This is an optimization exercise on Yosys and OpenROAD, whose aim is small area and a short achievable clock period, not a production implementation.
RTL that was checked went through simulation tests only; none was proved equivalent to the original.
Not every run is shown, and edits may drop behaviour that the tests do not exercise.
No functional check of the RTL was part of runs 4 and 5.

==> run_1/top_view.png <==
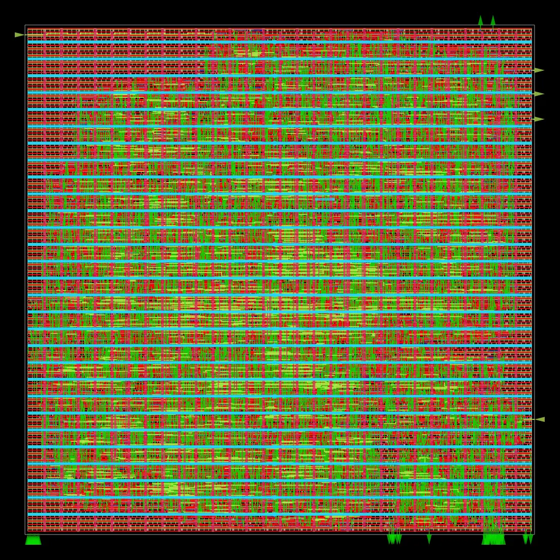
==> run_1/ir_map.png <==
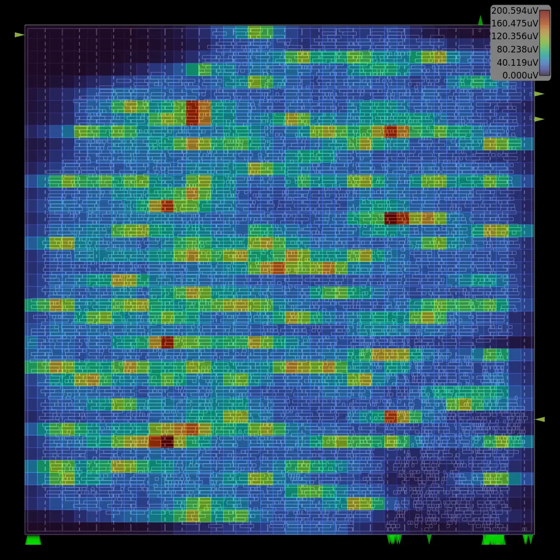
==> run_1/m3.png <==
Scale bar: 100 µm. Cells faint in the background.
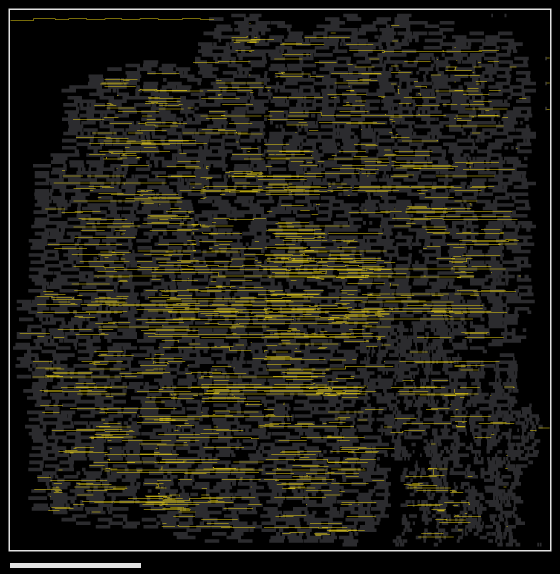
==> flow/design.v <==
`timescale 1ns / 1ps
`timescale 1ns / 1ps
module TMemory(
    input           clk,
    input           rst,
    input           write_en,
    input  [15:0]   hi,          
    input  [15:0]   lo,          
    input  [7:0]    write_data,
    output [7:0]    read_data
    );
    localparam integer NWORDS = 256;
    localparam integer NINIT  = 109;
    localparam [NINIT*8-1:0] INIT = {
        256'h4C6FB3A128F532FAFDC0E5FD0017D40E5C54FB5CD49E2BF1A4931D3AC7AEA9EC,
        256'h0902C0251609522DD8BBA80AEF965CD4FE965C549B86C0F53A373886C025A66F,
        256'hD3285517F4F5325517A4E35CA4C36FB3F1CEC21704090200670220FDC0F5329A,
        104'hF0A12BA1C8F1A4B31186F0B102
    };
    wire [7:0] d_set = write_data | {8{rst}};
    wire [7:0] d_clr = write_data & ~{8{rst}};
    reg  [NWORDS*8-1:0] MEM;
    wire [NWORDS-1:0]   sel;
    wire [15:0]         whi = hi & {16{write_en}};
    wire [NWORDS-1:0]   wen;
    genvar k, j;
    generate
        for (k = 0; k < NWORDS; k = k + 1) begin : g_word
            assign sel[k] = whi[k / 16] & lo[k % 16];
            if (k < NINIT) begin : g_init
                assign wen[k] = sel[k] | rst;
                for (j = 0; j < 8; j = j + 1) begin : g_bit
                    wire d = INIT[k*8+j] ? d_set[j] : d_clr[j];
                    always @(posedge clk)
                        MEM[k*8+j] <= (wen[k] & d) | (~wen[k] & MEM[k*8+j]);
                end
            end else begin : g_plain
                assign wen[k] = sel[k];
                for (j = 0; j < 8; j = j + 1) begin : g_bit
                    always @(posedge clk)
                        MEM[k*8+j] <= (wen[k] & write_data[j]) | (~wen[k] & MEM[k*8+j]);
                end
            end
        end
        for (j = 0; j < 8; j = j + 1) begin : g_rd
            wire [15:0] g;
            genvar i, w;
            for (i = 0; i < 16; i = i + 1) begin : g_grp
                wire [15:0] t;
                for (w = 0; w < 16; w = w + 1) begin : g_t
                    assign t[w] = lo[w] & MEM[(16*i+w)*8+j];
                end
                assign g[i] = hi[i] & (|t);
            end
            assign read_data[j] = |g;
        end
    endgenerate
endmodule
`timescale 1ns / 1ps
`timescale 1ns / 1ps
module Core_FSM(
    input      [3:0]    state,
    input      [3:0]    impact,
    output reg [3:0]    nextstate
    );
    always @(*) begin
        nextstate = state;
        case ({state, impact})
            8'h00: nextstate = 4'h2;
            8'h08: nextstate = 4'h6;
            8'h09: nextstate = 4'hA;
            8'h0F: nextstate = 4'hD;
            8'h1F: nextstate = 4'h0;
            8'h1B: nextstate = 4'h3;
            8'h1C: nextstate = 4'h8;
            8'h12: nextstate = 4'hB;
            8'h2B: nextstate = 4'h1;
            8'h2F: nextstate = 4'h5;
            8'h26: nextstate = 4'h7;
            8'h20: nextstate = 4'h9;
            8'h2C: nextstate = 4'hE;
            8'h3A: nextstate = 4'h4;
            8'h36: nextstate = 4'hF;
            8'h4F: nextstate = 4'h1;
            8'h41: nextstate = 4'h7;
            8'h45: nextstate = 4'hC;
            8'h5C: nextstate = 4'h0;
            8'h53: nextstate = 4'h2;
            8'h5F: nextstate = 4'h4;
            8'h52: nextstate = 4'h8;
            8'h61: nextstate = 4'h1;
            8'h62: nextstate = 4'h5;
            8'h63: nextstate = 4'h8;
            8'h69: nextstate = 4'hB;
            8'h6F: nextstate = 4'hE;
            8'h6E: nextstate = 4'hF;
            8'h70: nextstate = 4'h0;
            8'h7C: nextstate = 4'h2;
            8'h75: nextstate = 4'h5;
            8'h73: nextstate = 4'hA;
            8'h8A: nextstate = 4'h1;
            8'h8D: nextstate = 4'h3;
            8'h83: nextstate = 4'h7;
            8'h8B: nextstate = 4'hB;
            8'h82: nextstate = 4'hD;
            8'h90: nextstate = 4'h4;
            8'h91: nextstate = 4'h6;
            8'h9E: nextstate = 4'hC;
            8'h9A: nextstate = 4'hE;
            8'hA3: nextstate = 4'h2;
            8'hAF: nextstate = 4'h5;
            8'hAA: nextstate = 4'h8;
            8'hA1: nextstate = 4'hD;
            8'hBA: nextstate = 4'h1;
            8'hB5: nextstate = 4'h4;
            8'hBD: nextstate = 4'h8;
            8'hB9: nextstate = 4'hE;
            8'hCE: nextstate = 4'h3;
            8'hC9: nextstate = 4'h6;
            8'hCA: nextstate = 4'h9;
            8'hCF: nextstate = 4'hB;
            8'hC0: nextstate = 4'hE;
            8'hD2: nextstate = 4'h0;
            8'hD5: nextstate = 4'h2;
            8'hD9: nextstate = 4'h3;
            8'hDE: nextstate = 4'h5;
            8'hDF: nextstate = 4'hA;
            8'hEF: nextstate = 4'h1;
            8'hED: nextstate = 4'h4;
            8'hEC: nextstate = 4'h7;
            8'hFC: nextstate = 4'h3;
            8'hFA: nextstate = 4'h6;
            8'hF0: nextstate = 4'hA;
            8'hF4: nextstate = 4'hC;
            default: ;
        endcase
    end
endmodule
`timescale 1ns / 1ps
module OnboardTop(
    input   [15:0]  SW,
    output  [15:0]  LED,
    input           RST,
    input           JB_TCK,
    input           JB_TMS,
    input           JB_TDI,
    output          JB_TDO,
    output          JA_1,
    output          JA_2,
    output          JA_3,
    output          JA_4,
    output          JA_5,
    output          JC_1,
    output          JC_2,
    output          JC_3,
    output          JC_4
    );
    wire TCK = JB_TCK;
    wire TMS = JB_TMS;
    wire TDI = JB_TDI;
    localparam [3:0] S_TLR   = 4'd0,  S_RTI   = 4'd1,  S_SELDR = 4'd2,  S_CAPDR = 4'd3;
    localparam [3:0] S_SHDR  = 4'd4,  S_EX1DR = 4'd5,  S_PDR   = 4'd6,  S_EX2DR = 4'd7;
    localparam [3:0] S_UPDR  = 4'd8,  S_SELIR = 4'd9,  S_CAPIR = 4'd10, S_SHIR  = 4'd11;
    localparam [3:0] S_EX1IR = 4'd12, S_PIR   = 4'd13, S_EX2IR = 4'd14, S_UPIR  = 4'd15;
    localparam [3:0] CMD_BYPASS   = 4'b1111;
    localparam [3:0] CMD_SAMPLE   = 4'b0001;
    localparam [3:0] CMD_EXTEST   = 4'b0010;
    localparam [3:0] CMD_INTEST   = 4'b0011;
    localparam [3:0] CMD_IDCODE   = 4'b0100;
    localparam [3:0] CMD_RUNBIST  = 4'b0101;
    localparam [3:0] CMD_DATALOAD = 4'b0110;
    localparam [3:0] CMD_ADDRLOAD = 4'b0111;
    localparam [31:0] IDCODE = 32'hDEAD104D;
    localparam [2:0] B_IDLE = 3'd0, B_INIT = 3'd1, B_ASK = 3'd2, B_GET = 3'd3;
    localparam [2:0] B_IMP  = 3'd4, B_VER  = 3'd5, B_WAIT = 3'd6;
    reg  [3:0]  ts;          
    reg         clk_DR;      
    reg         clk_IR;      
    reg  [3:0]  sir;         
    reg         i_bypass;    
    reg         i_idcode;    
    reg         i_bsr;       
    reg         it;          
    reg         i_addr;      
    reg         i_dload;     
    reg         i_bist;      
    reg         bypass;
    reg  [5:0]  idcnt;       
    reg  [8:0]  sbsr;        
    reg  [4:0]  mbsr;        
    reg  [15:0] sr;          
    reg  [15:0] maddr;       
    reg         mrst;        
    reg         we;          
    reg         ben;         
    reg         tdo_q;
    reg  [4:0]  ja_q;        
    reg         sw_sel;      
    reg  [2:0]  bs;          
    reg  [7:0]  q;           
    reg  [7:0]  rdq;         
    reg  [15:0] q_hi;        
    reg  [15:0] q_lo;        
    reg         lastw;       
    reg         mis_q;       
    reg         done;
    reg  [3:0]  ref_data;
    reg  [3:0]  imp_data;
    reg  [4:0]  impact;
    reg         sig_f;       
    reg         sig_nl;      
    reg  [3:0]  sig_res;     
    reg  [3:0]  cstate;      
    reg         cclk_q;
    reg [3:0] ts_n;
    always @(*) begin
        ts_n = ts;
        if (RST) begin
            ts_n = S_TLR;
        end else begin
            case (ts)
            S_TLR:   if (!TMS) ts_n = S_RTI;
            S_RTI:   if (TMS)  ts_n = S_SELDR;
            S_SELDR: ts_n = TMS ? S_SELIR : S_CAPDR;
            S_CAPDR: ts_n = TMS ? S_EX1DR : S_SHDR;
            S_SHDR:  if (TMS)  ts_n = S_EX1DR;
            S_EX1DR: ts_n = TMS ? S_UPDR : S_PDR;
            S_PDR:   if (TMS)  ts_n = S_EX2DR;
            S_EX2DR: ts_n = TMS ? S_UPDR : S_SHDR;
            S_UPDR:  ts_n = TMS ? S_SELDR : S_RTI;
            S_SELIR: ts_n = TMS ? S_TLR : S_CAPIR;
            S_CAPIR: ts_n = TMS ? S_EX1IR : S_SHIR;
            S_SHIR:  if (TMS)  ts_n = S_EX1IR;
            S_EX1IR: ts_n = TMS ? S_UPIR : S_PIR;
            S_PIR:   if (TMS)  ts_n = S_EX2IR;
            S_EX2IR: ts_n = TMS ? S_UPIR : S_SHIR;
            S_UPIR:  ts_n = TMS ? S_SELDR : S_RTI;
            endcase
        end
    end
    wire shDR = (ts == S_SHDR);
    wire shIR = (ts == S_SHIR);
    wire updDR = (ts == S_UPDR);
    wire clk_DR_n = (ts_n == S_CAPDR) ? 1'b1 :
                    (ts_n == S_EX1DR || ts_n == S_TLR) ? 1'b0 : clk_DR;
    wire clk_IR_n = (ts_n == S_CAPIR) ? 1'b1 :
                    (ts_n == S_EX1IR || ts_n == S_TLR) ? 1'b0 : clk_IR;
    wire [3:0] sir_n = RST ? CMD_IDCODE :
                       (clk_IR && shIR) ? {TDI, sir[3:1]} : sir;
    wire [3:0] ir_src = (ts_n == S_UPIR) ? sir : CMD_IDCODE;
    wire upd_ir = RST || (ts_n == S_UPIR);
    wire i_bypass_n = upd_ir ? (ir_src == CMD_BYPASS) : i_bypass;
    wire i_idcode_n = upd_ir ? (ir_src == CMD_IDCODE) : i_idcode;
    wire i_bsr_n    = upd_ir ? (ir_src == CMD_SAMPLE || ir_src == CMD_EXTEST || ir_src == CMD_INTEST) : i_bsr;
    wire it_n       = upd_ir ? (ir_src == CMD_INTEST) : it;
    wire i_addr_n   = upd_ir ? (ir_src == CMD_ADDRLOAD) : i_addr;
    wire i_dload_n  = upd_ir ? (ir_src == CMD_DATALOAD) : i_dload;
    wire rb_n       = upd_ir ? (ir_src == CMD_RUNBIST) : i_bist;
    wire i_sr     = i_addr | i_dload | i_bist;
    wire byp_n = (clk_DR && i_bypass) ? (shDR & TDI) : bypass;
    wire [5:0] idcnt_n = !(clk_DR && i_idcode) ? idcnt :
                         !shDR ? 6'd0 :
                         idcnt[5] ? idcnt : idcnt + 6'd1;
    wire id_bit_n = idcnt_n[5] | IDCODE[idcnt_n[4:0]];
    wire [8:0] sbsr_n = RST ? 9'd0 :
                        !(clk_DR && i_bsr) ? sbsr :
                        shDR ? {TDI, sbsr[8:1]} : {SW[15:11], cstate};
    wire [4:0] mbsr_n = RST ? 5'd0 :
                        (ts_n == S_UPDR) ? sbsr[8:4] : mbsr;
    wire [13:0] signature = {sig_f, sig_nl, imp_data & {4{sig_f}}, ref_data & {4{sig_f}}, sig_res};
    wire [15:0] sr_cap = i_addr ? maddr : i_bist ? {2'b00, signature} : 16'd0;
    wire [15:0] sr_n = !(clk_DR && i_sr) ? sr :
                       shDR ? {TDI & ~i_bist, sr[15:1]} : sr_cap;
    wire [7:0] start_addr = maddr[15:8];
    wire [7:0] end_addr   = maddr[7:0];
    wire tdo_dr_n = i_bypass ? byp_n :
                    i_idcode ? id_bit_n :
                    i_bsr    ? sbsr_n[0] :
                    i_sr     ? sr_n[0] : 1'b0;
    wire tdo_n = ((ts_n == S_SHIR) & sir_n[0]) | ((ts_n == S_SHDR) & tdo_dr_n);
    wire [7:0] rd;
    wire [3:0] cnext;
    reg [2:0] bs_n;
    always @(*) begin
        bs_n = bs;
        if (RST) begin
            bs_n = B_IDLE;
        end else begin
            case (bs)
            B_IDLE: if (ben) bs_n = B_INIT;
            B_INIT: bs_n = ben ? B_ASK : B_IDLE;
            B_ASK:  bs_n = !ben ? B_IDLE : done ? B_WAIT : B_GET;
            B_GET:  bs_n = ben ? B_IMP : B_IDLE;
            B_IMP:  bs_n = ben ? B_VER : B_IDLE;
            B_VER:  bs_n = !ben ? B_IDLE : sig_f ? B_WAIT : B_ASK;
            B_WAIT: if (!ben) bs_n = B_IDLE;
            default: bs_n = B_IDLE;
            endcase
        end
    end
    wire       past_end = (q > end_addr);
    wire       at_end   = (q == end_addr);
    wire       mismatch = (cnext != ref_data);
    reg [4:0] impact_n;
    always @(*) begin
        impact_n = impact;
        case (bs_n)
        B_IDLE: impact_n = 5'd0;
        B_GET:  impact_n = {1'b0, rdq[7:4]};
        B_IMP:  impact_n[4] = 1'b1;
        B_VER:  impact_n[4] = 1'b0;
        default: ;
        endcase
    end
    wire [7:0] q_n = (bs_n == B_INIT) ? start_addr :
                     (bs_n == B_GET)  ? q + 8'd1 :
                     (ts_n == S_UPDR && i_dload) ? sr[15:8] : q;
    always @(posedge TCK) begin
        bs     <= bs_n;
        impact <= impact_n;
        rdq    <= rd;
        q    <= q_n;
        q_hi <= 16'd1 << q_n[7:4];
        q_lo <= 16'd1 << q_n[3:0];
        case (bs_n)
        B_ASK:  done <= past_end;
        B_IMP:  mis_q <= mismatch;
        B_GET: begin
            lastw    <= at_end;
            imp_data <= rdq[7:4];
            ref_data <= rdq[3:0];
        end
        default: ;
        endcase
        if (RST || bs_n == B_INIT) begin
            sig_f   <= 1'b0;
            sig_nl  <= 1'b0;
        end else if (bs_n == B_ASK) begin
            if (past_end)
                sig_nl <= 1'b0;
        end else if (bs_n == B_VER) begin
            sig_f   <= mis_q;
            sig_nl  <= !lastw;
        end
        if (RST || bs_n == B_INIT)
            sig_res <= 4'd0;
        else if (bs == B_VER && sig_f)
            sig_res <= cstate;
    end
    wire [4:0] to_core = i_bist ? impact : it ? mbsr : SW[15:11];
    wire       cstep = to_core[4] & ~cclk_q;
    Core_FSM cfsm1(
        .state(cstate),
        .impact(to_core[3:0]),
        .nextstate(cnext)
    );
    always @(posedge TCK) begin
        cclk_q <= to_core[4];
        if (RST)
            cstate <= 4'd0;
        else if (cstep)
            cstate <= cnext;
    end
    always @(posedge TCK) begin
        ts     <= ts_n;
        clk_DR <= clk_DR_n;
        clk_IR <= clk_IR_n;
        sir    <= sir_n;
        i_bypass <= i_bypass_n;
        i_idcode <= i_idcode_n;
        i_bsr    <= i_bsr_n;
        it       <= it_n;
        i_addr   <= i_addr_n;
        i_dload  <= i_dload_n;
        i_bist   <= rb_n;
        bypass <= byp_n;
        idcnt  <= idcnt_n;
        sbsr   <= sbsr_n;
        mbsr   <= mbsr_n;
        sr     <= sr_n;
        mrst   <= (ts_n == S_TLR);
        we     <= (ts_n == S_UPDR) && i_dload;
        ben    <= rb_n && (ts_n == S_RTI);
        tdo_q  <= tdo_n;
        ja_q   <= rb_n ? impact_n : it_n ? mbsr_n : 5'd0;
        sw_sel <= !rb_n && !it_n;
        if (mrst)
            maddr <= {8'h00, 8'h6C};
        else if (updDR && i_addr)
            maddr <= sr;
    end
    TMemory tmem1(
        .clk(TCK),
        .rst(mrst),
        .write_en(we),
        .hi(q_hi),
        .lo(q_lo),
        .write_data(sr[7:0]),
        .read_data(rd)
    );
    wire [4:0] ja = ja_q | (SW[15:11] & {5{sw_sel}});
    assign JB_TDO = tdo_q;
    assign LED[15:12] = cstate;
    assign LED[11:5]  = 7'b0000000;
    assign LED[4:0]   = impact;
    assign JA_1 = ja[4];
    assign JA_2 = ja[3];
    assign JA_3 = ja[2];
    assign JA_4 = ja[1];
    assign JA_5 = ja[0];
    assign JC_1 = cstate[3];
    assign JC_2 = cstate[2];
    assign JC_3 = cstate[1];
    assign JC_4 = cstate[0];
endmodule
==> flow/config.mk <==
export PLATFORM = sky130hd
export DESIGN_NAME = OnboardTop
export DESIGN_NICKNAME = OnboardTop
export VERILOG_FILES = /design/flow/design.v
export SDC_FILE = /design/flow/constraint.sdc
export NUM_CORES = 8
export LEC_CHECK = 0
export CAP_MARGIN = 20
export CORE_MARGIN = 2
export CORE_UTILIZATION = 50
export CTS_CLUSTER_DIAMETER = 80
export CTS_CLUSTER_SIZE = 30
export SETUP_SLACK_MARGIN = 3.8
export SLEW_MARGIN = 20
==> flow/run.sh <==
#!/bin/bash
# synth_recipe.tcl (not shown) runs the flow's synth.tcl, then flattens the netlist and writes it again
# the make line also repeats each setting of config.mk as NAME=value (left out here)
make -C /OpenROAD-flow-scripts/flow DESIGN_CONFIG=/design/flow/config.mk WORK_HOME=/design/flow/orfs CLKGATE_MAP_FILE= SYNTH_SCRIPT=/design/flow/synth_recipe.tcl finish
==> flow/constraint.sdc <==
create_clock -name core_clock -period 7.0 [get_ports {JB_TCK}]
set_input_delay 1.4000 -clock core_clock [delete_from_list [all_inputs] [get_ports {JB_TCK}]]
set_output_delay 1.4000 -clock core_clock [all_outputs]
set_load 0.01 [all_outputs]
==> results.py, run 1 <==
metrics = {
    "clocking": {
        "path_clk_slew_ns": 0.11,
        "cts_buffer_depth": 3,
        "clk_latency_ns": 0.78,
        "root_buffer": "clkbuf_16",
        "clock-sinks": 2206,
        "cts_tree": "done",
        "htree_levels": 3,
    },
    "routing": {
        "antenna_left": 0,
        "drt_iter0_drc": 6381,
        "first_pass_iters": 5,
        "vias_per_cell": 6.79,
        "wl_per_cell_um": 33.7,
        "drc_errors": 0,
    },
    "cells_and_area": {
        "layout_commonest_cell": "edfxtp_1",
        "layout_common_cells": "2079 x edfxtp_1, 444 x a22oi_1, 319 x a22o_1, 313 x a221oi_1, 154 x nand4_1",
        "fin_nets": 4863,
        "areaGrowthSynthToFinish_pct": 9.13,
    },
    "place": {
        "pre_cts_ws_ns": 2.06,
        "globalplace.congestion": 0.843,
    },
    "floorplan": {
        "coreArea_mm2": 0.165,
        "fp.dieW_um": 411,
        "io_pins": 46,
    },
    "setup_path": {
        "start_kind": "primary input",
        "critPathMaxFanout": 11,
        "cp_data_arrival_time_ns": 3.83,
        "path_class": "in2reg",
        "cp.required_ns": 7.50,
        "crit_path_end_kind": "flip-flop",
    },
    "sta": {
        "finalMaxSlewViolations": 0,
        "hold_viol": 0,
        "tns_ns": 0,
        "finalCritPeriodShare_pct": 47.5,
        "slew_headroom_pct": 22.2,
        "worst_slack_ns": 3.67,
        "fin_crit_ns": 3.33,
        "whs_ns": 0.410,
        "worst_pin_slew_ns": 1.17,
    },
    "grt": {
        "overflow": 0,
        "grt_max_degree": 152,
        "grt_pass1_vias": 45700,
    },
    "synthesis": {
        "ys_warn_count": 3,
        "synth_area_per_cell_um2": 16.9,
        "synthArstFlopShare_pct": 0,
        "synth-main-ff-cell": "edfxtp_1",
        "syn_area_mm2": 0.0828,
    },
    "flow_run": {
        "drv_cap": 0,
    },
    "hold_path": {
        "min-delay-path-class": "reg2reg",
    },
    "outcome": {
        "status": "finished clean",
    },
}
Back to the opening pictures, top_view.png:
final cell count without fillers: 7100
Placement Rows: 149
chip height: 411 µm
die area: 0.169 mm²
Core Util, Final: 54.9%

Back to the opening pictures, ir_map.png:

Back to the opening pictures, m3.png:
The layer holds 9.4% of the routed length. The wires run mostly horizontal. The longest straight run is 157 µm. The layer carries 22.5 mm of wire. 554 nets have wire on it.
Via Count: 48200
grt met3 use: 4.57%
final WL: 239 mm

## run 1: kinds of logic after synthesis
group                      count (synthesis)  share of synthesized area [%]
adders and majority gates                 10                          0.151
buffers and inverters                    415                           2.00
AOI/OAI and AO/OA                       1435                           13.7
xor gates and xnor gates                  12                          0.127
muxes                                     41                          0.520
and+or+nand+nor                          769                           5.03
other                                      1                        0.00453
DFF                                     2206                           78.5
## run 1: worst paths after layout
kind | startpoint | endpoint | slack (ns) | cells after the start
worst min register to register | rdq[2]$_DFF_P_ | ref_data[2]$_DFFE_PP_ | 0.41 | 0
worst min-delay path | rdq[2]$_DFF_P_ | ref_data[2]$_DFFE_PP_ | 0.41 | 0
worst max register to register | q_lo[7]$_SDFF_PP0_ | rdq[7]$_DFF_P_ | 3.76 | 7
worst max-delay path | SW[12] | mis_q$_DFFE_PP_ | 3.67 | 11
## run 1: layer usage
layer	track usage [%]	up-vias	wire, µm
met2	43.5	2415	113000
met5	0	-	13
met4	5.98	2	4610
li1	-	20100	-
met1	40.6	25500	99400
met3	4.57	215	22500
## run 1: final cells by class
type / count / area [µm²]
diodes: 1 / 2.50
flip-flops and latches: 2206 / 65100
inverters: 33 / 131
well taps: 2189 / 2740
clock inverters: 77 / 1010
multi-input cells: 2276 / 16600
repair buffers: 211 / 2100
fillers: 12700 / 74300
clock buffers: 107 / 2660
## run 1: per-stage QoR
step	utilization [%]	instance area (µm²)	std cells
floorplan	-	83000	4895
global placement	51.9	85500	6833
detailed placement	51.9	85500	6833
CTS	54.6	89800	7064
global route	54.9	90300	7099
finish	54.9	90300	7100
## run 1: cell usage after synthesis, types with 8 or more instances
master	number	area, µm²
a22o_1	319	2790
edfxtp_1	2079	62400
nand2b_1	17	106
buf_4	14	105
o211ai_1	8	60.1
ha_1	10	125
o21a_1	12	90.1
a22oi_1	446	3350
nor2_1	109	409
a21oi_1	33	165
a211oi_1	12	90.1
or2_2	14	87.6
nor2b_1	18	113
a21o_1	116	871
clkbuf_1	292	1100
inv_1	30	113
and3_1	154	963
nand4_1	154	963
nor3_1	26	130
a221oi_1	317	2780
nor4_1	18	113
and2_1	12	75.1
nand3_1	107	536
mux2i_1	34	340
buf_1	65	244
dfxtp_1	127	2540
nand2_1	112	420
xor2_1	8	70.1
o21ai_0	115	576
## run 1: what timing repair did
action,CTS,global route
endpoints found under the setup margin,73,53
pin swaps,22,16
cloned,3,1
setup buffers,44,33
hold buffers,0,0
gates resized for setup,139,41
## run 1: critical path: stages
cell and delay [ns]:
buf_8 0.10, mux2_4 0.30, o21ai_4 0.18, buf_12 0.15
mux2_4 0.30, nand4_1 0.10, o211ai_1 0.20, or4_4 0.58
a41oi_4 0.23, xor2_1 0.17, nand4_1 0.11
==> run_1/layers.png <==
Only two layers are drawn.
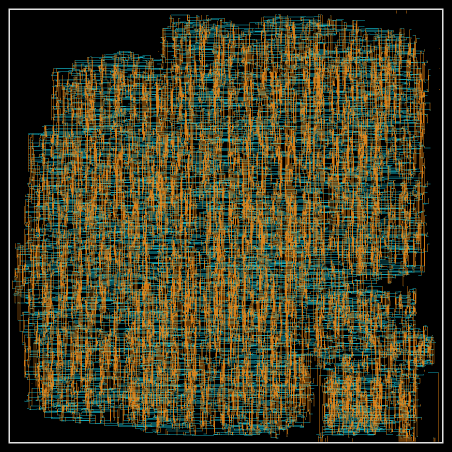

==> run 1 -> run 2 <==
--- a/flow/design.v
+++ b/flow/design.v
@@ -3,11 +3,14 @@
 module TMemory(
     input           clk,
     input           rst,
-    input           write_en,
+    input           rst_n,       
+    input  [15:0]   whi,         
     input  [15:0]   hi,          
     input  [15:0]   lo,          
+    input  [15:0]   lo_n,        
     input  [7:0]    write_data,
-    output [7:0]    read_data
+    input           par,
+    output [7:0]    read_raw
     );
     localparam integer NWORDS = 256;
     localparam integer NINIT  = 109;
@@ -17,28 +20,29 @@
         256'hD3285517F4F5325517A4E35CA4C36FB3F1CEC21704090200670220FDC0F5329A,
         104'hF0A12BA1C8F1A4B31186F0B102
     };
-    wire [7:0] d_set = write_data | {8{rst}};
-    wire [7:0] d_clr = write_data & ~{8{rst}};
+    wire [7:0] c_wr  = write_data ^ {8{par}};
+    wire [7:0] c_one = rst ? {8{~par}} : c_wr;      
+    wire [7:0] c_zer = rst ? {8{par}}  : c_wr;      
     reg  [NWORDS*8-1:0] MEM;
-    wire [NWORDS-1:0]   sel;
-    wire [15:0]         whi = hi & {16{write_en}};
-    wire [NWORDS-1:0]   wen;
+    wire [NWORDS-1:0]   wen;         
+    wire [NWORDS-1:0]   keep;        
     genvar k, j;
     generate
         for (k = 0; k < NWORDS; k = k + 1) begin : g_word
-            assign sel[k] = whi[k / 16] & lo[k % 16];
             if (k < NINIT) begin : g_init
-                assign wen[k] = sel[k] | rst;
+                assign wen[k]  = (whi[k / 16] & ~lo_n[k % 16]) | rst;
+                assign keep[k] = ~(whi[k / 16] & lo[k % 16]) & rst_n;
                 for (j = 0; j < 8; j = j + 1) begin : g_bit
-                    wire d = INIT[k*8+j] ? d_set[j] : d_clr[j];
+                    wire c = INIT[k*8+j] ? c_one[j] : c_zer[j];
                     always @(posedge clk)
-                        MEM[k*8+j] <= (wen[k] & d) | (~wen[k] & MEM[k*8+j]);
+                        MEM[k*8+j] <= ~((wen[k] | MEM[k*8+j]) & (keep[k] | c));
                 end
             end else begin : g_plain
-                assign wen[k] = sel[k];
+                assign wen[k]  = whi[k / 16] & ~lo_n[k % 16];
+                assign keep[k] = ~(whi[k / 16] & lo[k % 16]);
                 for (j = 0; j < 8; j = j + 1) begin : g_bit
                     always @(posedge clk)
-                        MEM[k*8+j] <= (wen[k] & write_data[j]) | (~wen[k] & MEM[k*8+j]);
+                        MEM[k*8+j] <= ~((wen[k] | MEM[k*8+j]) & (keep[k] | c_wr[j]));
                 end
             end
         end
@@ -48,11 +52,11 @@
             for (i = 0; i < 16; i = i + 1) begin : g_grp
                 wire [15:0] t;
                 for (w = 0; w < 16; w = w + 1) begin : g_t
-                    assign t[w] = lo[w] & MEM[(16*i+w)*8+j];
+                    assign t[w] = lo_n[w] | MEM[(16*i+w)*8+j];
                 end
-                assign g[i] = hi[i] & (|t);
+                assign g[i] = hi[i] & (&t);
             end
-            assign read_data[j] = |g;
+            assign read_raw[j] = |g;
         end
     endgenerate
 endmodule
@@ -191,7 +195,6 @@
     reg  [15:0] sr;          
     reg  [15:0] maddr;       
     reg         mrst;        
-    reg         we;          
     reg         ben;         
     reg         tdo_q;
     reg  [4:0]  ja_q;        
@@ -199,10 +202,13 @@
     reg  [2:0]  bs;          
     reg  [7:0]  q;           
     reg  [7:0]  rdq;         
+    reg         par;         
     reg  [15:0] q_hi;        
     reg  [15:0] q_lo;        
+    reg  [15:0] q_lo_n;      
+    reg  [15:0] q_wh;        
+    reg         mrst_n;      
     reg         lastw;       
-    reg         mis_q;       
     reg         done;
     reg  [3:0]  ref_data;
     reg  [3:0]  imp_data;
@@ -278,7 +284,8 @@
                     i_bsr    ? sbsr_n[0] :
                     i_sr     ? sr_n[0] : 1'b0;
     wire tdo_n = ((ts_n == S_SHIR) & sir_n[0]) | ((ts_n == S_SHDR) & tdo_dr_n);
-    wire [7:0] rd;
+    wire [7:0] rd_raw;
+    wire [7:0] rdv = rdq ^ {8{~par}};    
     wire [3:0] cnext;
     reg [2:0] bs_n;
     always @(*) begin
@@ -292,7 +299,7 @@
             B_ASK:  bs_n = !ben ? B_IDLE : done ? B_WAIT : B_GET;
             B_GET:  bs_n = ben ? B_IMP : B_IDLE;
             B_IMP:  bs_n = ben ? B_VER : B_IDLE;
-            B_VER:  bs_n = !ben ? B_IDLE : sig_f ? B_WAIT : B_ASK;
+            B_VER:  bs_n = !ben ? B_IDLE : fail_now ? B_WAIT : B_ASK;
             B_WAIT: if (!ben) bs_n = B_IDLE;
             default: bs_n = B_IDLE;
             endcase
@@ -300,13 +307,13 @@
     end
     wire       past_end = (q > end_addr);
     wire       at_end   = (q == end_addr);
-    wire       mismatch = (cnext != ref_data);
+    wire       fail_now = (cstate != ref_data);
     reg [4:0] impact_n;
     always @(*) begin
         impact_n = impact;
         case (bs_n)
         B_IDLE: impact_n = 5'd0;
-        B_GET:  impact_n = {1'b0, rdq[7:4]};
+        B_GET:  impact_n = {1'b0, rdv[7:4]};
         B_IMP:  impact_n[4] = 1'b1;
         B_VER:  impact_n[4] = 1'b0;
         default: ;
@@ -318,34 +325,37 @@
     always @(posedge TCK) begin
         bs     <= bs_n;
         impact <= impact_n;
-        rdq    <= rd;
+        rdq    <= rd_raw;
+        par    <= ~par;
         q    <= q_n;
         q_hi <= 16'd1 << q_n[7:4];
         q_lo <= 16'd1 << q_n[3:0];
+        q_wh <= ((ts_n == S_UPDR) && i_dload) ? (16'd1 << q_n[7:4]) : 16'd0;
+        q_lo_n <= ~(16'd1 << q_n[3:0]);
         case (bs_n)
         B_ASK:  done <= past_end;
-        B_IMP:  mis_q <= mismatch;
         B_GET: begin
             lastw    <= at_end;
-            imp_data <= rdq[7:4];
-            ref_data <= rdq[3:0];
+            imp_data <= rdv[7:4];
+            ref_data <= rdv[3:0];
         end
         default: ;
         endcase
         if (RST || bs_n == B_INIT) begin
             sig_f   <= 1'b0;
             sig_nl  <= 1'b0;
-        end else if (bs_n == B_ASK) begin
-            if (past_end)
+            sig_res <= 4'd0;
+        end else begin
+            if (bs_n == B_ASK && past_end)
                 sig_nl <= 1'b0;
-        end else if (bs_n == B_VER) begin
-            sig_f   <= mis_q;
-            sig_nl  <= !lastw;
+            else if (bs_n == B_VER)
+                sig_nl <= !lastw;
+            if (bs == B_VER) begin
+                sig_f <= fail_now;
+                if (fail_now)
+                    sig_res <= cstate;
+            end
         end
-        if (RST || bs_n == B_INIT)
-            sig_res <= 4'd0;
-        else if (bs == B_VER && sig_f)
-            sig_res <= cstate;
     end
     wire [4:0] to_core = i_bist ? impact : it ? mbsr : SW[15:11];
     wire       cstep = to_core[4] & ~cclk_q;
@@ -379,7 +389,7 @@
         mbsr   <= mbsr_n;
         sr     <= sr_n;
         mrst   <= (ts_n == S_TLR);
-        we     <= (ts_n == S_UPDR) && i_dload;
+        mrst_n <= (ts_n != S_TLR);
         ben    <= rb_n && (ts_n == S_RTI);
         tdo_q  <= tdo_n;
         ja_q   <= rb_n ? impact_n : it_n ? mbsr_n : 5'd0;
@@ -392,11 +402,14 @@
     TMemory tmem1(
         .clk(TCK),
         .rst(mrst),
-        .write_en(we),
+        .rst_n(mrst_n),
+        .whi(q_wh),
         .hi(q_hi),
         .lo(q_lo),
+        .lo_n(q_lo_n),
         .write_data(sr[7:0]),
-        .read_data(rd)
+        .par(par),
+        .read_raw(rd_raw)
     );
     wire [4:0] ja = ja_q | (SW[15:11] & {5{sw_sel}});
     assign JB_TDO = tdo_q;
--- a/flow/config.mk
+++ b/flow/config.mk
@@ -5,6 +5,7 @@
 export SDC_FILE = /design/flow/constraint.sdc
 export NUM_CORES = 8
 export LEC_CHECK = 0
+export ABC_AREA = 1
 export CAP_MARGIN = 20
 export CORE_MARGIN = 2
 export CORE_UTILIZATION = 50
==> run_2/layers.png <==
Only two layers are drawn.
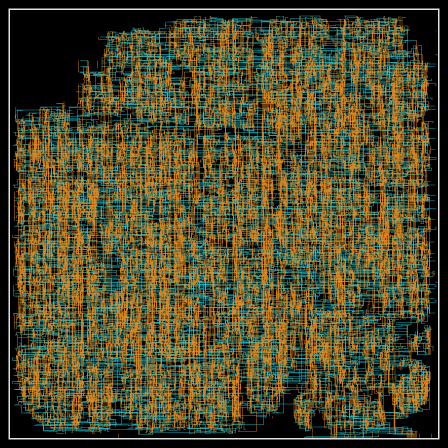
Key: orange = M2 [wire length 126 mm]; cyan = M1 [wire length 122 mm]
Via Count: 70300
Total GRT Usage: 34.5%
routed len/inst: 28.2 µm
final WL: 290 mm

==> run_2/route_heat.png <==
Scale bar: 100 µm. The die is cut into 40 by 40 equal tiles; dark blue is low, red is high, scaled to the fullest tile. Values are wire area over tile area, all layers added.
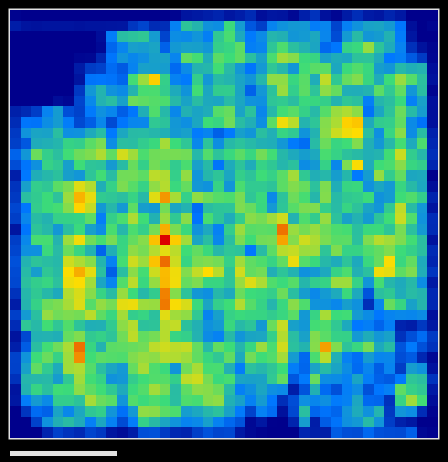
The emptiest ninth of the die: top left. 6.1% of the tiles are nearly empty. The mean over all tiles is 0.31.

==> run 2 against run 1 <==
Still clean. Routed wire length is 21% higher. First-iteration DRC count increased by 33%. Critical path depth fell by 3. Register-to-register slack got worse by 0.05 ns. Die area down 5.7%. Global-route usage up 6.9 points. Final cell count rose by 45%. Core utilization is 0.48 points lower. Highest routed layer unchanged.
==> results.py, run 2 <==
metrics = {
    "routing": {
        "antenna_left": 0,
        "vias_per_cell": 6.83,
        "drc_errors": 0,
        "drt_iter0_drc": 8510,
        "first_pass_iters": 6,
    },
    "sta": {
        "hold_viol": 0,
        "worst_pin_slew_ns": 1.25,
        "worst_slack_ns": 3.71,
        "fin_crit_ns": 3.29,
        "finalCritPeriodShare_pct": 47.0,
        "whs_ns": 0.453,
        "tns_ns": 0,
    },
    "synthesis": {
        "synth_top_area_share_pct": 56.7,
        "synth_compound_area_share_pct": 24.2,
        "synthXorXnorAreaFrac_pct": 0.292,
        "synthArstFlopShare_pct": 0,
        "synth_mux_area_share_pct": 0.0513,
        "synth_top_cell_by_area": "dfxtp_1",
        "synthAdderAreaFrac_pct": 0.160,
        "ys_warn_count": 3,
        "synth_top_family_by_area": "compound AO/OA/AOI/OAI gates",
        "synth_area_per_cell_um2": 9.15,
    },
    "floorplan": {
        "die_h_um": 399,
        "io_pins": 46,
        "fp.dieW_um": 399,
        "die_area_mm2": 0.159,
    },
    "flow_run": {
        "drv_cap": 0,
    },
    "cells_and_area": {
        "ff_latch_area_mm2": 0.0452,
        "multiInputGateArea_mm2": 0.0302,
        "layout_common_cells": "2516 x o22ai_1, 2166 x dfxtp_1, 1272 x nor2_1, 400 x nand2_1, 265 x nor4_1",
        "layout_commonest_cell": "o22ai_1",
    },
    "setup_path": {
        "cp.required_ns": 7.73,
        "regToRegSetupSlack_ns": 3.71,
        "cp_slowest_stage_delay_ns": 0.63,
        "cp_slowest_cell": "dfxtp_4",
        "rr_worst_depth": 8,
        "crit_path_end_kind": "flip-flop",
        "cp_data_arrival_time_ns": 4.02,
        "critPathBufInv": 2,
        "crit_chain": "buf_12 > nor2_1 > nor4_1 > nand4_1 > nand4_1 > nor3_1 > clkbuf_4 > nand3_1",
        "critPathMaxFanout": 108,
        "start_kind": "flip-flop",
    },
    "grt": {
        "grt_max_degree": 148,
        "grt_pass1_vias": 63900,
    },
    "clocking": {
        "cts_buffer_depth": 3,
        "path_clk_slew_ns": 0.11,
        "clk_latency_ns": 0.79,
        "root_buffer": "clkbuf_16",
        "htree_levels": 3,
        "cts_tree": "done",
    },
    "hold_path": {
        "hold_start": "tmem1.MEM[435]$_DFF_P_",
        "whs_endpoint": "tmem1.MEM[435]$_DFF_P_",
        "min-delay-path-class": "reg2reg",
        "min_path_cells": 1,
    },
    "place": {
        "dpl_cell_area_mm2": 0.0796,
        "pre_cts_ws_ns": 1.82,
    },
    "outcome": {
        "status": "finished clean",
    },
}
==> run_2/class_map.png <==
Scale bar: 100 µm.
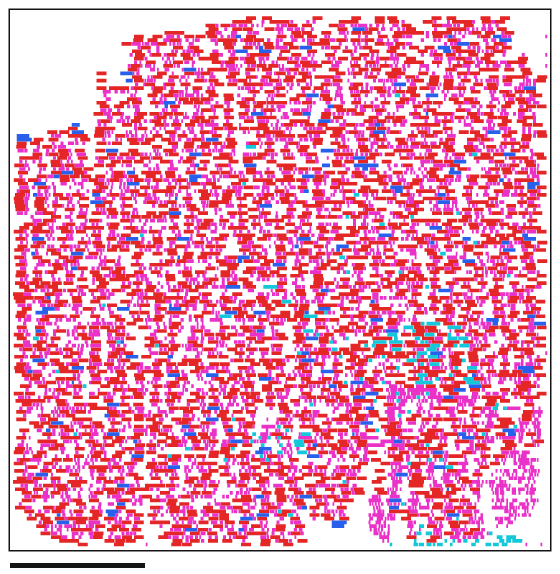
Key: red = registers [cells 2238, share of their area 55%]; cyan = remaining buffers and delay cells [cells 156, share of their area 2.1%]; blue = clock drivers and dummy loads [cells 190, share of their area 4.6%]; magenta = remaining logic cells [cells 5667, share of their area 38%]
fin area: 0.0841 mm²
Core ar.: 0.155 mm²
Core Util, Final: 54.4%
Placement Rows: 144
Seq area share: 53.8%

## run 2: cell types whose count changed after synthesis, moves of 134 or more
| cell | delta |
|---|---|
| clkbuf_1 | +223 |
| a21oi_1 | +134 |
| a22oi_1 | -445 |
| nand2_1 | +289 |
| nor4_1 | +254 |
| dfxtp_1 | +2081 |
| edfxtp_1 | -2049 |
| o22ai_1 | +2511 |
| and3_1 | -154 |
| nor2_1 | +1172 |
| a22o_1 | -319 |
| a221oi_1 | -315 |
## run 2: how the worst max path moves through the flow
stage	from	to	slack, ns	cells after the start
after detailed placement	RST	q_lo[15]$_DFF_P_	1.82	14
after CTS	impact[0]$_DFF_P_	LED[0]	3.80	1
final	q_lo_n[4]$_DFF_P_	rdq[3]$_DFF_P_	3.71	8
after global routing	SW[12]	JA_4	3.76	4
after global placement	RST	q_lo[15]$_DFF_P_	1.85	14
after floorplan	RST	q_lo_n[10]$_DFF_P_	3.86	14
## run 2: kinds of logic (layout without fill, tap and decap cells)
logic type / after synthesis / after routing
compound gates: 3045 / 3045
xor+xnor: 26 / 26
fa+ha+maj: 10 / 10
buf+inv: 796 / 515
flops: 2238 / 2238
mux: 4 / 4
other cells: 1 / 9
simple gates: 2405 / 2406
## run 2: final cells by class
cell class	instances	area share [%]
sequential	2238	53.8
multi-input combinational	5498	35.9
clock buffer	115	3.32
tap	2044	3.04
timing repair buffer	156	2.04
clock inverter	75	1.17
inverter	169	0.775
antenna	2	0.00595
## run 2: per-layer routing
metal	wire [µm]	vias up	global-route usage, %
met4	14000	4	14.3
met3	27800	594	6.39
met2	126000	3429	52.1
met1	122000	34900	48.6
met5	25	-	0
li1	-	31400	-
## run 2: what timing repair did
item	4_1_cts	5_1_grt
pin swaps	7	4
gates cloned	1	1
resized for setup	87	41
endpoints found under the setup margin	94	297
hold buffers	0	0
buffers inserted	18	16
## run 2: stage by stage
stage,cells,utilization [%]
after floorplan,8531,-
after global placement,10100,51.5
after detailed placement,10100,51.5
after CTS,10300,54.1
after global routing,10300,54.4
final,10300,54.4
==> run_2/ir_map.png <==
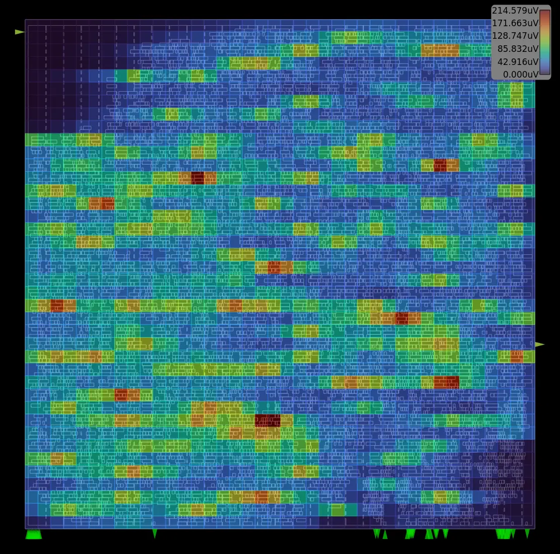

==> run 2 -> run 3 <==
--- a/flow/design.v
+++ b/flow/design.v
@@ -4,7 +4,7 @@
     input           clk,
     input           rst,
     input           rst_n,       
-    input  [15:0]   whi,         
+    input  [3:0]    we4,         
     input  [15:0]   hi,          
     input  [15:0]   lo,          
     input  [15:0]   lo_n,        
@@ -24,10 +24,14 @@
     wire [7:0] c_one = rst ? {8{~par}} : c_wr;      
     wire [7:0] c_zer = rst ? {8{par}}  : c_wr;      
     reg  [NWORDS*8-1:0] MEM;
+    wire [15:0]         whi;
     wire [NWORDS-1:0]   wen;         
     wire [NWORDS-1:0]   keep;        
     genvar k, j;
     generate
+        for (k = 0; k < 16; k = k + 1) begin : g_whi
+            assign whi[k] = hi[k] & we4[k / 4];
+        end
         for (k = 0; k < NWORDS; k = k + 1) begin : g_word
             if (k < NINIT) begin : g_init
                 assign wen[k]  = (whi[k / 16] & ~lo_n[k % 16]) | rst;
@@ -206,7 +210,7 @@
     reg  [15:0] q_hi;        
     reg  [15:0] q_lo;        
     reg  [15:0] q_lo_n;      
-    reg  [15:0] q_wh;        
+    reg  [3:0]  we4;         
     reg         mrst_n;      
     reg         lastw;       
     reg         done;
@@ -330,7 +334,7 @@
         q    <= q_n;
         q_hi <= 16'd1 << q_n[7:4];
         q_lo <= 16'd1 << q_n[3:0];
-        q_wh <= ((ts_n == S_UPDR) && i_dload) ? (16'd1 << q_n[7:4]) : 16'd0;
+        we4  <= ((ts_n == S_UPDR) && i_dload) ? (4'd1 << q_n[7:6]) : 4'd0;
         q_lo_n <= ~(16'd1 << q_n[3:0]);
         case (bs_n)
         B_ASK:  done <= past_end;
@@ -403,7 +407,7 @@
         .clk(TCK),
         .rst(mrst),
         .rst_n(mrst_n),
-        .whi(q_wh),
+        .we4(we4),
         .hi(q_hi),
         .lo(q_lo),
         .lo_n(q_lo_n),
--- a/flow/config.mk
+++ b/flow/config.mk
@@ -5,7 +5,6 @@
 export SDC_FILE = /design/flow/constraint.sdc
 export NUM_CORES = 8
 export LEC_CHECK = 0
-export ABC_AREA = 1
 export CAP_MARGIN = 20
 export CORE_MARGIN = 2
 export CORE_UTILIZATION = 50
==> run_3/ir_map.png <==
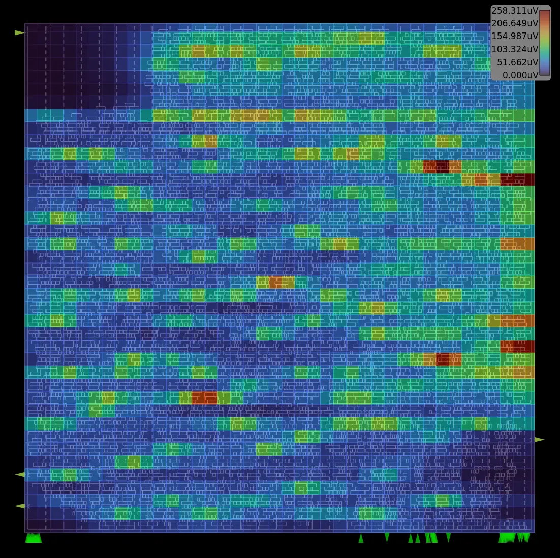

==> run_3/top_view.png <==
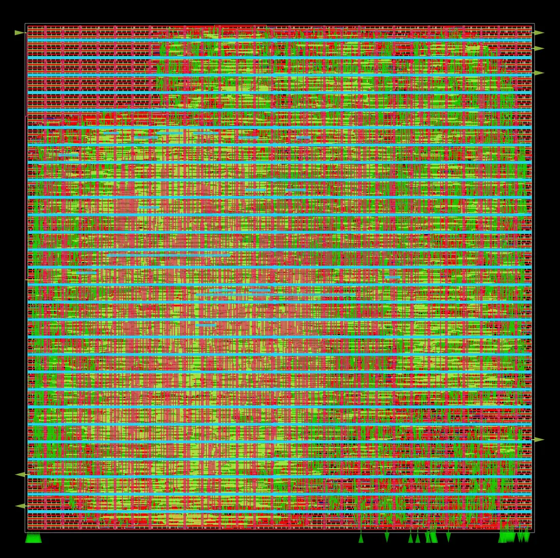
chip height: 397 µm
die width: 397 µm
fin area: 0.0842 mm²
die area: 0.157 mm²
IO Count: 46

==> run_3/m3.png <==
Scale bar: 100 µm. Cells faint in the background.
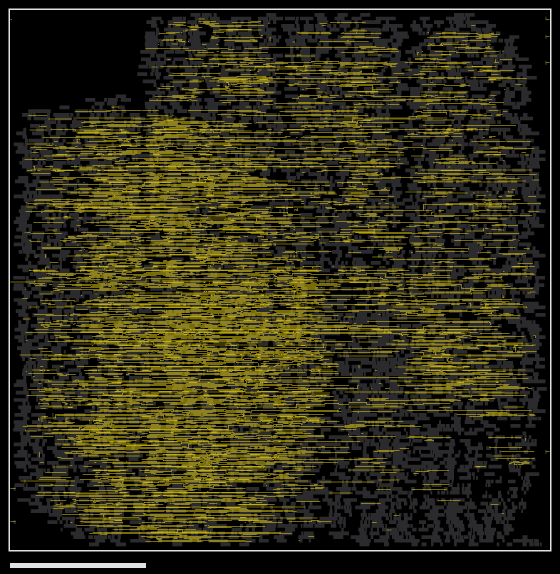
The longest straight run is 158 µm. 1299 nets have wire on it.
grt met3 use: 19.7%
Via Count: 73800
final WL: 377 mm

==> run 3 against run 2 <==
Clock skew up 0.015 ns. Global-route usage up 11 points. Highest routed layer unchanged. Core utilization up 0.47 points.
==> results.py, run 3 <==
metrics = {
    "setup_path": {
        "cp_data_arrival_time_ns": 4.27,
        "rr_worst_depth": 6,
        "cp_slowest_cell": "dfxtp_4",
        "crit_path_start": "q_lo_n[3]$_DFF_P_",
        "cp_slowest_stage_delay_ns": 0.79,
        "critPathMaxFanout": 28,
        "crit_path_end_kind": "flip-flop",
        "start_kind": "flip-flop",
    },
    "synthesis": {
        "synth_compound_area_share_pct": 30.4,
        "synth_top_family_by_area": "compound AO/OA/AOI/OAI gates",
        "synthXorXnorAreaFrac_pct": 0.546,
        "synth_top_area_share_pct": 57.1,
        "synth_area_per_cell_um2": 10.1,
        "ys_warn_count": 3,
        "synth_mux_area_share_pct": 0.557,
        "synthAdderAreaFrac_pct": 0.162,
    },
    "routing": {
        "first_pass_iters": 6,
        "antenna_left": 0,
        "vias_per_cell": 7.78,
        "wl_per_cell_um": 39.7,
        "drt_iter0_drc": 12700,
    },
    "sta": {
        "finalCritPeriodShare_pct": 49.9,
        "fin_crit_ns": 3.49,
        "tns_ns": 0,
        "worst_pin_slew_ns": 1.34,
    },
    "cells_and_area": {
        "ff_latch_area_mm2": 0.0450,
        "layout_commonest_cell": "o22ai_1",
        "final_cells": 9491,
        "multiInputGateArea_mm2": 0.0300,
    },
    "hold_path": {
        "min-delay-path-class": "reg2reg",
        "whs_endpoint": "tmem1.MEM[405]$_DFF_P_",
    },
    "place": {
        "dp_cells": 9221,
    },
    "grt": {
        "grtUsageTotal_pct": 45.5,
        "grt_max_degree": 100,
        "grt_pass1_vias": 65500,
    },
    "clocking": {
        "path_clk_slew_ns": 0.11,
        "cts_buffer_depth": 3,
        "htree_levels": 3,
        "holdBufCountCts": 0,
        "clk_latency_ns": 0.86,
    },
    "flow_run": {
        "drv_cap": 0,
    },
    "floorplan": {
        "coreArea_mm2": 0.154,
    },
    "outcome": {
        "status": "finished clean",
    },
}
[run 3: cell count changes after synthesis, sizes merged, moves of 131 or more]
cell and delta:
nor2 -947, a21oi -134, nand2 -155, o21ai -131, o22ai +131, o22a +163, nor4 -164
[run 3: timing repair]
action	in CTS	in global routing
cloned	0	2
pin swaps	5	10
endpoints found under the setup margin	233	326
gates resized for setup	85	59
buffers inserted	14	17
[run 3: critical path: cells and delay by family, from the launching register on]
family | cells | cell delay, ns
buffers and inverters | 1 | 0.59
flip-flops | 1 | 0.79
AO/OA/AOI/OAI | 2 | 0.83
AND/OR/NAND/NOR | 3 | 1.18
[run 3: layout make-up]
| class | instances | share of cell area [%] |
|---|---|---|
| sequential | 2226 | 53.4 |
| multi-input combinational | 4693 | 35.6 |
| clock buffer | 118 | 3.34 |
| timing repair buffer | 250 | 3.07 |
| tap | 2044 | 3.04 |
| clock inverter | 77 | 1.23 |
| inverter | 45 | 0.201 |
| antenna | 38 | 0.113 |
[run 3: how the worst max path moves through the flow]
stage,depth (start not counted),to
after floorplan,11,cstate[1]$_SDFFE_PP0P_
after global placement,9,q_lo[10]$_DFF_P_
after detailed placement,9,q_lo[10]$_DFF_P_
after CTS,3,JA_2
after global routing,4,tmem1.MEM[1290]$_DFF_P_
final,6,rdq[1]$_DFF_P_
[run 3: kinds of logic (layout without fill, tap and decap cells)]
family | Yosys count | count (layout)
buf+inv | 694 | 490
mux | 39 | 39
compound gates | 3519 | 3519
other cells | 1 | 45
simple gates | 1070 | 1070
xor+xnor | 48 | 48
fa+ha+maj | 10 | 10
flops | 2226 | 2226
[run 3: metrics by stage]
stage	setup slack [ns]	instance area, µm²	hold slack (ns)	util [%]
final	3.51	84200	0.434	54.9
after floorplan	3.66	77100	0.406	-
after global placement	2.35	79100	0.415	51.5
after CTS	3.67	83500	0.436	54.4
after detailed placement	2.30	79400	0.422	51.7
after global routing	3.68	84100	0.447	54.8
[run 3: metal layers]
layer / vias up / GRT usage (%) / share of wire, %
li1: 29700 / - / -
met1: 36000 / 57.8 / 37
met2: 6503 / 60.5 / 39
met3: 1562 / 19.7 / 16
met4: 34 / 33.2 / 8.8
met5: - / 1.14 / 0.11
==> run_3/class_map.png <==
Scale bar: 100 µm.
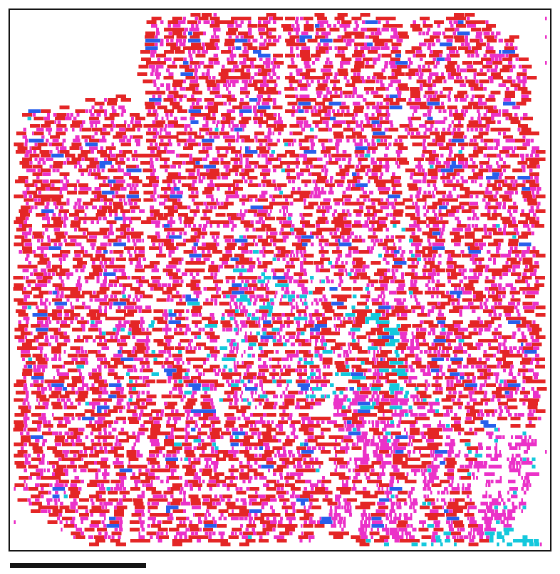

==> run 3 -> run 4 <==
--- a/flow/design.v
+++ b/flow/design.v
@@ -7,7 +7,7 @@
     input  [3:0]    we4,         
     input  [15:0]   hi,          
     input  [15:0]   lo,          
-    input  [15:0]   lo_n,        
+    input  [31:0]   lo_n,        
     input  [7:0]    write_data,
     input           par,
     output [7:0]    read_raw
@@ -34,7 +34,7 @@
         end
         for (k = 0; k < NWORDS; k = k + 1) begin : g_word
             if (k < NINIT) begin : g_init
-                assign wen[k]  = (whi[k / 16] & ~lo_n[k % 16]) | rst;
+                assign wen[k]  = (whi[k / 16] & ~lo_n[(k / 128) * 16 + k % 16]) | rst;
                 assign keep[k] = ~(whi[k / 16] & lo[k % 16]) & rst_n;
                 for (j = 0; j < 8; j = j + 1) begin : g_bit
                     wire c = INIT[k*8+j] ? c_one[j] : c_zer[j];
@@ -42,7 +42,7 @@
                         MEM[k*8+j] <= ~((wen[k] | MEM[k*8+j]) & (keep[k] | c));
                 end
             end else begin : g_plain
-                assign wen[k]  = whi[k / 16] & ~lo_n[k % 16];
+                assign wen[k]  = whi[k / 16] & ~lo_n[(k / 128) * 16 + k % 16];
                 assign keep[k] = ~(whi[k / 16] & lo[k % 16]);
                 for (j = 0; j < 8; j = j + 1) begin : g_bit
                     always @(posedge clk)
@@ -56,7 +56,7 @@
             for (i = 0; i < 16; i = i + 1) begin : g_grp
                 wire [15:0] t;
                 for (w = 0; w < 16; w = w + 1) begin : g_t
-                    assign t[w] = lo_n[w] | MEM[(16*i+w)*8+j];
+                    assign t[w] = lo_n[(i / 8) * 16 + w] | MEM[(16*i+w)*8+j];
                 end
                 assign g[i] = hi[i] & (&t);
             end
@@ -209,7 +209,7 @@
     reg         par;         
     reg  [15:0] q_hi;        
     reg  [15:0] q_lo;        
-    reg  [15:0] q_lo_n;      
+    reg  [31:0] q_lo_n;      
     reg  [3:0]  we4;         
     reg         mrst_n;      
     reg         lastw;       
@@ -335,7 +335,7 @@
         q_hi <= 16'd1 << q_n[7:4];
         q_lo <= 16'd1 << q_n[3:0];
         we4  <= ((ts_n == S_UPDR) && i_dload) ? (4'd1 << q_n[7:6]) : 4'd0;
-        q_lo_n <= ~(16'd1 << q_n[3:0]);
+        q_lo_n <= ~(32'd1 << {q_n[7], q_n[3:0]});
         case (bs_n)
         B_ASK:  done <= past_end;
         B_GET: begin
==> run_4/class_map.png <==
Scale bar: 100 µm.
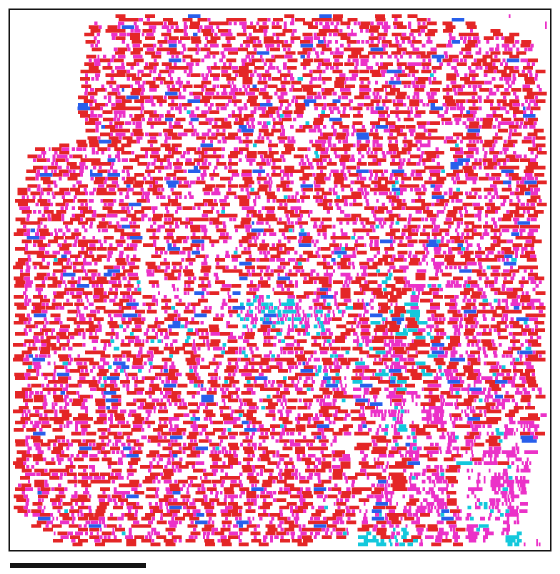
Key: red = registers [cells 2242, share of their area 55%]; magenta = remaining logic cells [cells 4794, share of their area 37%]; cyan = remaining buffers and delay cells [cells 257, share of their area 2.9%]; blue = clock drivers and dummy loads [cells 194, share of their area 4.8%]
Core Util, Final: 55.1%
Seq area share: 53.5%
fin area: 0.0848 mm²
Core ar.: 0.154 mm²

==> run_4/ir_map.png <==
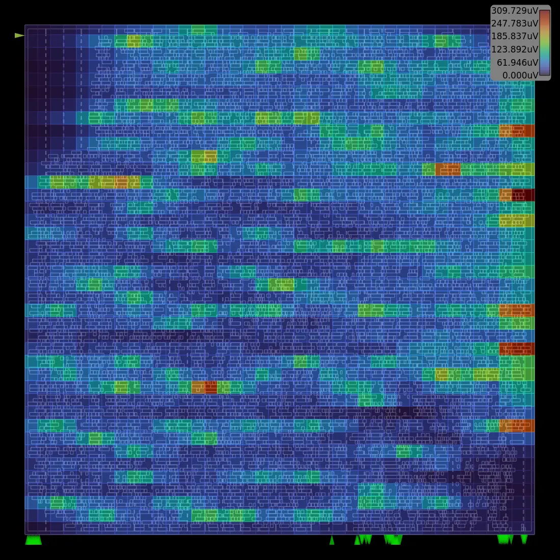

==> run 4 against run 3 <==
Final cell count up 0.83%. Die area up 0.47%.
==> results.py, run 4 <==
metrics = {
    "grt": {
        "antenna_found_initial": 40,
        "grt_pass1_wl_mm": 518,
        "grt_pass1_vias": 66100,
        "grtUsageTotal_pct": 45.8,
        "grt_max_degree": 91,
    },
    "floorplan": {
        "die_area_mm2": 0.158,
        "die_h_um": 397,
        "fp.dieW_um": 397,
        "io_pins": 46,
    },
    "clocking": {
        "htree_levels": 3,
        "cts_buffer_depth": 3,
        "holdBufCountCts": 0,
        "path_clk_slew_ns": 0.11,
        "clk_latency_ns": 0.84,
        "cts_buffers": 109,
    },
    "cells_and_area": {
        "layout_commonest_cell": "o22ai_1",
        "reg.largest.list": "tmem1.MEM: 2048 flops, q_lo_n: 32 flops",
        "final_cells": 9570,
    },
    "synthesis": {
        "synthArstFlopShare_pct": 0,
        "synth_area_per_cell_um2": 10.1,
        "ys_ff_latch": 2242,
        "synth_top_area_share_pct": 57.2,
        "ys_warn_count": 3,
    },
    "setup_path": {
        "crit_path_end_kind": "flip-flop",
        "path_class": "reg2reg",
        "start_kind": "flip-flop",
        "rr_worst_depth": 7,
        "critPathMaxFanout": 46,
        "regToRegSetupSlack_ns": 3.48,
        "cp_data_arrival_time_ns": 4.28,
    },
    "hold_path": {
        "min-delay-path-class": "reg2reg",
        "min_path_cells": 1,
        "whs_endpoint": "tmem1.MEM[400]$_DFF_P_",
    },
    "sta": {
        "finalCritPeriodShare_pct": 50.3,
        "tns_ns": 0,
        "worst_pin_slew_ns": 1.44,
        "finalMaxSlewViolations": 0,
        "whs_ns": 0.437,
        "fin_crit_ns": 3.52,
    },
    "routing": {
        "top_layer": "met5",
        "antenna_left": 0,
        "vias_per_cell": 7.77,
        "first_pass_iters": 9,
        "wl_per_cell_um": 39.6,
        "wl_mm": 379,
        "wl_met3_mm": 57.1,
        "wl_met2_mm": 149,
        "wl_met1_mm": 142,
        "drt_iter0_drc": 12600,
    },
    "outcome": {
        "status": "finished clean",
    },
    "flow_run": {
        "drv_cap": 0,
    },
    "place": {
        "dp_cells": 9294,
    },
}
==> run_4/m3.png <==
Scale bar: 100 µm. Cells faint in the background.
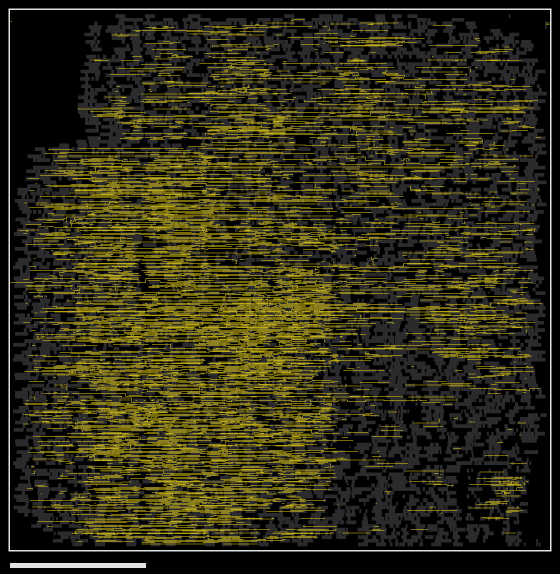
The layer carries 57.1 mm of wire. The longest straight run is 178 µm. The layer holds 15% of the routed length. The wires run mostly horizontal.
Via Count: 74400
grt met3 use: 18.8%

run 4: worst max-delay path by stage:
stage	cells after the start	slack, ns	to	from
floorplan	10	3.41	q_lo_n[16]$_DFF_P_	RST
CTS	3	3.80	JA_2	SW[14]
finish	7	3.48	rdq[2]$_DFF_P_	q_lo_n[20]$_DFF_P_
detailed placement	12	1.56	we4[3]$_SDFF_PN0_	JB_TMS
global placement	12	1.57	we4[3]$_SDFF_PN0_	JB_TMS
global route	9	3.72	tdo_q$_DFF_P_	ts[0]$_DFF_P_
run 4: critical path, cell delays in order (launching register included):
cell,delay (ns)
dfxtp_4,0.70
buf_6,0.55
o22a_1,0.25
o221ai_1,0.12
nor3_1,0.56
o2111ai_1,0.40
nand4_1,0.55
or4_1,0.23
run 4: layout make-up:
cell class | instances | area [µm²] | share of cell area [%]
antenna | 39 | 97.6 | 0.115
clock buffer | 117 | 2870 | 3.39
clock inverter | 77 | 1030 | 1.21
inverter | 35 | 151 | 0.179
multi-input combinational | 4759 | 30300 | 35.8
sequential | 2242 | 45300 | 53.5
tap | 2044 | 2560 | 3.02
timing repair buffer | 257 | 2390 | 2.81
run 4: logic make-up after synthesis:
family                     count (synthesis)  synth area share, %
AOI/OAI and AO/OA                       3532                 30.3
xor gates and xnor gates                  41                0.464
adders and majority gates                 10                0.162
buffers and inverters                    686                 3.47
DFF                                     2242                 58.4
muxes                                     36                0.525
other                                      1              0.00484
and+or+nand+nor                         1132                 6.75
run 4: metrics by stage:
stage                     instance area (µm²)  setup WS, ns
after floorplan                         77600          3.41
after global placement                  79700          1.57
after detailed placement                79800          1.56
after CTS                               84200          3.80
after global routing                    84700          3.72
final                                   84800          3.48
run 4: repair_timing:
action / 4_1_cts / 5_1_grt
endpoints found under the setup margin: 112 / 216
buffers inserted: 31 / 8
gates cloned: 1 / 2
resized for setup: 119 / 59
pin swaps: 19 / 14
hold endpoints to repair: 0 / 0
run 4: metal layers:
layer  global-route usage, %  up-vias
met3                    18.8     1484
met1                    59.4    36400
li1                        -    30000
met4                    31.0       26
met2                    61.6     6422
met5                    1.79        -
==> run_4/layers.png <==
Only two layers are drawn.
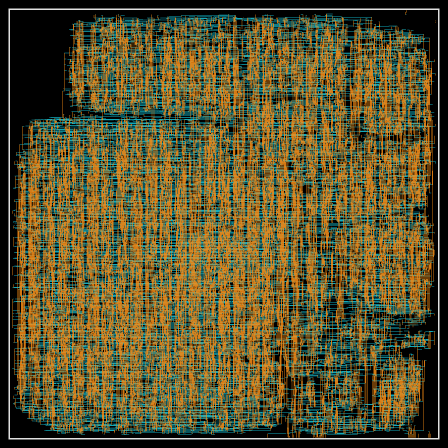

==> run 4 -> run 5 <==
--- a/flow/config.mk
+++ b/flow/config.mk
@@ -5,6 +5,7 @@
 export SDC_FILE = /design/flow/constraint.sdc
 export NUM_CORES = 8
 export LEC_CHECK = 0
+export ABC_AREA = 1
 export CAP_MARGIN = 20
 export CORE_MARGIN = 2
 export CORE_UTILIZATION = 50
==> run_5/layers.png <==
Only two layers are drawn.
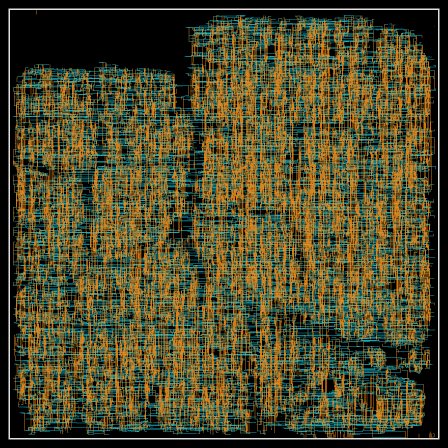
Key: cyan = M1 [wire length 120 mm]; orange = M2 [wire length 124 mm]
Via Count: 70100
Total GRT Usage: 33.3%
final WL: 281 mm

==> run_5/ir_map.png <==
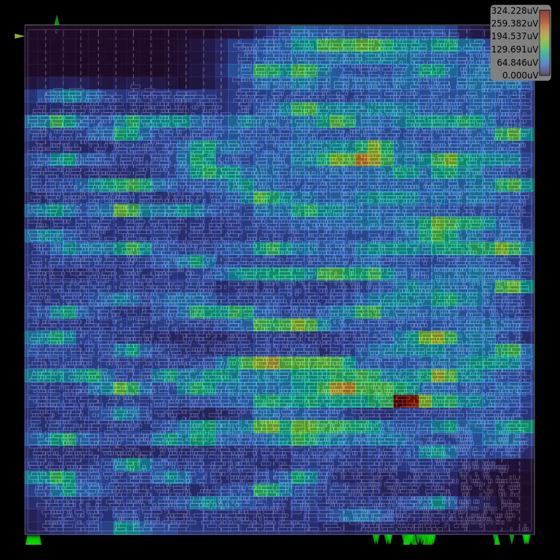

==> run_5/class_map.png <==
Scale bar: 100 µm.
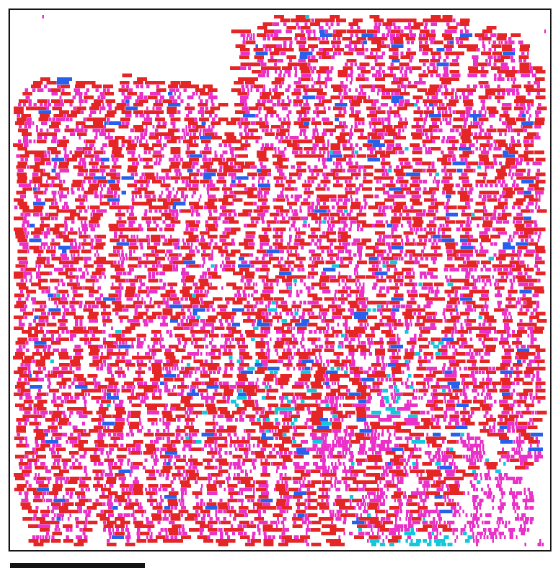
Key: magenta = remaining logic cells [cells 5794, share of their area 38%]; blue = clock drivers and dummy loads [cells 195, share of their area 4.7%]; cyan = remaining buffers and delay cells [cells 145, share of their area 1.7%]; red = registers [cells 2242, share of their area 55%]
Core Util, Final: 54.1%
fin area: 0.0844 mm²
Placement Rows: 145
Seq area share: 53.6%
Core ar.: 0.156 mm²

==> run 5 against run 4 <==
Critical path depth did not move. Critical path type unchanged. Critical endpoint unchanged. Largest cell class unchanged. Core utilization fell by 1.0 points. Final cell count rose by 9.1%.
==> results.py, run 5 <==
metrics = {
    "outcome": {
        "status": "finished clean",
    },
    "sta": {
        "finalCritPeriodShare_pct": 46.4,
        "worst_slack_ns": 3.75,
        "tns_ns": 0,
        "whs_ns": 0.452,
        "finalMaxSlewViolations": 0,
    },
    "setup_path": {
        "cp_slowest_stage_delay_ns": 0.71,
        "cp_slowest_cell": "dfxtp_4",
        "path_class": "reg2reg",
        "rr_worst_depth": 7,
        "crit_chain": "buf_4 > o22ai_1 > nor4_1 > nand4_1 > nand4_1 > nor2_1 > nand2_1",
        "regToRegSetupSlack_ns": 3.75,
        "critPathMaxFanout": 37,
        "cp_data_arrival_time_ns": 3.93,
        "critPathBufInv": 1,
        "critPathMostFrequentCell": "nand4_1",
    },
    "routing": {
        "antenna_left": 0,
        "drt_iter0_drc": 8353,
    },
    "synthesis": {
        "synthArstFlopShare_pct": 0,
        "synth_area_per_cell_um2": 9.10,
        "ys_ff_latch": 2242,
        "ys_warn_count": 3,
        "synth_top_area_share_pct": 56.3,
    },
    "floorplan": {
        "io_pins": 46,
        "die_area_mm2": 0.161,
        "fp.dieW_um": 401,
    },
    "grt": {
        "antenna_found_initial": 9,
        "grt_max_degree": 150,
        "grt_pass1_vias": 64600,
        "grt_pass1_wl_mm": 416,
    },
    "clocking": {
        "clk_latency_ns": 0.79,
        "path_clk_slew_ns": 0.10,
        "cts_buffers": 109,
        "htree_levels": 3,
        "cts_buffer_depth": 3,
    },
    "cells_and_area": {
        "layout_common_cells": "2511 x o22ai_1, 2173 x dfxtp_1, 1196 x nor2_1, 457 x nand2_1, 260 x nor4_1",
        "reg.largest.list": "tmem1.MEM: 2048 flops, q_lo_n: 32 flops",
        "drive_gt1_share_pct": 6.30,
        "layout_commonest_cell": "o22ai_1",
    },
    "hold_path": {
        "whs_endpoint": "tmem1.MEM[417]$_DFF_P_",
        "min-delay-path-class": "reg2reg",
    },
    "flow_run": {
        "drv_cap": 0,
    },
    "place": {
        "pre_cts_ws_ns": 2.02,
        "dp_cells": 10200,
    },
}
run 5: cell count changes in the layout (fill, tap and decap cells not counted), moves of 105 or more:
cell	previous run	this run
nor2_1	335	1196
inv_1	31	239
nand2_1	256	457
nor4_1	92	260
o22ai_1	2664	2511
o22a_1	164	14
o21ai_0	89	227
nand3_1	34	153
o21ai_1	2	110
o21bai_1	111	5
buf_4	192	87
run 5: area by class of cell:
type	count	area (µm²)	area share, %
sequential	2242	45300	53.6
inverter	283	1080	1.28
antenna	5	12.5	0.0148
clock buffer	114	2780	3.29
timing repair inverter	1	6.26	0.00741
clock inverter	81	1050	1.24
multi-input combinational	5510	30300	35.9
timing repair buffer	145	1360	1.61
tap	2058	2570	3.05
run 5: per-layer routing:
| metal | track usage, % | vias up | wire, µm |
|---|---|---|---|
| li1 | - | 31800 | - |
| met1 | 46.4 | 34600 | 120000 |
| met2 | 51.0 | 3152 | 124000 |
| met3 | 5.22 | 601 | 23000 |
| met4 | 14.8 | 8 | 13900 |
| met5 | 0 | - | 50 |
run 5: worst max-delay path by stage:
stage                                  start                      to  depth (start not counted)
after floorplan                       SW[13]                    JA_3                          2
after global placement                   RST      q_lo_n[19]$_DFF_P_                         10
after detailed placement                 RST      q_lo_n[16]$_DFF_P_                         10
after CTS                             SW[13]                    JA_3                          4
after global routing          i_bist$_DFF_P_  cstate[0]$_SDFFE_PP0P_                         15
final                     q_lo_n[26]$_DFF_P_          rdq[2]$_DFF_P_                          7
run 5: what timing repair did:
action	4_1_cts	5_1_grt
pin swaps	8	5
setup endpoints to repair	728	128
gates resized for setup	81	27
hold endpoints to repair	0	0
hold buffers	0	0
cloned	4	0
buffers inserted	9	6
run 5: kinds of logic (layout without fill, tap and decap cells):
kind of cell / after synthesis / count (layout) / synth area share, %
compound gates: 3052 / 3054 / 24.1
simple gates: 2412 / 2412 / 13.6
mux: 1 / 1 / 0.0143
xor+xnor: 26 / 26 / 0.289
other cells: 1 / 12 / 0.00476
buf+inv: 904 / 624 / 4.45
flops: 2242 / 2242 / 57.4
fa+ha+maj: 10 / 10 / 0.159
==> run_5/top_view.png <==
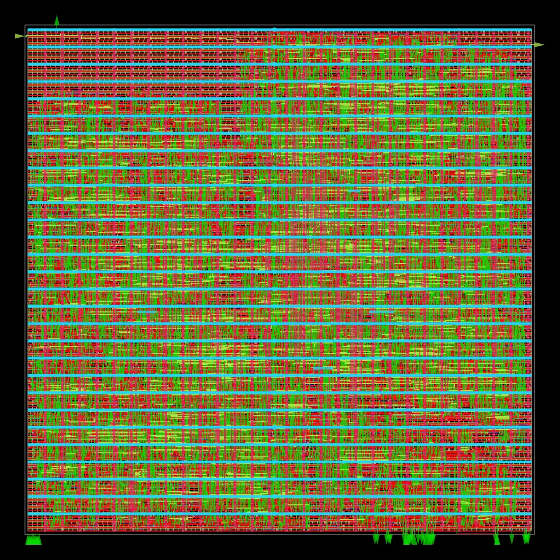

==> run 5 -> run 6 <==
--- a/flow/design.v
+++ b/flow/design.v
@@ -193,7 +193,6 @@
     reg         i_dload;     
     reg         i_bist;      
     reg         bypass;
-    reg  [5:0]  idcnt;       
     reg  [8:0]  sbsr;        
     reg  [4:0]  mbsr;        
     reg  [15:0] sr;          
@@ -208,7 +207,6 @@
     reg  [7:0]  rdq;         
     reg         par;         
     reg  [15:0] q_hi;        
-    reg  [15:0] q_lo;        
     reg  [31:0] q_lo_n;      
     reg  [3:0]  we4;         
     reg         mrst_n;      
@@ -268,10 +266,6 @@
     wire rb_n       = upd_ir ? (ir_src == CMD_RUNBIST) : i_bist;
     wire i_sr     = i_addr | i_dload | i_bist;
     wire byp_n = (clk_DR && i_bypass) ? (shDR & TDI) : bypass;
-    wire [5:0] idcnt_n = !(clk_DR && i_idcode) ? idcnt :
-                         !shDR ? 6'd0 :
-                         idcnt[5] ? idcnt : idcnt + 6'd1;
-    wire id_bit_n = idcnt_n[5] | IDCODE[idcnt_n[4:0]];
     wire [8:0] sbsr_n = RST ? 9'd0 :
                         !(clk_DR && i_bsr) ? sbsr :
                         shDR ? {TDI, sbsr[8:1]} : {SW[15:11], cstate};
@@ -279,8 +273,11 @@
                         (ts_n == S_UPDR) ? sbsr[8:4] : mbsr;
     wire [13:0] signature = {sig_f, sig_nl, imp_data & {4{sig_f}}, ref_data & {4{sig_f}}, sig_res};
     wire [15:0] sr_cap = i_addr ? maddr : i_bist ? {2'b00, signature} : 16'd0;
-    wire [15:0] sr_n = !(clk_DR && i_sr) ? sr :
+    wire [5:0]  id_inc = sr[5] ? sr[5:0] : sr[5:0] + 6'd1;
+    wire [15:0] sr_n = !(clk_DR && (i_sr || i_idcode)) ? sr :
+                       i_idcode ? {sr[15:6], shDR ? id_inc : 6'd0} :
                        shDR ? {TDI & ~i_bist, sr[15:1]} : sr_cap;
+    wire id_bit_n = sr_n[5] | IDCODE[sr_n[4:0]];
     wire [7:0] start_addr = maddr[15:8];
     wire [7:0] end_addr   = maddr[7:0];
     wire tdo_dr_n = i_bypass ? byp_n :
@@ -333,7 +330,6 @@
         par    <= ~par;
         q    <= q_n;
         q_hi <= 16'd1 << q_n[7:4];
-        q_lo <= 16'd1 << q_n[3:0];
         we4  <= ((ts_n == S_UPDR) && i_dload) ? (4'd1 << q_n[7:6]) : 4'd0;
         q_lo_n <= ~(32'd1 << {q_n[7], q_n[3:0]});
         case (bs_n)
@@ -388,7 +384,6 @@
         i_dload  <= i_dload_n;
         i_bist   <= rb_n;
         bypass <= byp_n;
-        idcnt  <= idcnt_n;
         sbsr   <= sbsr_n;
         mbsr   <= mbsr_n;
         sr     <= sr_n;
@@ -409,7 +404,7 @@
         .rst_n(mrst_n),
         .we4(we4),
         .hi(q_hi),
-        .lo(q_lo),
+        .lo(16'd1 << q[3:0]),
         .lo_n(q_lo_n),
         .write_data(sr[7:0]),
         .par(par),
==> run_6/top_view.png <==
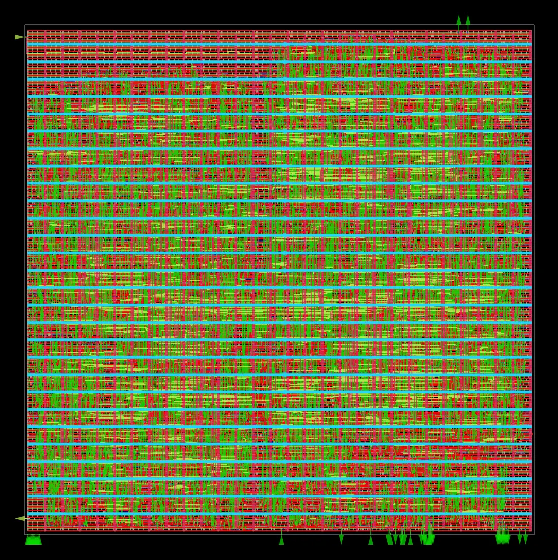
final cell count without fillers: 10300
Placement Rows: 144

==> run_6/route_heat.png <==
Scale bar: 100 µm. The die is cut into 40 by 40 equal tiles; dark blue is low, red is high, scaled to the fullest tile. Values are wire area over tile area, all layers added.
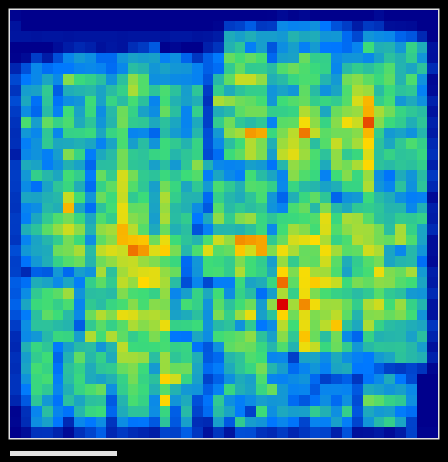
27% of the tiles are over half the peak. 5.5% of the tiles are nearly empty. The fullest tile reaches 0.77. The emptiest ninth of the die: top left. The mean over all tiles is 0.29.
Total GRT Usage: 33.8%
routed len/inst: 27.2 µm
Via Count: 69800
final WL: 279 mm

==> run 6 against run 5 <==
Synthesized cell count fell by 1.6%. Sequential cell count is 22 lower. Highest routed layer is now met4. Worst setup slack got worse by 0.10 ns. Sequential share of layout area about the same. Count of clock-buffer cells in the layout unchanged. Global-route usage increased by 0.46 points. Cell area fell by 1.1%. Largest cell class unchanged. Core utilization about the same. Non-clock buffer count up 4.
==> results.py, run 6 <==
metrics = {
    "synthesis": {
        "synth_compound_area_share_pct": 24.4,
        "synth_mux_area_share_pct": 0,
        "ys_warn_count": 3,
        "synth_top_family_by_area": "compound AO/OA/AOI/OAI gates",
        "synth-main-ff-cell": "dfxtp_1",
        "ys_ff_latch": 2220,
        "synthXorXnorAreaFrac_pct": 0.281,
        "syn_area_mm2": 0.0779,
        "synth_area_per_cell_um2": 9.15,
        "synth_top_area_share_pct": 56.4,
        "synthArstFlopShare_pct": 0,
        "synthSimpleGateAreaFrac_pct": 13.7,
        "synthAdderAreaFrac_pct": 0.241,
    },
    "clocking": {
        "htree_levels": 3,
        "holdBufCountCts": 0,
        "cts_buffer_depth": 3,
        "clk_latency_ns": 0.79,
    },
    "floorplan": {
        "die_area_mm2": 0.159,
        "fp.dieW_um": 399,
        "coreArea_mm2": 0.154,
        "io_pins": 46,
    },
    "cells_and_area": {
        "max_flop_register": "tmem1.MEM",
        "reg.largest.list": "tmem1.MEM: 2048 flops, q_lo_n: 32 flops",
        "fin_util_pct": 54.1,
        "largest_reg_flops": 2048,
        "layout_common_cells": "2542 x o22ai_1, 2156 x dfxtp_1, 1166 x nor2_1, 464 x nand2_1, 257 x nor4_1",
        "drive_gt1_share_pct": 6.09,
    },
    "grt": {
        "grtUsageMet3_pct": 5.16,
        "use_met2_pct": 52.6,
        "globalRoute.busiestLayer": "met2",
        "grt_pass1_vias": 64200,
        "grt_pass1_wl_mm": 412,
        "antenna_found_initial": 3,
        "gr-usage-met1_pct": 46.5,
        "grt_max_degree": 150,
    },
    "setup_path": {
        "cp_data_arrival_time_ns": 4.05,
        "cp_slowest_stage_delay_ns": 0.77,
        "critPathMaxFanout": 27,
        "crit_chain": "buf_4 > o22ai_1 > nor4_1 > nand4_1 > nand4_1 > nor2_1 > nand2_1",
        "path_class": "reg2reg",
        "critPathMostFrequentCell": "nand4_1",
        "cp_slowest_cell": "nor4_1",
    },
    "place": {
        "dp_cells": 10100,
    },
    "routing": {
        "drt_iter0_drc": 8047,
        "antenna_left": 0,
    },
    "sta": {
        "finalMaxSlewViolations": 0,
        "rsz0062_at_grt": "true",
        "worst_slack_ns": 3.65,
        "tns_ns": 0,
        "whs_ns": 0.453,
        "slew_headroom_pct": 20.0,
        "finalCritPeriodShare_pct": 47.8,
    },
    "flow_run": {
        "drv_cap": 0,
    },
    "hold_path": {
        "min-delay-path-class": "reg2reg",
    },
    "outcome": {
        "status": "finished clean",
    },
}
==> run_6/layers.png <==
Only two layers are drawn.
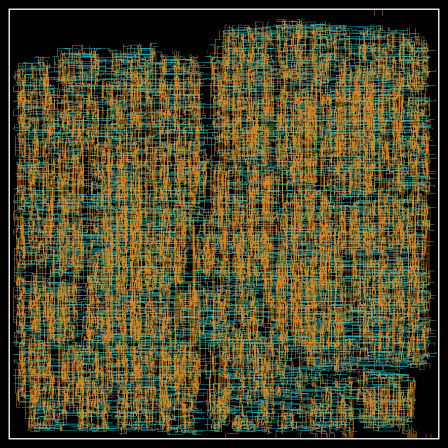
Key: cyan = M1 [wire length 118 mm]; orange = M2 [wire length 126 mm]

-- run 6: worst paths after layout --
kind / startpoint / to / slack (ns) / cells past startpoint
max: q_lo_n[30]$_DFF_P_ / rdq[3]$_DFF_P_ / 3.65 / 7
min: tmem1.MEM[286]$_DFF_P_ / tmem1.MEM[286]$_DFF_P_ / 0.45 / 1
max reg2reg: q_lo_n[30]$_DFF_P_ / rdq[3]$_DFF_P_ / 3.65 / 7
min reg2reg: tmem1.MEM[286]$_DFF_P_ / tmem1.MEM[286]$_DFF_P_ / 0.45 / 1
-- run 6: area by class of cell --
type	count	area [µm²]	share of cell area (%)
sequential	2220	44800	53.6
multi-input combinational	5503	30400	36.4
clock buffer	114	2720	3.26
tap	2044	2560	3.06
timing repair buffer	149	1370	1.64
clock inverter	68	942	1.13
inverter	177	678	0.812
antenna	6	15.0	0.0180
-- run 6: worst max-delay path: cells and delay by family, from the launching register on --
family	cells	cell delay, ns
compound gates	1	0.21
buf+inv	1	0.46
flops	1	0.76
simple gates	5	1.78
-- run 6: logic make-up (layout without fill, tap and decap cells) --
family	after synthesis	count (layout)
AOI/OAI and AO/OA	3054	3056
and+or+nand+nor	2400	2400
DFF	2220	2220
buffers and inverters	796	508
xor gates and xnor gates	25	25
adders and majority gates	15	15
other	1	13
-- run 6: repair_timing --
action | CTS | global route
endpoints found under the hold margin | 0 | 0
resized for setup | 76 | 31
buffers inserted | 13 | 5
pin swaps | 11 | 7
gates cloned | 2 | 0
setup endpoints to repair | 394 | 134
-- run 6: per-layer routing --
metal  vias up  share of wire (%)
li1      31500                  -
met1     34300                 42
met2      3314                 45
met3       573                8.2
met4         0                4.6
met5         -                  0
==> run_6/class_map.png <==
Scale bar: 100 µm.
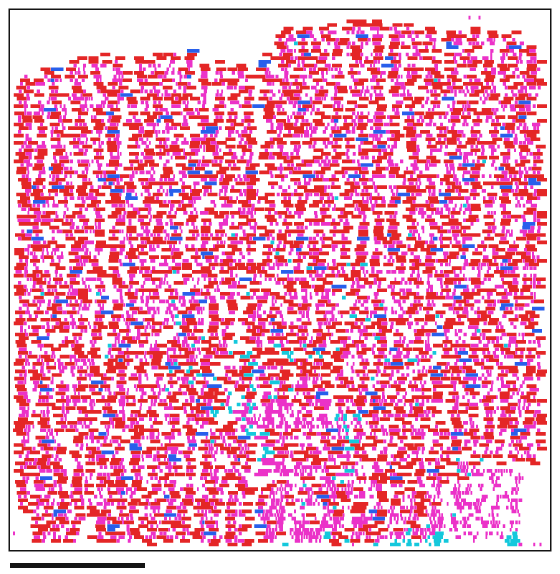

==> run 6 -> run 7 <==
--- a/flow/config.mk
+++ b/flow/config.mk
@@ -8,8 +8,8 @@
 export ABC_AREA = 1
 export CAP_MARGIN = 20
 export CORE_MARGIN = 2
-export CORE_UTILIZATION = 50
+export CORE_UTILIZATION = 80
 export CTS_CLUSTER_DIAMETER = 80
 export CTS_CLUSTER_SIZE = 30
-export SETUP_SLACK_MARGIN = 3.8
+export SETUP_SLACK_MARGIN = 4.0
 export SLEW_MARGIN = 20
==> run_7/class_map.png <==
Scale bar: 100 µm.
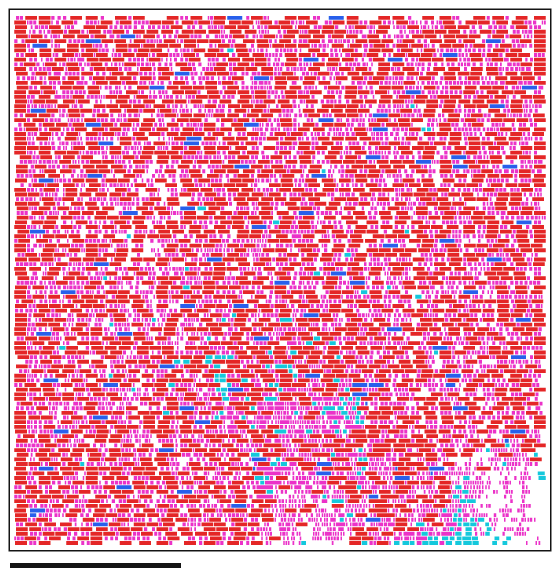
Key: red = registers [cells 2220, share of their area 56%]; magenta = remaining logic cells [cells 5684, share of their area 39%]; cyan = remaining buffers and delay cells [cells 165, share of their area 2.0%]; blue = clock drivers and dummy loads [cells 95, share of their area 2.8%]
fin area: 0.0816 mm²
Core ar.: 0.0966 mm²
Seq area share: 54.9%
Core Util, Final: 84.5%
Placement Rows: 114

==> run_7/top_view.png <==
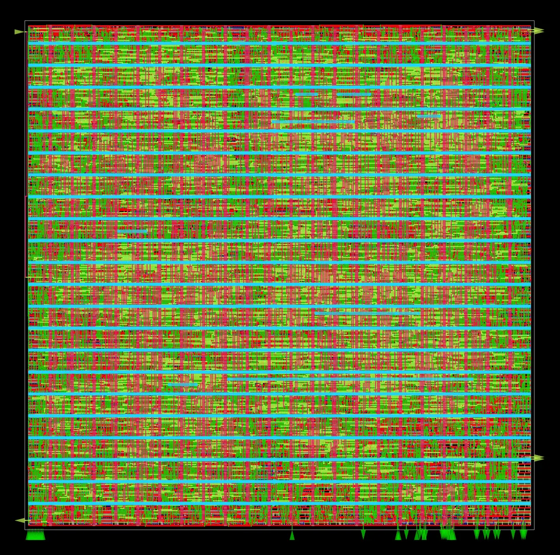
final WL: 263 mm
final cell count without fillers: 9456
die area: 0.0999 mm²
die width: 316 µm

==> run_7/m3.png <==
Scale bar: 100 µm. Cells faint in the background.
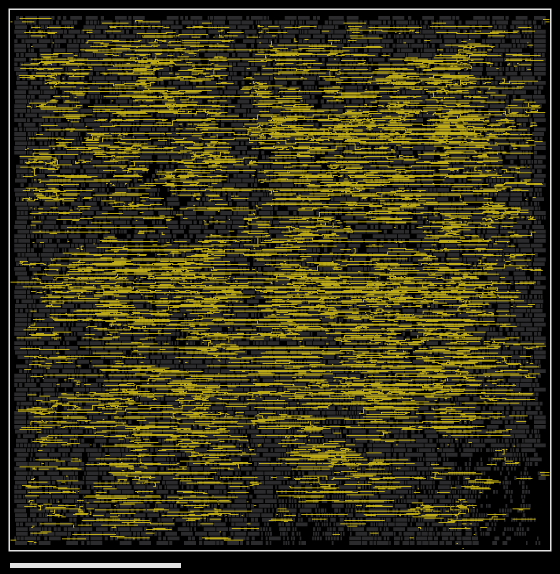
1612 nets have wire on it. The layer holds 14% of the routed length.
grt met3 use: 14.5%
Via Count: 74700

==> run 7 against run 6 <==
Register-to-register slack improved by 0.14 ns. Count of clock-buffer cells in the layout decreased by 23. Area after synthesis unchanged. Critical path depth unchanged. Via count increased by 7.0%. Die area decreased by 37%. Core utilization increased by 30 points. First-iteration DRC count increased by 64%. Critical path type unchanged. Critical endpoint is now rdq[1]$_DFF_P_.
==> results.py, run 7 <==
metrics = {
    "setup_path": {
        "path_class": "reg2reg",
        "r2r_start": "q_lo_n[1]$_DFF_P_",
        "crit_end": "rdq[1]$_DFF_P_",
        "regToRegSetupSlack_ns": 3.79,
        "r2r-end": "rdq[1]$_DFF_P_",
        "critPathMaxFanout": 45,
        "cp_data_arrival_time_ns": 3.84,
    },
    "grt": {
        "grtUsageTotal_pct": 49.9,
        "antenna_found_initial": 9,
        "grt_max_degree": 78,
    },
    "synthesis": {
        "syn_inst": 8511,
        "synth_top_area_share_pct": 56.4,
        "syn_area_mm2": 0.0779,
        "synth_area_per_cell_um2": 9.15,
        "ys_warn_count": 3,
        "synth_mux_area_share_pct": 0,
        "synthXorXnorAreaFrac_pct": 0.281,
        "synth-main-ff-cell": "dfxtp_1",
        "synthArstFlopShare_pct": 0,
        "ys_ff_latch": 2220,
        "synth_compound_area_share_pct": 24.4,
        "synthSimpleGateAreaFrac_pct": 13.7,
    },
    "clocking": {
        "cts_buffer_depth": 3,
        "htree_levels": 3,
        "clk_latency_ns": 0.73,
    },
    "sta": {
        "finalMaxSlewViolations": 0,
        "tns_ns": 0,
        "finalCritPeriodShare_pct": 45.9,
    },
    "cells_and_area": {
        "largest_reg_flops": 2048,
        "drive_gt1_share_pct": 5.57,
        "reg.largest.list": "tmem1.MEM: 2048 flops, q_lo_n: 32 flops",
        "max_flop_register": "tmem1.MEM",
        "layout_common_cells": "2542 x o22ai_1, 2153 x dfxtp_1, 1164 x nor2_1, 460 x nand2_1, 259 x nor4_1",
    },
    "flow_run": {
        "drv_cap": 0,
    },
    "routing": {
        "drt_iter0_drc": 13200,
    },
    "outcome": {
        "status": "finished clean",
    },
    "place": {
        "dp_cells": 9292,
    },
    "hold_path": {
        "min-delay-path-class": "reg2reg",
    },
}
-- run 7: worst min-delay path by stage --
stage / start / to / slack, ns / cells after the start
after floorplan: tmem1.MEM[676]$_DFF_P_ / tmem1.MEM[676]$_DFF_P_ / 0.43 / 1
after global placement: tmem1.MEM[802]$_DFF_P_ / tmem1.MEM[802]$_DFF_P_ / 0.43 / 1
after detailed placement: tmem1.MEM[421]$_DFF_P_ / tmem1.MEM[421]$_DFF_P_ / 0.44 / 1
after CTS: tmem1.MEM[1437]$_DFF_P_ / tmem1.MEM[1437]$_DFF_P_ / 0.45 / 1
after global routing: tmem1.MEM[1717]$_DFF_P_ / tmem1.MEM[1717]$_DFF_P_ / 0.47 / 1
final: tmem1.MEM[421]$_DFF_P_ / tmem1.MEM[421]$_DFF_P_ / 0.46 / 1
-- run 7: critical path: stages (launching register included) --
cell     delay, ns
dfxtp_2       0.85
buf_6         0.45
nor2_1        0.11
nor4_1        0.54
nand4_1       0.40
nand4_1       0.35
nor2_1        0.07
nand2_1       0.25
-- run 7: metal layers --
metal | routed length [µm] | up-vias | share of wire [%] | global-route usage (%)
met5 | 341 | - | 0.13 | 1.56
met3 | 38000 | 1781 | 14 | 14.5
li1 | - | 31500 | - | -
met1 | 89100 | 34800 | 34 | 62.0
met2 | 112000 | 6650 | 42 | 73.5
met4 | 24300 | 17 | 9.2 | 38.4
-- run 7: repair_timing --
action,4_1_cts,5_1_grt
pin swaps,10,17
gates cloned,3,3
gates resized for setup,114,98
endpoints found under the setup margin,1231,640
setup buffers,35,11
-- run 7: logic make-up after synthesis --
kind of cell             Yosys count
XOR/XNOR                          25
other                              1
AND/OR/NAND/NOR                 2400
adder cells (fa/ha/maj)           15
AO/OA/AOI/OAI                   3054
buffers and inverters            796
flip-flops                      2220
-- run 7: final cells by class --
cell class              instances  area, µm²  share of cell area, %
flip-flops and latches       2220      44800                   54.9
multi-input cells            5507      30600                   37.5
clock buffers                  91       2190                   2.69
repair buffers                165       1600                   1.96
well taps                    1276       1600                   1.96
inverters                     177        706                  0.865
clock inverters                 4       51.3                 0.0629
diodes                         16       40.0                 0.0491
-- run 7: metrics by stage --
| stage | area, µm² | hold slack (ns) | setup WS, ns |
|---|---|---|---|
| CTS | 81000 | 0.455 | 3.84 |
| floorplan | 78000 | 0.425 | 3.94 |
| detailed placement | 78300 | 0.440 | 2.50 |
| global route | 81600 | 0.466 | 3.83 |
| global placement | 78300 | 0.433 | 2.56 |
| finish | 81600 | 0.456 | 3.79 |
==> run_7/ir_map.png <==
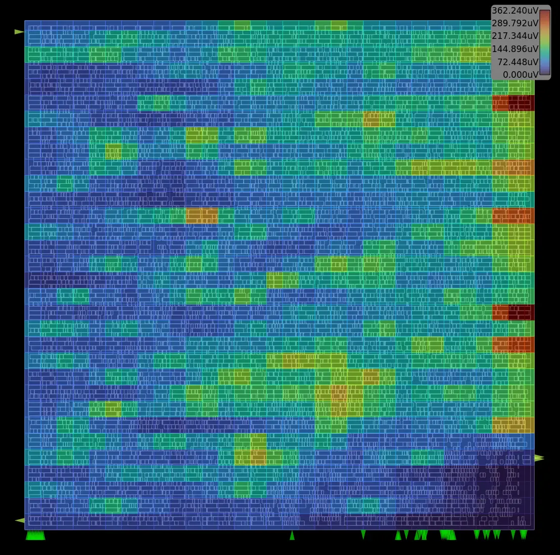

==> run 7 -> run 8 <==
--- a/flow/config.mk
+++ b/flow/config.mk
@@ -8,7 +8,7 @@
 export ABC_AREA = 1
 export CAP_MARGIN = 20
 export CORE_MARGIN = 2
-export CORE_UTILIZATION = 80
+export CORE_UTILIZATION = 60
 export CTS_CLUSTER_DIAMETER = 80
 export CTS_CLUSTER_SIZE = 30
 export SETUP_SLACK_MARGIN = 4.0
==> run_8/ir_map.png <==
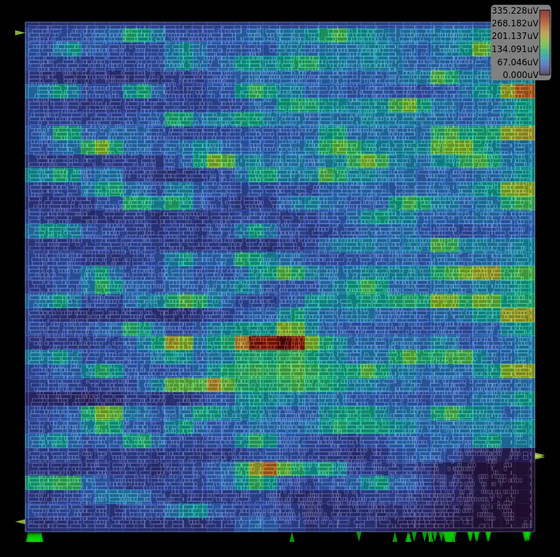

==> run_8/top_view.png <==
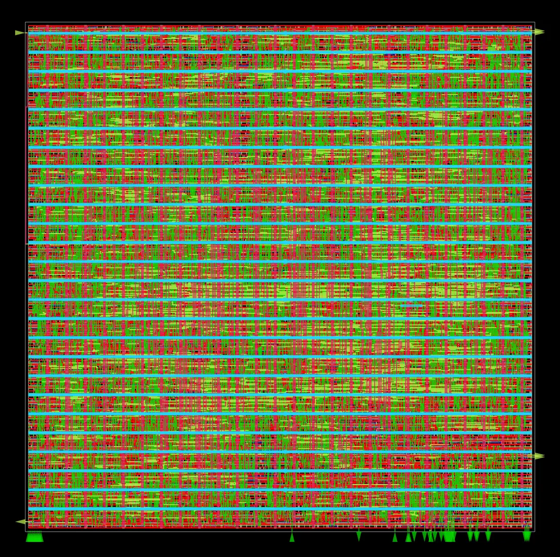
die width: 364 µm
Placement Rows: 132

==> run_8/m3.png <==
Scale bar: 100 µm. Cells faint in the background.
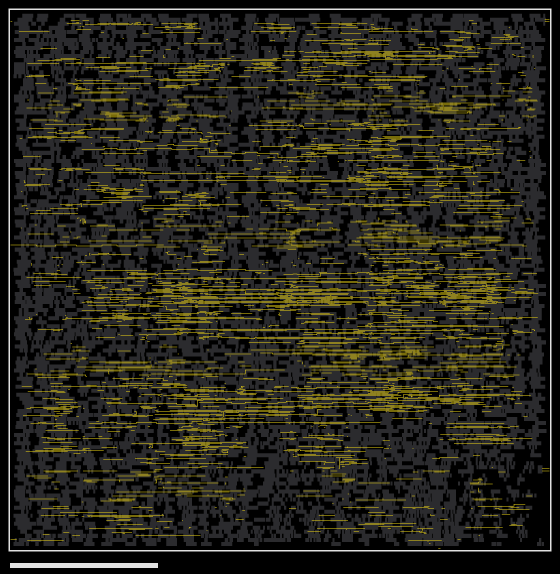
The longest straight run is 153 µm. 931 nets have wire on it. The wires run mostly horizontal.
final WL: 273 mm
grt met3 use: 8.35%
Via Count: 70600

==> run 8 against run 7 <==
Still clean. Sequential share of layout area fell by 0.84 points. Via count shrank 5.5%. Final cell count is 5.4% higher. Core utilization is 20 points lower. Worst hold slack worse by 0.0039 ns. Global-route usage fell by 10 points. Worst setup slack better by 0.027 ns. First-iteration DRC count is 30% lower. Critical endpoint is now JA_2. Highest routed layer unchanged.
==> results.py, run 8 <==
metrics = {
    "outcome": {
        "status": "finished clean",
    },
    "setup_path": {
        "cp_slowest_stage_delay_ns": 0.14,
        "cp_data_arrival_time_ns": 1.78,
        "path_class": "in2out",
        "critPathMaxFanout": 2,
        "cp_slowest_cell": "o21bai_4",
        "rr_worst_depth": 7,
        "regToRegSetupSlack_ns": 3.88,
        "r2r-end": "rdq[2]$_DFF_P_",
        "cp_top_family": "buffers and inverters",
        "critPathBufInv": 3,
        "crit_chain": "buf_8 > inv_4 > o21bai_4 > buf_6",
        "r2r_start": "q_lo_n[11]$_DFF_P_",
        "crit_cells": 4,
    },
    "grt": {
        "grt_max_degree": 150,
        "antenna_found_initial": 3,
    },
    "floorplan": {
        "io_pins": 46,
        "coreArea_mm2": 0.129,
        "die_area_mm2": 0.133,
    },
    "synthesis": {
        "syn_inst": 8511,
        "synth-main-ff-cell": "dfxtp_1",
        "synth_area_per_cell_um2": 9.15,
        "synthArstFlopShare_pct": 0,
        "synth_top_area_share_pct": 56.4,
        "ys_warn_count": 3,
        "syn_area_mm2": 0.0779,
        "ys_ff_latch": 2220,
        "synthTopCellsByArea": "dfxtp_1 56%, o22ai_1 20%, nor2_1 5.6%",
    },
    "flow_run": {
        "drv_cap": 0,
    },
    "clocking": {
        "clk_latency_ns": 0.77,
        "cts_buffer_depth": 3,
    },
    "hold_path": {
        "hold_start": "tmem1.MEM[1695]$_DFF_P_",
        "min-delay-path-class": "reg2reg",
        "min_path_cells": 1,
        "whs_endpoint": "tmem1.MEM[1695]$_DFF_P_",
    },
    "cells_and_area": {
        "drive_gt1_share_pct": 6.25,
        "ff_latch_area_mm2": 0.0448,
        "largest_reg_flops": 2048,
        "layout_common_cells": "2542 x o22ai_1, 2154 x dfxtp_1, 1164 x nor2_1, 461 x nand2_1, 252 x nor4_1",
        "max_flop_register": "tmem1.MEM",
        "reg.largest.list": "tmem1.MEM: 2048 flops, q_lo_n: 32 flops",
        "multiInputGateArea_mm2": 0.0307,
    },
    "sta": {
        "fmax_mhz": 314,
        "finalCritPeriodShare_pct": 45.5,
        "finalMaxSlewViolations": 0,
        "tns_ns": 0,
    },
    "place": {
        "globalplace.congestion": 0.932,
    },
    "routing": {
        "drc_errors": 0,
        "drt_iter0_drc": 9233,
    },
}
==> run 8: cell counts after synthesis <==
Identical to the previous run, type by type.
==> run 8: final cells by class <==
type / count / area share, %
Timing Repair Buffer: 177 / 2.10
Multi-Input combinational cell: 5506 / 37.0
Sequential cell: 2220 / 54.1
Antenna cell: 6 / 0.0181
Tap cell: 1742 / 2.63
Inverter: 177 / 0.845
Clock inverter: 28 / 0.427
Clock buffer: 106 / 2.93
==> run 8: logic make-up after synthesis <==
kind of cell / share of synthesized area, %
other cells: 0.00481
flops: 57.4
fa+ha+maj: 0.241
xor+xnor: 0.281
compound gates: 24.4
buf+inv: 4.00
simple gates: 13.7
==> run 8: worst max-delay path by stage <==
stage / slack [ns] / to
floorplan: 3.94 / q_lo_n[19]$_DFF_P_
global placement: 2.51 / q_lo_n[14]$_DFF_P_
detailed placement: 2.45 / q_lo_n[14]$_DFF_P_
CTS: 3.86 / JA_2
global route: 3.80 / JA_2
finish: 3.82 / JA_2
==> run 8: timing repair <==
action,4_1_cts,5_1_grt
setup endpoints to repair,724,226
setup buffers,39,10
gates cloned,5,1
resized for setup,149,69
pin swaps,8,9
==> run 8: layer usage <==
metal	global-route usage, %	up-vias	wire length [µm]
met1	52.4	34400	109000
met3	8.35	818	26500
met4	22.6	2	18100
met5	0	-	13
li1	-	31500	-
met2	59.9	3842	120000
==> run 8: through the flow <==
stage          hold slack, ns  std cells  area (µm²)  util (%)  setup WS [ns]
6_report                0.452       9962       82900      64.2           3.82
5_1_grt                 0.463       9956       82900      64.2           3.80
4_1_cts                 0.454       9945       82500      63.9           3.86
3_5_place_dp            0.440       9767       79100      61.2           2.45
3_3_place_gp            0.433       9767       79100      61.2           2.51
2_1_floorplan           0.425       8517       78000         -           3.94
==> run_8/layers.png <==
Only two layers are drawn.
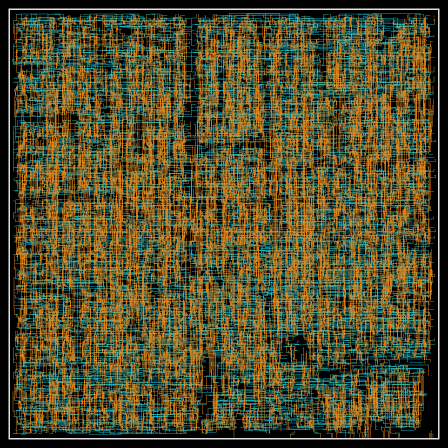

==> run 8 -> run 9 <==
--- a/flow/config.mk
+++ b/flow/config.mk
@@ -8,7 +8,7 @@
 export ABC_AREA = 1
 export CAP_MARGIN = 20
 export CORE_MARGIN = 2
-export CORE_UTILIZATION = 60
+export CORE_UTILIZATION = 70
 export CTS_CLUSTER_DIAMETER = 80
 export CTS_CLUSTER_SIZE = 30
 export SETUP_SLACK_MARGIN = 4.0
==> run_9/layers.png <==
Only two layers are drawn.
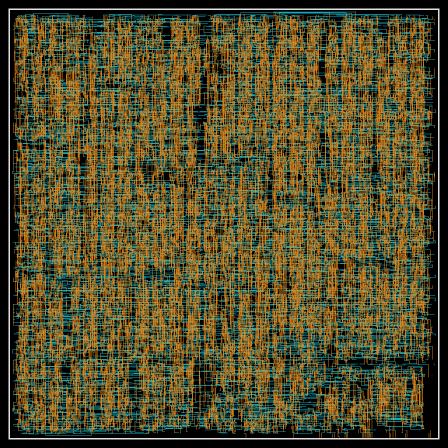
Key: orange = M2 [wire length 114 mm]; cyan = M1 [wire length 98.4 mm]
Total GRT Usage: 44.2%
final WL: 264 mm

==> run_9/top_view.png <==
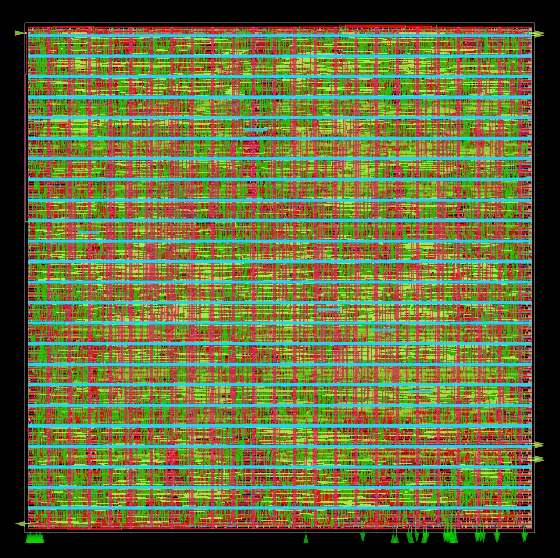
Core Util, Final: 73.9%
Placement Rows: 122
die area: 0.114 mm²

==> run_9/ir_map.png <==
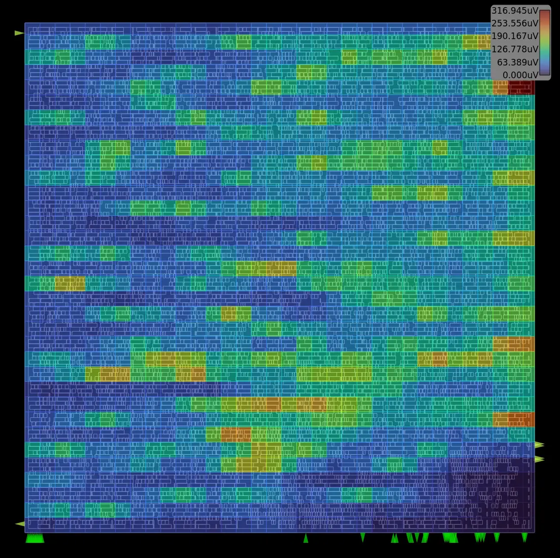

==> run 9 against run 8 <==
Still clean on timing, DRC and antenna. Clock skew is 0.0024 ns higher. Count of clock-buffer cells in the layout is 17 lower. Final cell count is 3.2% lower. Sequential share of layout area is 0.80 points higher. Fmax is 0.25% higher. Sequential cell count stayed put. Core utilization is 9.7 points higher. Via count is 2.0% higher. Routed wire length is 3.3% lower. Global-route usage is 4.7 points higher. Synthesized cell count stayed put. Critical path type is now reg2reg. Critical endpoint is now rdq[4]$_DFF_P_.
==> results.py, run 9 <==
metrics = {
    "synthesis": {
        "syn_area_mm2": 0.0779,
        "synth_enable_flop_cells": 25,
        "syn_inst": 8511,
        "synth_top_area_share_pct": 56.4,
        "synth_area_per_cell_um2": 9.15,
        "ys_ff_latch": 2220,
        "synthTopCellsByArea": "dfxtp_1 56%, o22ai_1 20%, nor2_1 5.6%",
        "synth-main-ff-cell": "dfxtp_1",
        "synthArstFlopShare_pct": 0,
    },
    "place": {
        "pre_cts_ws_ns": 2.57,
        "globalplace.congestion": 0.951,
    },
    "flow_run": {
        "drv_cap": 0,
    },
    "routing": {
        "drc_errors": 0,
        "drt_iter0_drc": 10600,
        "vias": 72000,
    },
    "grt": {
        "antenna_found_initial": 7,
        "grt_max_degree": 150,
    },
    "setup_path": {
        "critPathBufInv": 1,
        "cp_data_arrival_time_ns": 3.83,
        "crit_chain": "buf_4 > o22ai_1 > nor4_1 > nand3_1 > nand4_1 > nor2_1 > nand3b_1",
        "cp_top_family": "simple AND/OR/NAND/NOR gates",
        "path_class": "reg2reg",
        "critPathMaxFanout": 37,
        "cp_slowest_cell": "dfxtp_4",
    },
    "sta": {
        "tns_ns": 0,
        "worst_slack_ns": 3.82,
        "finalMaxSlewViolations": 0,
        "fmax_mhz": 315,
        "finalCritPeriodShare_pct": 45.4,
    },
    "floorplan": {
        "coreArea_mm2": 0.111,
        "fp.dieW_um": 338,
    },
    "clocking": {
        "clk_latency_ns": 0.73,
        "cts_buffer_depth": 3,
    },
    "cells_and_area": {
        "ff_latch_area_mm2": 0.0448,
        "multiInputGateArea_mm2": 0.0306,
        "max_flop_register": "tmem1.MEM",
    },
    "outcome": {
        "status": "finished clean",
    },
}
run 9: through the flow:
stage                     cells  instance area (µm²)
after floorplan            8517                78000
after global placement     9508                78700
after detailed placement   9508                78700
after CTS                  9621                81300
after global routing       9632                81600
final                      9642                81700
run 9: worst paths after layout:
check,startpoint,endpoint,slack [ns],cells after the start
setup / recovery,q_lo_n[14]$_DFF_P_,rdq[4]$_DFF_P_,3.82,7
hold / removal,tmem1.MEM[1437]$_DFF_P_,tmem1.MEM[1437]$_DFF_P_,0.45,1
setup reg to reg,q_lo_n[14]$_DFF_P_,rdq[4]$_DFF_P_,3.82,7
hold reg to reg,tmem1.MEM[1437]$_DFF_P_,tmem1.MEM[1437]$_DFF_P_,0.45,1
run 9: repair_timing:
item | in CTS | in global routing
buffers inserted | 14 | 8
pin swaps | 9 | 3
setup endpoints to repair | 870 | 603
hold buffers | 0 | 0
resized for setup | 135 | 70
gates cloned | 4 | 3
run 9: worst register-to-register path: cells and delay by family, from the launching register on:
| family | cells | cell delay [ns] |
|---|---|---|
| AOI/OAI and AO/OA | 1 | 0.23 |
| DFF | 1 | 0.71 |
| buffers and inverters | 1 | 0.64 |
| and+or+nand+nor | 5 | 1.54 |
run 9: logic make-up (layout without fill, tap and decap cells):
logic type | count (synthesis) | after routing | synth area share (%)
compound gates | 3054 | 3057 | 24.4
simple gates | 2400 | 2400 | 13.7
flops | 2220 | 2220 | 57.4
buf+inv | 796 | 419 | 4.00
xor+xnor | 25 | 26 | 0.281
fa+ha+maj | 15 | 15 | 0.241
other cells | 1 | 17 | 0.00481
run 9: final cells by class:
type                    count  share of cell area [%]
flip-flops and latches   2220                    54.9
multi-input cells        5505                    37.5
clock buffers              89                    2.62
well taps                1488                    2.28
repair buffers            146                    1.76
inverters                 177                   0.878
clock inverters             6                  0.0980
diodes                     10                  0.0306
repair inverters            1                  0.0107
run 9: layer usage:
metal	track usage, %	wire, µm	vias up
met4	29.5	19200	10
met3	10.0	32600	1088
met5	0	66	-
met1	58.0	98400	34300
met2	65.3	114000	5263
li1	-	-	31400
==> run_9/m3.png <==
Scale bar: 100 µm. Cells faint in the background.
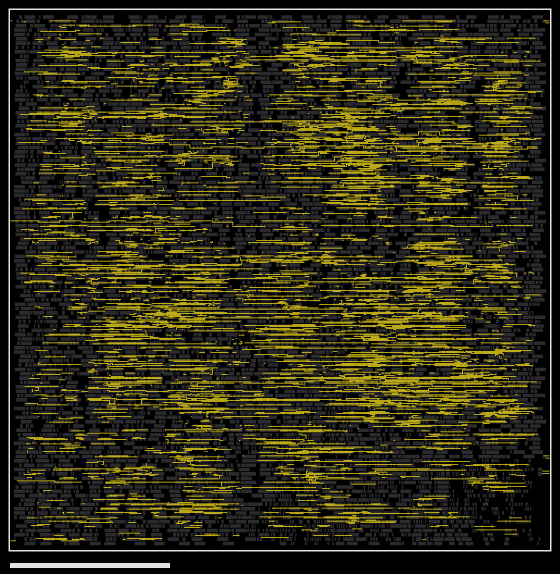

==> run 9 -> run 10 <==
--- a/flow/config.mk
+++ b/flow/config.mk
@@ -11,5 +11,5 @@
 export CORE_UTILIZATION = 70
 export CTS_CLUSTER_DIAMETER = 80
 export CTS_CLUSTER_SIZE = 30
-export SETUP_SLACK_MARGIN = 4.0
+export SETUP_SLACK_MARGIN = 4.2
 export SLEW_MARGIN = 20
==> run_10/m3.png <==
Scale bar: 100 µm. Cells faint in the background.
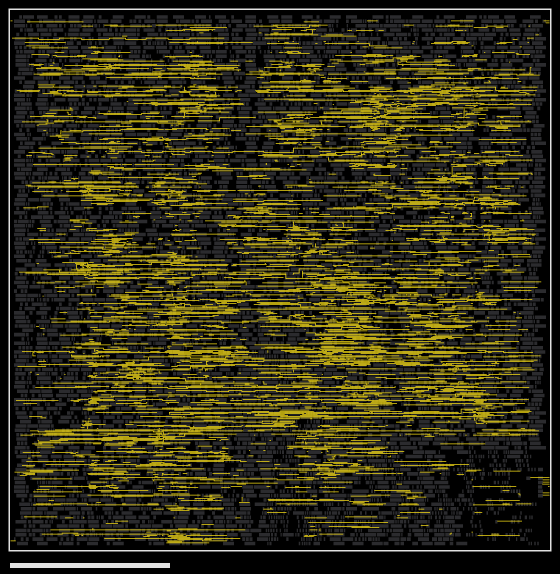
1237 nets have wire on it. The layer carries 35.2 mm of wire.
grt met3 use: 11.5%
final WL: 268 mm

==> run_10/layers.png <==
Only two layers are drawn.
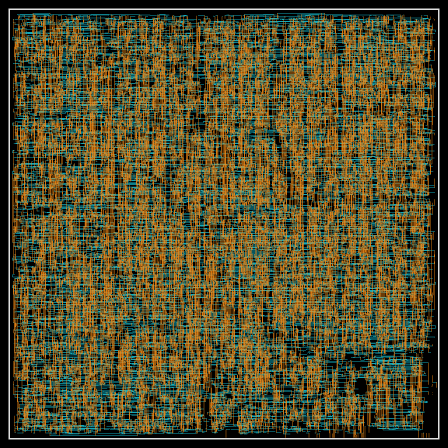
Key: cyan = M1 [wire length 99.1 mm]; orange = M2 [wire length 114 mm]
Total GRT Usage: 44.4%
routed len/inst: 27.6 µm

==> run 10 against run 9 <==
Clock skew grew 0.012 ns. Synthesized cell count is the same. Area after synthesis is the same. Count of clock-buffer cells in the layout grew 1. Cell area grew 1.3%. Still clean on timing, DRC and antenna. Core utilization grew 0.98 points. Worst setup slack gained 0.030 ns. Sequential share of layout area shrank 0.71 points. Sequential cell count is the same. Register-to-register slack gained 0.11 ns.
==> results.py, run 10 <==
metrics = {
    "cells_and_area": {
        "max_flop_register": "tmem1.MEM",
        "multiInputGateArea_mm2": 0.0309,
        "fin_util_pct": 74.9,
        "ff_latch_area_mm2": 0.0448,
    },
    "routing": {
        "first_pass_iters": 8,
        "vias_per_cell": 7.47,
        "drc_errors": 0,
        "drt_iter0_drc": 11800,
    },
    "setup_path": {
        "cp_data_arrival_time_ns": 1.75,
        "regToRegSetupSlack_ns": 3.93,
        "r2r_start": "q_lo_n[7]$_DFF_P_",
        "cp.required_ns": 5.60,
        "crit_end": "JA_4",
        "path_class": "in2out",
        "crit_path_start": "SW[12]",
        "critPathMaxFanout": 2,
        "rr_worst_depth": 9,
        "r2r-end": "rdq[1]$_DFF_P_",
    },
    "outcome": {
        "status": "finished clean",
    },
    "sta": {
        "fin_crit_ns": 3.15,
        "fmax_mhz": 318,
        "finalCritPeriodShare_pct": 44.9,
        "tns_ns": 0,
        "finalMaxSlewViolations": 0,
    },
    "synthesis": {
        "synth_enable_flop_cells": 25,
        "syn_inst": 8511,
        "synth_area_per_cell_um2": 9.15,
        "synth_top_area_share_pct": 56.4,
        "synth-main-ff-cell": "dfxtp_1",
        "synthArstFlopShare_pct": 0,
        "syn_area_mm2": 0.0779,
        "synthTopCellsByArea": "dfxtp_1 56%, o22ai_1 20%, nor2_1 5.6%",
        "ys_ff_latch": 2220,
        "synth_top_cell_by_area": "dfxtp_1",
    },
    "clocking": {
        "cts_buffer_depth": 3,
        "clk_latency_ns": 0.75,
        "clock-sinks": 2220,
        "htree_levels": 3,
    },
    "floorplan": {
        "rows": 122,
        "coreArea_mm2": 0.111,
        "die_area_mm2": 0.114,
        "fp.dieW_um": 338,
    },
    "hold_path": {
        "min-delay-path-class": "reg2reg",
    },
    "flow_run": {
        "drv_cap": 0,
    },
    "grt": {
        "grt_pass1_vias": 66200,
        "overflow": 0,
        "grt_max_degree": 150,
    },
    "place": {
        "globalplace.congestion": 0.949,
    },
}
==> run_10/route_heat.png <==
Scale bar: 100 µm. The die is cut into 34 by 34 equal tiles; dark blue is low, red is high, scaled to the fullest tile. Values are wire area over tile area, all layers added.
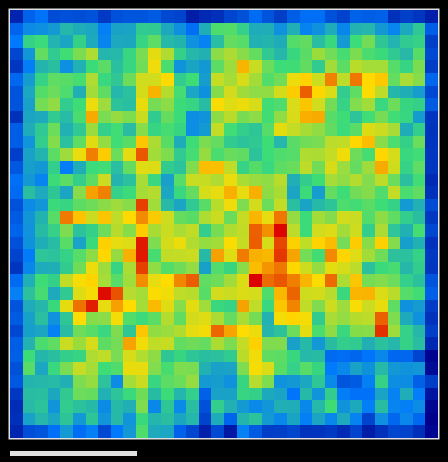
The emptiest ninth of the die: bottom right. 51% of the tiles are over half the peak. 0.30% of the tiles are nearly empty. The fullest tile reaches 0.85. The densest ninth of the die: middle.
Via Count: 72400

[run 10: through the flow]
stage	std cells	worst slack (ns)	hold slack, ns	cell area (µm²)
floorplan	8517	3.94	0.425	78100
global placement	9511	2.62	0.433	78800
detailed placement	9512	2.56	0.440	78800
CTS	9647	3.85	0.455	81900
global route	9679	3.84	0.469	82700
finish	9687	3.85	0.454	82800
[run 10: cell type report]
class | instances | area share [%]
clock inverter | 13 | 0.187
sequential | 2220 | 54.1
clock buffer | 90 | 2.67
inverter | 177 | 0.948
timing repair inverter | 1 | 0.0106
antenna | 8 | 0.0242
multi-input combinational | 5508 | 37.3
tap | 1488 | 2.25
timing repair buffer | 182 | 2.45
[run 10: how the worst min path moves through the flow]
| stage | from | end | slack [ns] | depth (start not counted) |
|---|---|---|---|---|
| finish | tmem1.MEM[1717]$_DFF_P_ | tmem1.MEM[1717]$_DFF_P_ | 0.45 | 1 |
| global route | tmem1.MEM[762]$_DFF_P_ | tmem1.MEM[762]$_DFF_P_ | 0.47 | 1 |
| CTS | tmem1.MEM[1827]$_DFF_P_ | tmem1.MEM[1827]$_DFF_P_ | 0.45 | 1 |
| detailed placement | tmem1.MEM[1945]$_DFF_P_ | tmem1.MEM[1945]$_DFF_P_ | 0.44 | 1 |
| global placement | tmem1.MEM[1717]$_DFF_P_ | tmem1.MEM[1717]$_DFF_P_ | 0.43 | 1 |
| floorplan | tmem1.MEM[676]$_DFF_P_ | tmem1.MEM[676]$_DFF_P_ | 0.43 | 1 |
[run 10: worst max-delay path, cell delays in order]
cell and delay [ns]:
buf_12 0.09, inv_12 0.03, o21bai_4 0.11, buf_6 0.12
[run 10: timing repair]
item                                     CTS  global route
gates resized for setup                  187           131
buffers inserted                          28            25
pin swaps                                 14            12
gates cloned                               4             6
endpoints found under the setup margin  1293          1106
endpoints found under the hold margin      0             0
[run 10: layer usage]
layer | share of wire (%) | vias up | global-route usage (%)
li1 | - | 31500 | -
met1 | 37 | 34600 | 58.4
met2 | 43 | 5243 | 65.3
met3 | 13 | 1071 | 11.5
met4 | 7.2 | 6 | 27.9
met5 | 0.017 | - | 0
[run 10: logic make-up after synthesis]
kind of cell               count (synthesis)  share of synthesized area (%)
AOI/OAI and AO/OA                       3054                           24.4
and+or+nand+nor                         2400                           13.7
DFF                                     2220                           57.4
buffers and inverters                    796                           4.00
xor gates and xnor gates                  25                          0.281
adders and majority gates                 15                          0.241
other                                      1                        0.00481

==> layout pictures side by side <==
Routed metal per tile.
shot_01.png
Scale bar: 100 µm. The die is cut into 21 by 21 equal tiles; dark blue is low, red is high, scaled to the fullest tile. Values are wire area over tile area, all layers added.
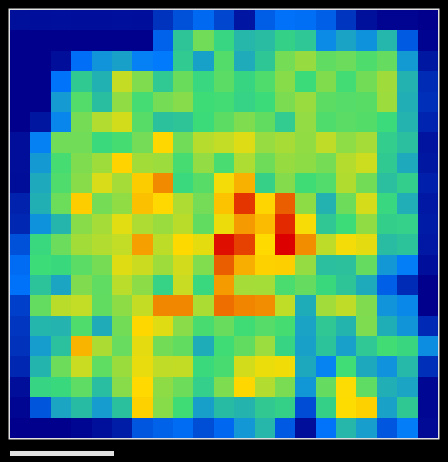
shot_02.png
Scale bar: 100 µm. The die is cut into 36 by 36 equal tiles; dark blue is low, red is high, scaled to the fullest tile. Values are wire area over tile area, all layers added.
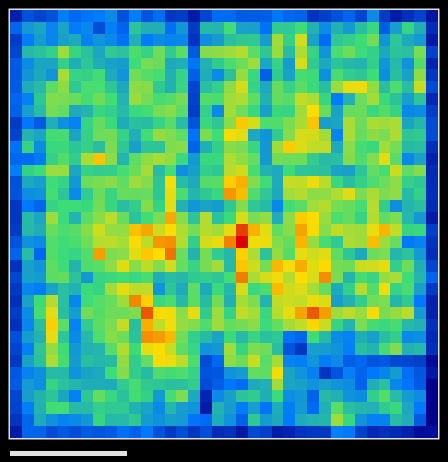
shot_03.png
Scale bar: 100 µm. The die is cut into 40 by 40 equal tiles; dark blue is low, red is high, scaled to the fullest tile. Values are wire area over tile area, all layers added.
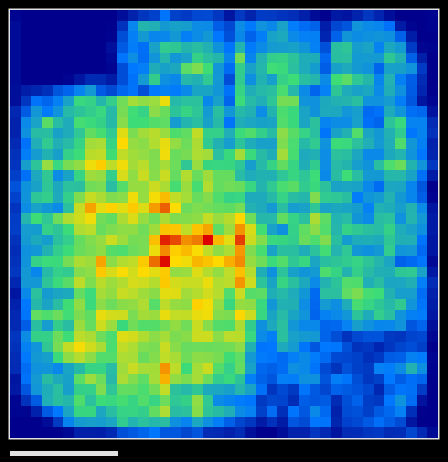
shot_04.png
Scale bar: 100 µm. The die is cut into 20 by 20 equal tiles; dark blue is low, red is high, scaled to the fullest tile. Values are wire area over tile area, all layers added.
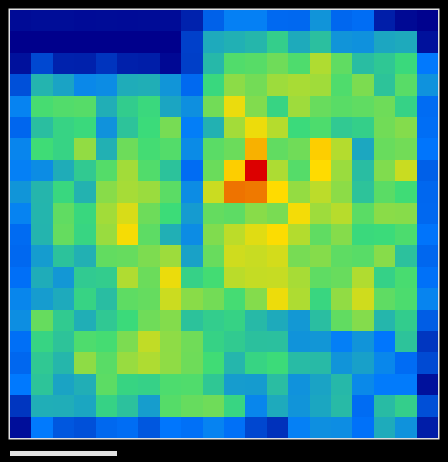
shot_01.png is run 1.
shot_03.png is run 3.
shot_02.png is run 8.
shot_04.png is run 5.
The one with the smallest die is shot_02.png.

Key to shot_01.png:
The fullest tile reaches 0.51. 50% of the tiles are over half the peak. The emptiest ninth of the die: top left.


==> layout pictures side by side <==
Signal wires on met3.
Scale bar: 100 µm. Cells faint in the background.
Plate I
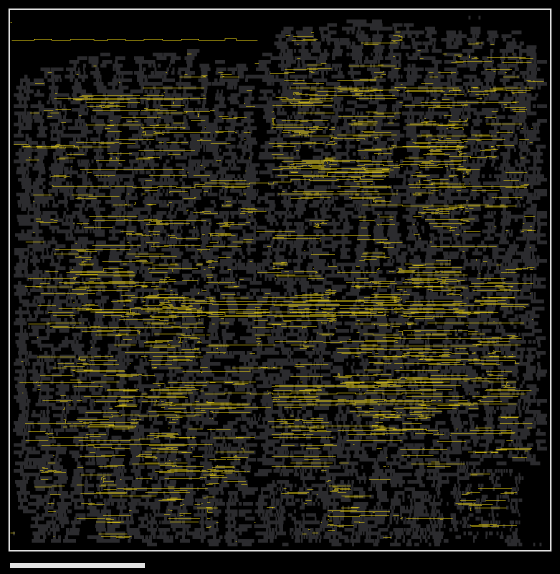
Plate II
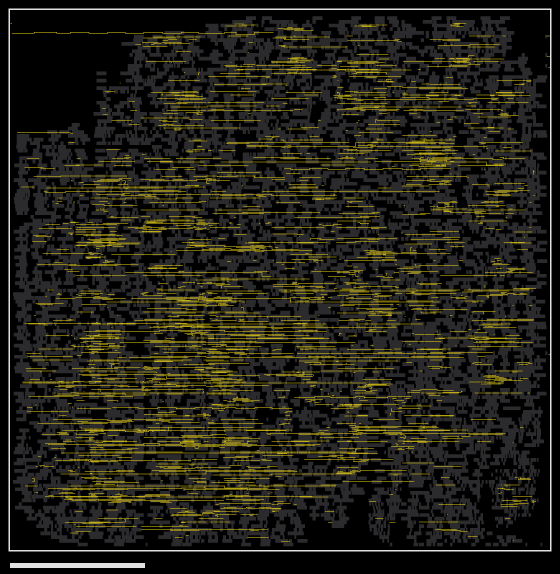
| from | picture |
|---|---|
| run 6 | Plate I |
| run 2 | Plate II |

Key to Plate I:
The longest straight run is 155 µm. The layer holds 8.2% of the routed length. 829 nets have wire on it.

[port drivers added, routing unchanged]
How much do the figures lean on ideal ports? The routed layouts below were timed once more, with nothing changed but the port constraints.
Step 1 sets driving cells, clkbuf_16 on the clock port and buf_2 on the other inputs (assumed; they add their load-dependent delay and slew).
Step 2 moves the port delays by t, midway between the first and last clock arrival at a register: inputs arrive t later, outputs are due t later. That takes back most of the time a late clock gives input paths.
Three values: ideal ports, drivers, drivers and shift; two values: the first two.
run	t, ns	slack for setup (ns)	hold WS [ns]	slew at the worst register clock pin (ns)	pins driven straight from the clock port
run 1	0.841	3.672 / 3.716 / 2.875	0.410 / 0.410 / 0.410	0.12 / 0.12	1
run 2	0.859	3.713 / 3.713 / 3.270	0.453 / 0.453 / 0.453	0.12 / 0.12	1
run 3	0.904	3.510 / 3.510 / 3.079	0.434 / 0.434 / 0.434	0.12 / 0.12	1
run 4	0.883	3.476 / 3.476 / 3.020	0.437 / 0.437 / 0.437	0.12 / 0.12	1
run 5	0.846	3.754 / 3.754 / 3.275	0.452 / 0.452 / 0.452	0.12 / 0.12	1
run 6	0.847	3.653 / 3.653 / 3.084	0.453 / 0.453 / 0.453	0.12 / 0.12	1
run 7	0.794	3.789 / 3.771 / 3.213	0.456 / 0.456 / 0.456	0.12 / 0.12	1
run 8	0.829	3.816 / 3.765 / 3.025	0.452 / 0.452 / 0.452	0.12 / 0.12	1
run 9	0.792	3.823 / 3.794 / 3.322	0.455 / 0.455 / 0.455	0.12 / 0.12	1
run 10	0.814	3.854 / 3.777 / 3.493	0.454 / 0.454 / 0.454	0.12 / 0.12	1
After both steps setup and hold are still met in every run listed. For run 1, which loses most, drivers alone change the setup slack by +0.044 ns; drivers and shift together by -0.797 ns.
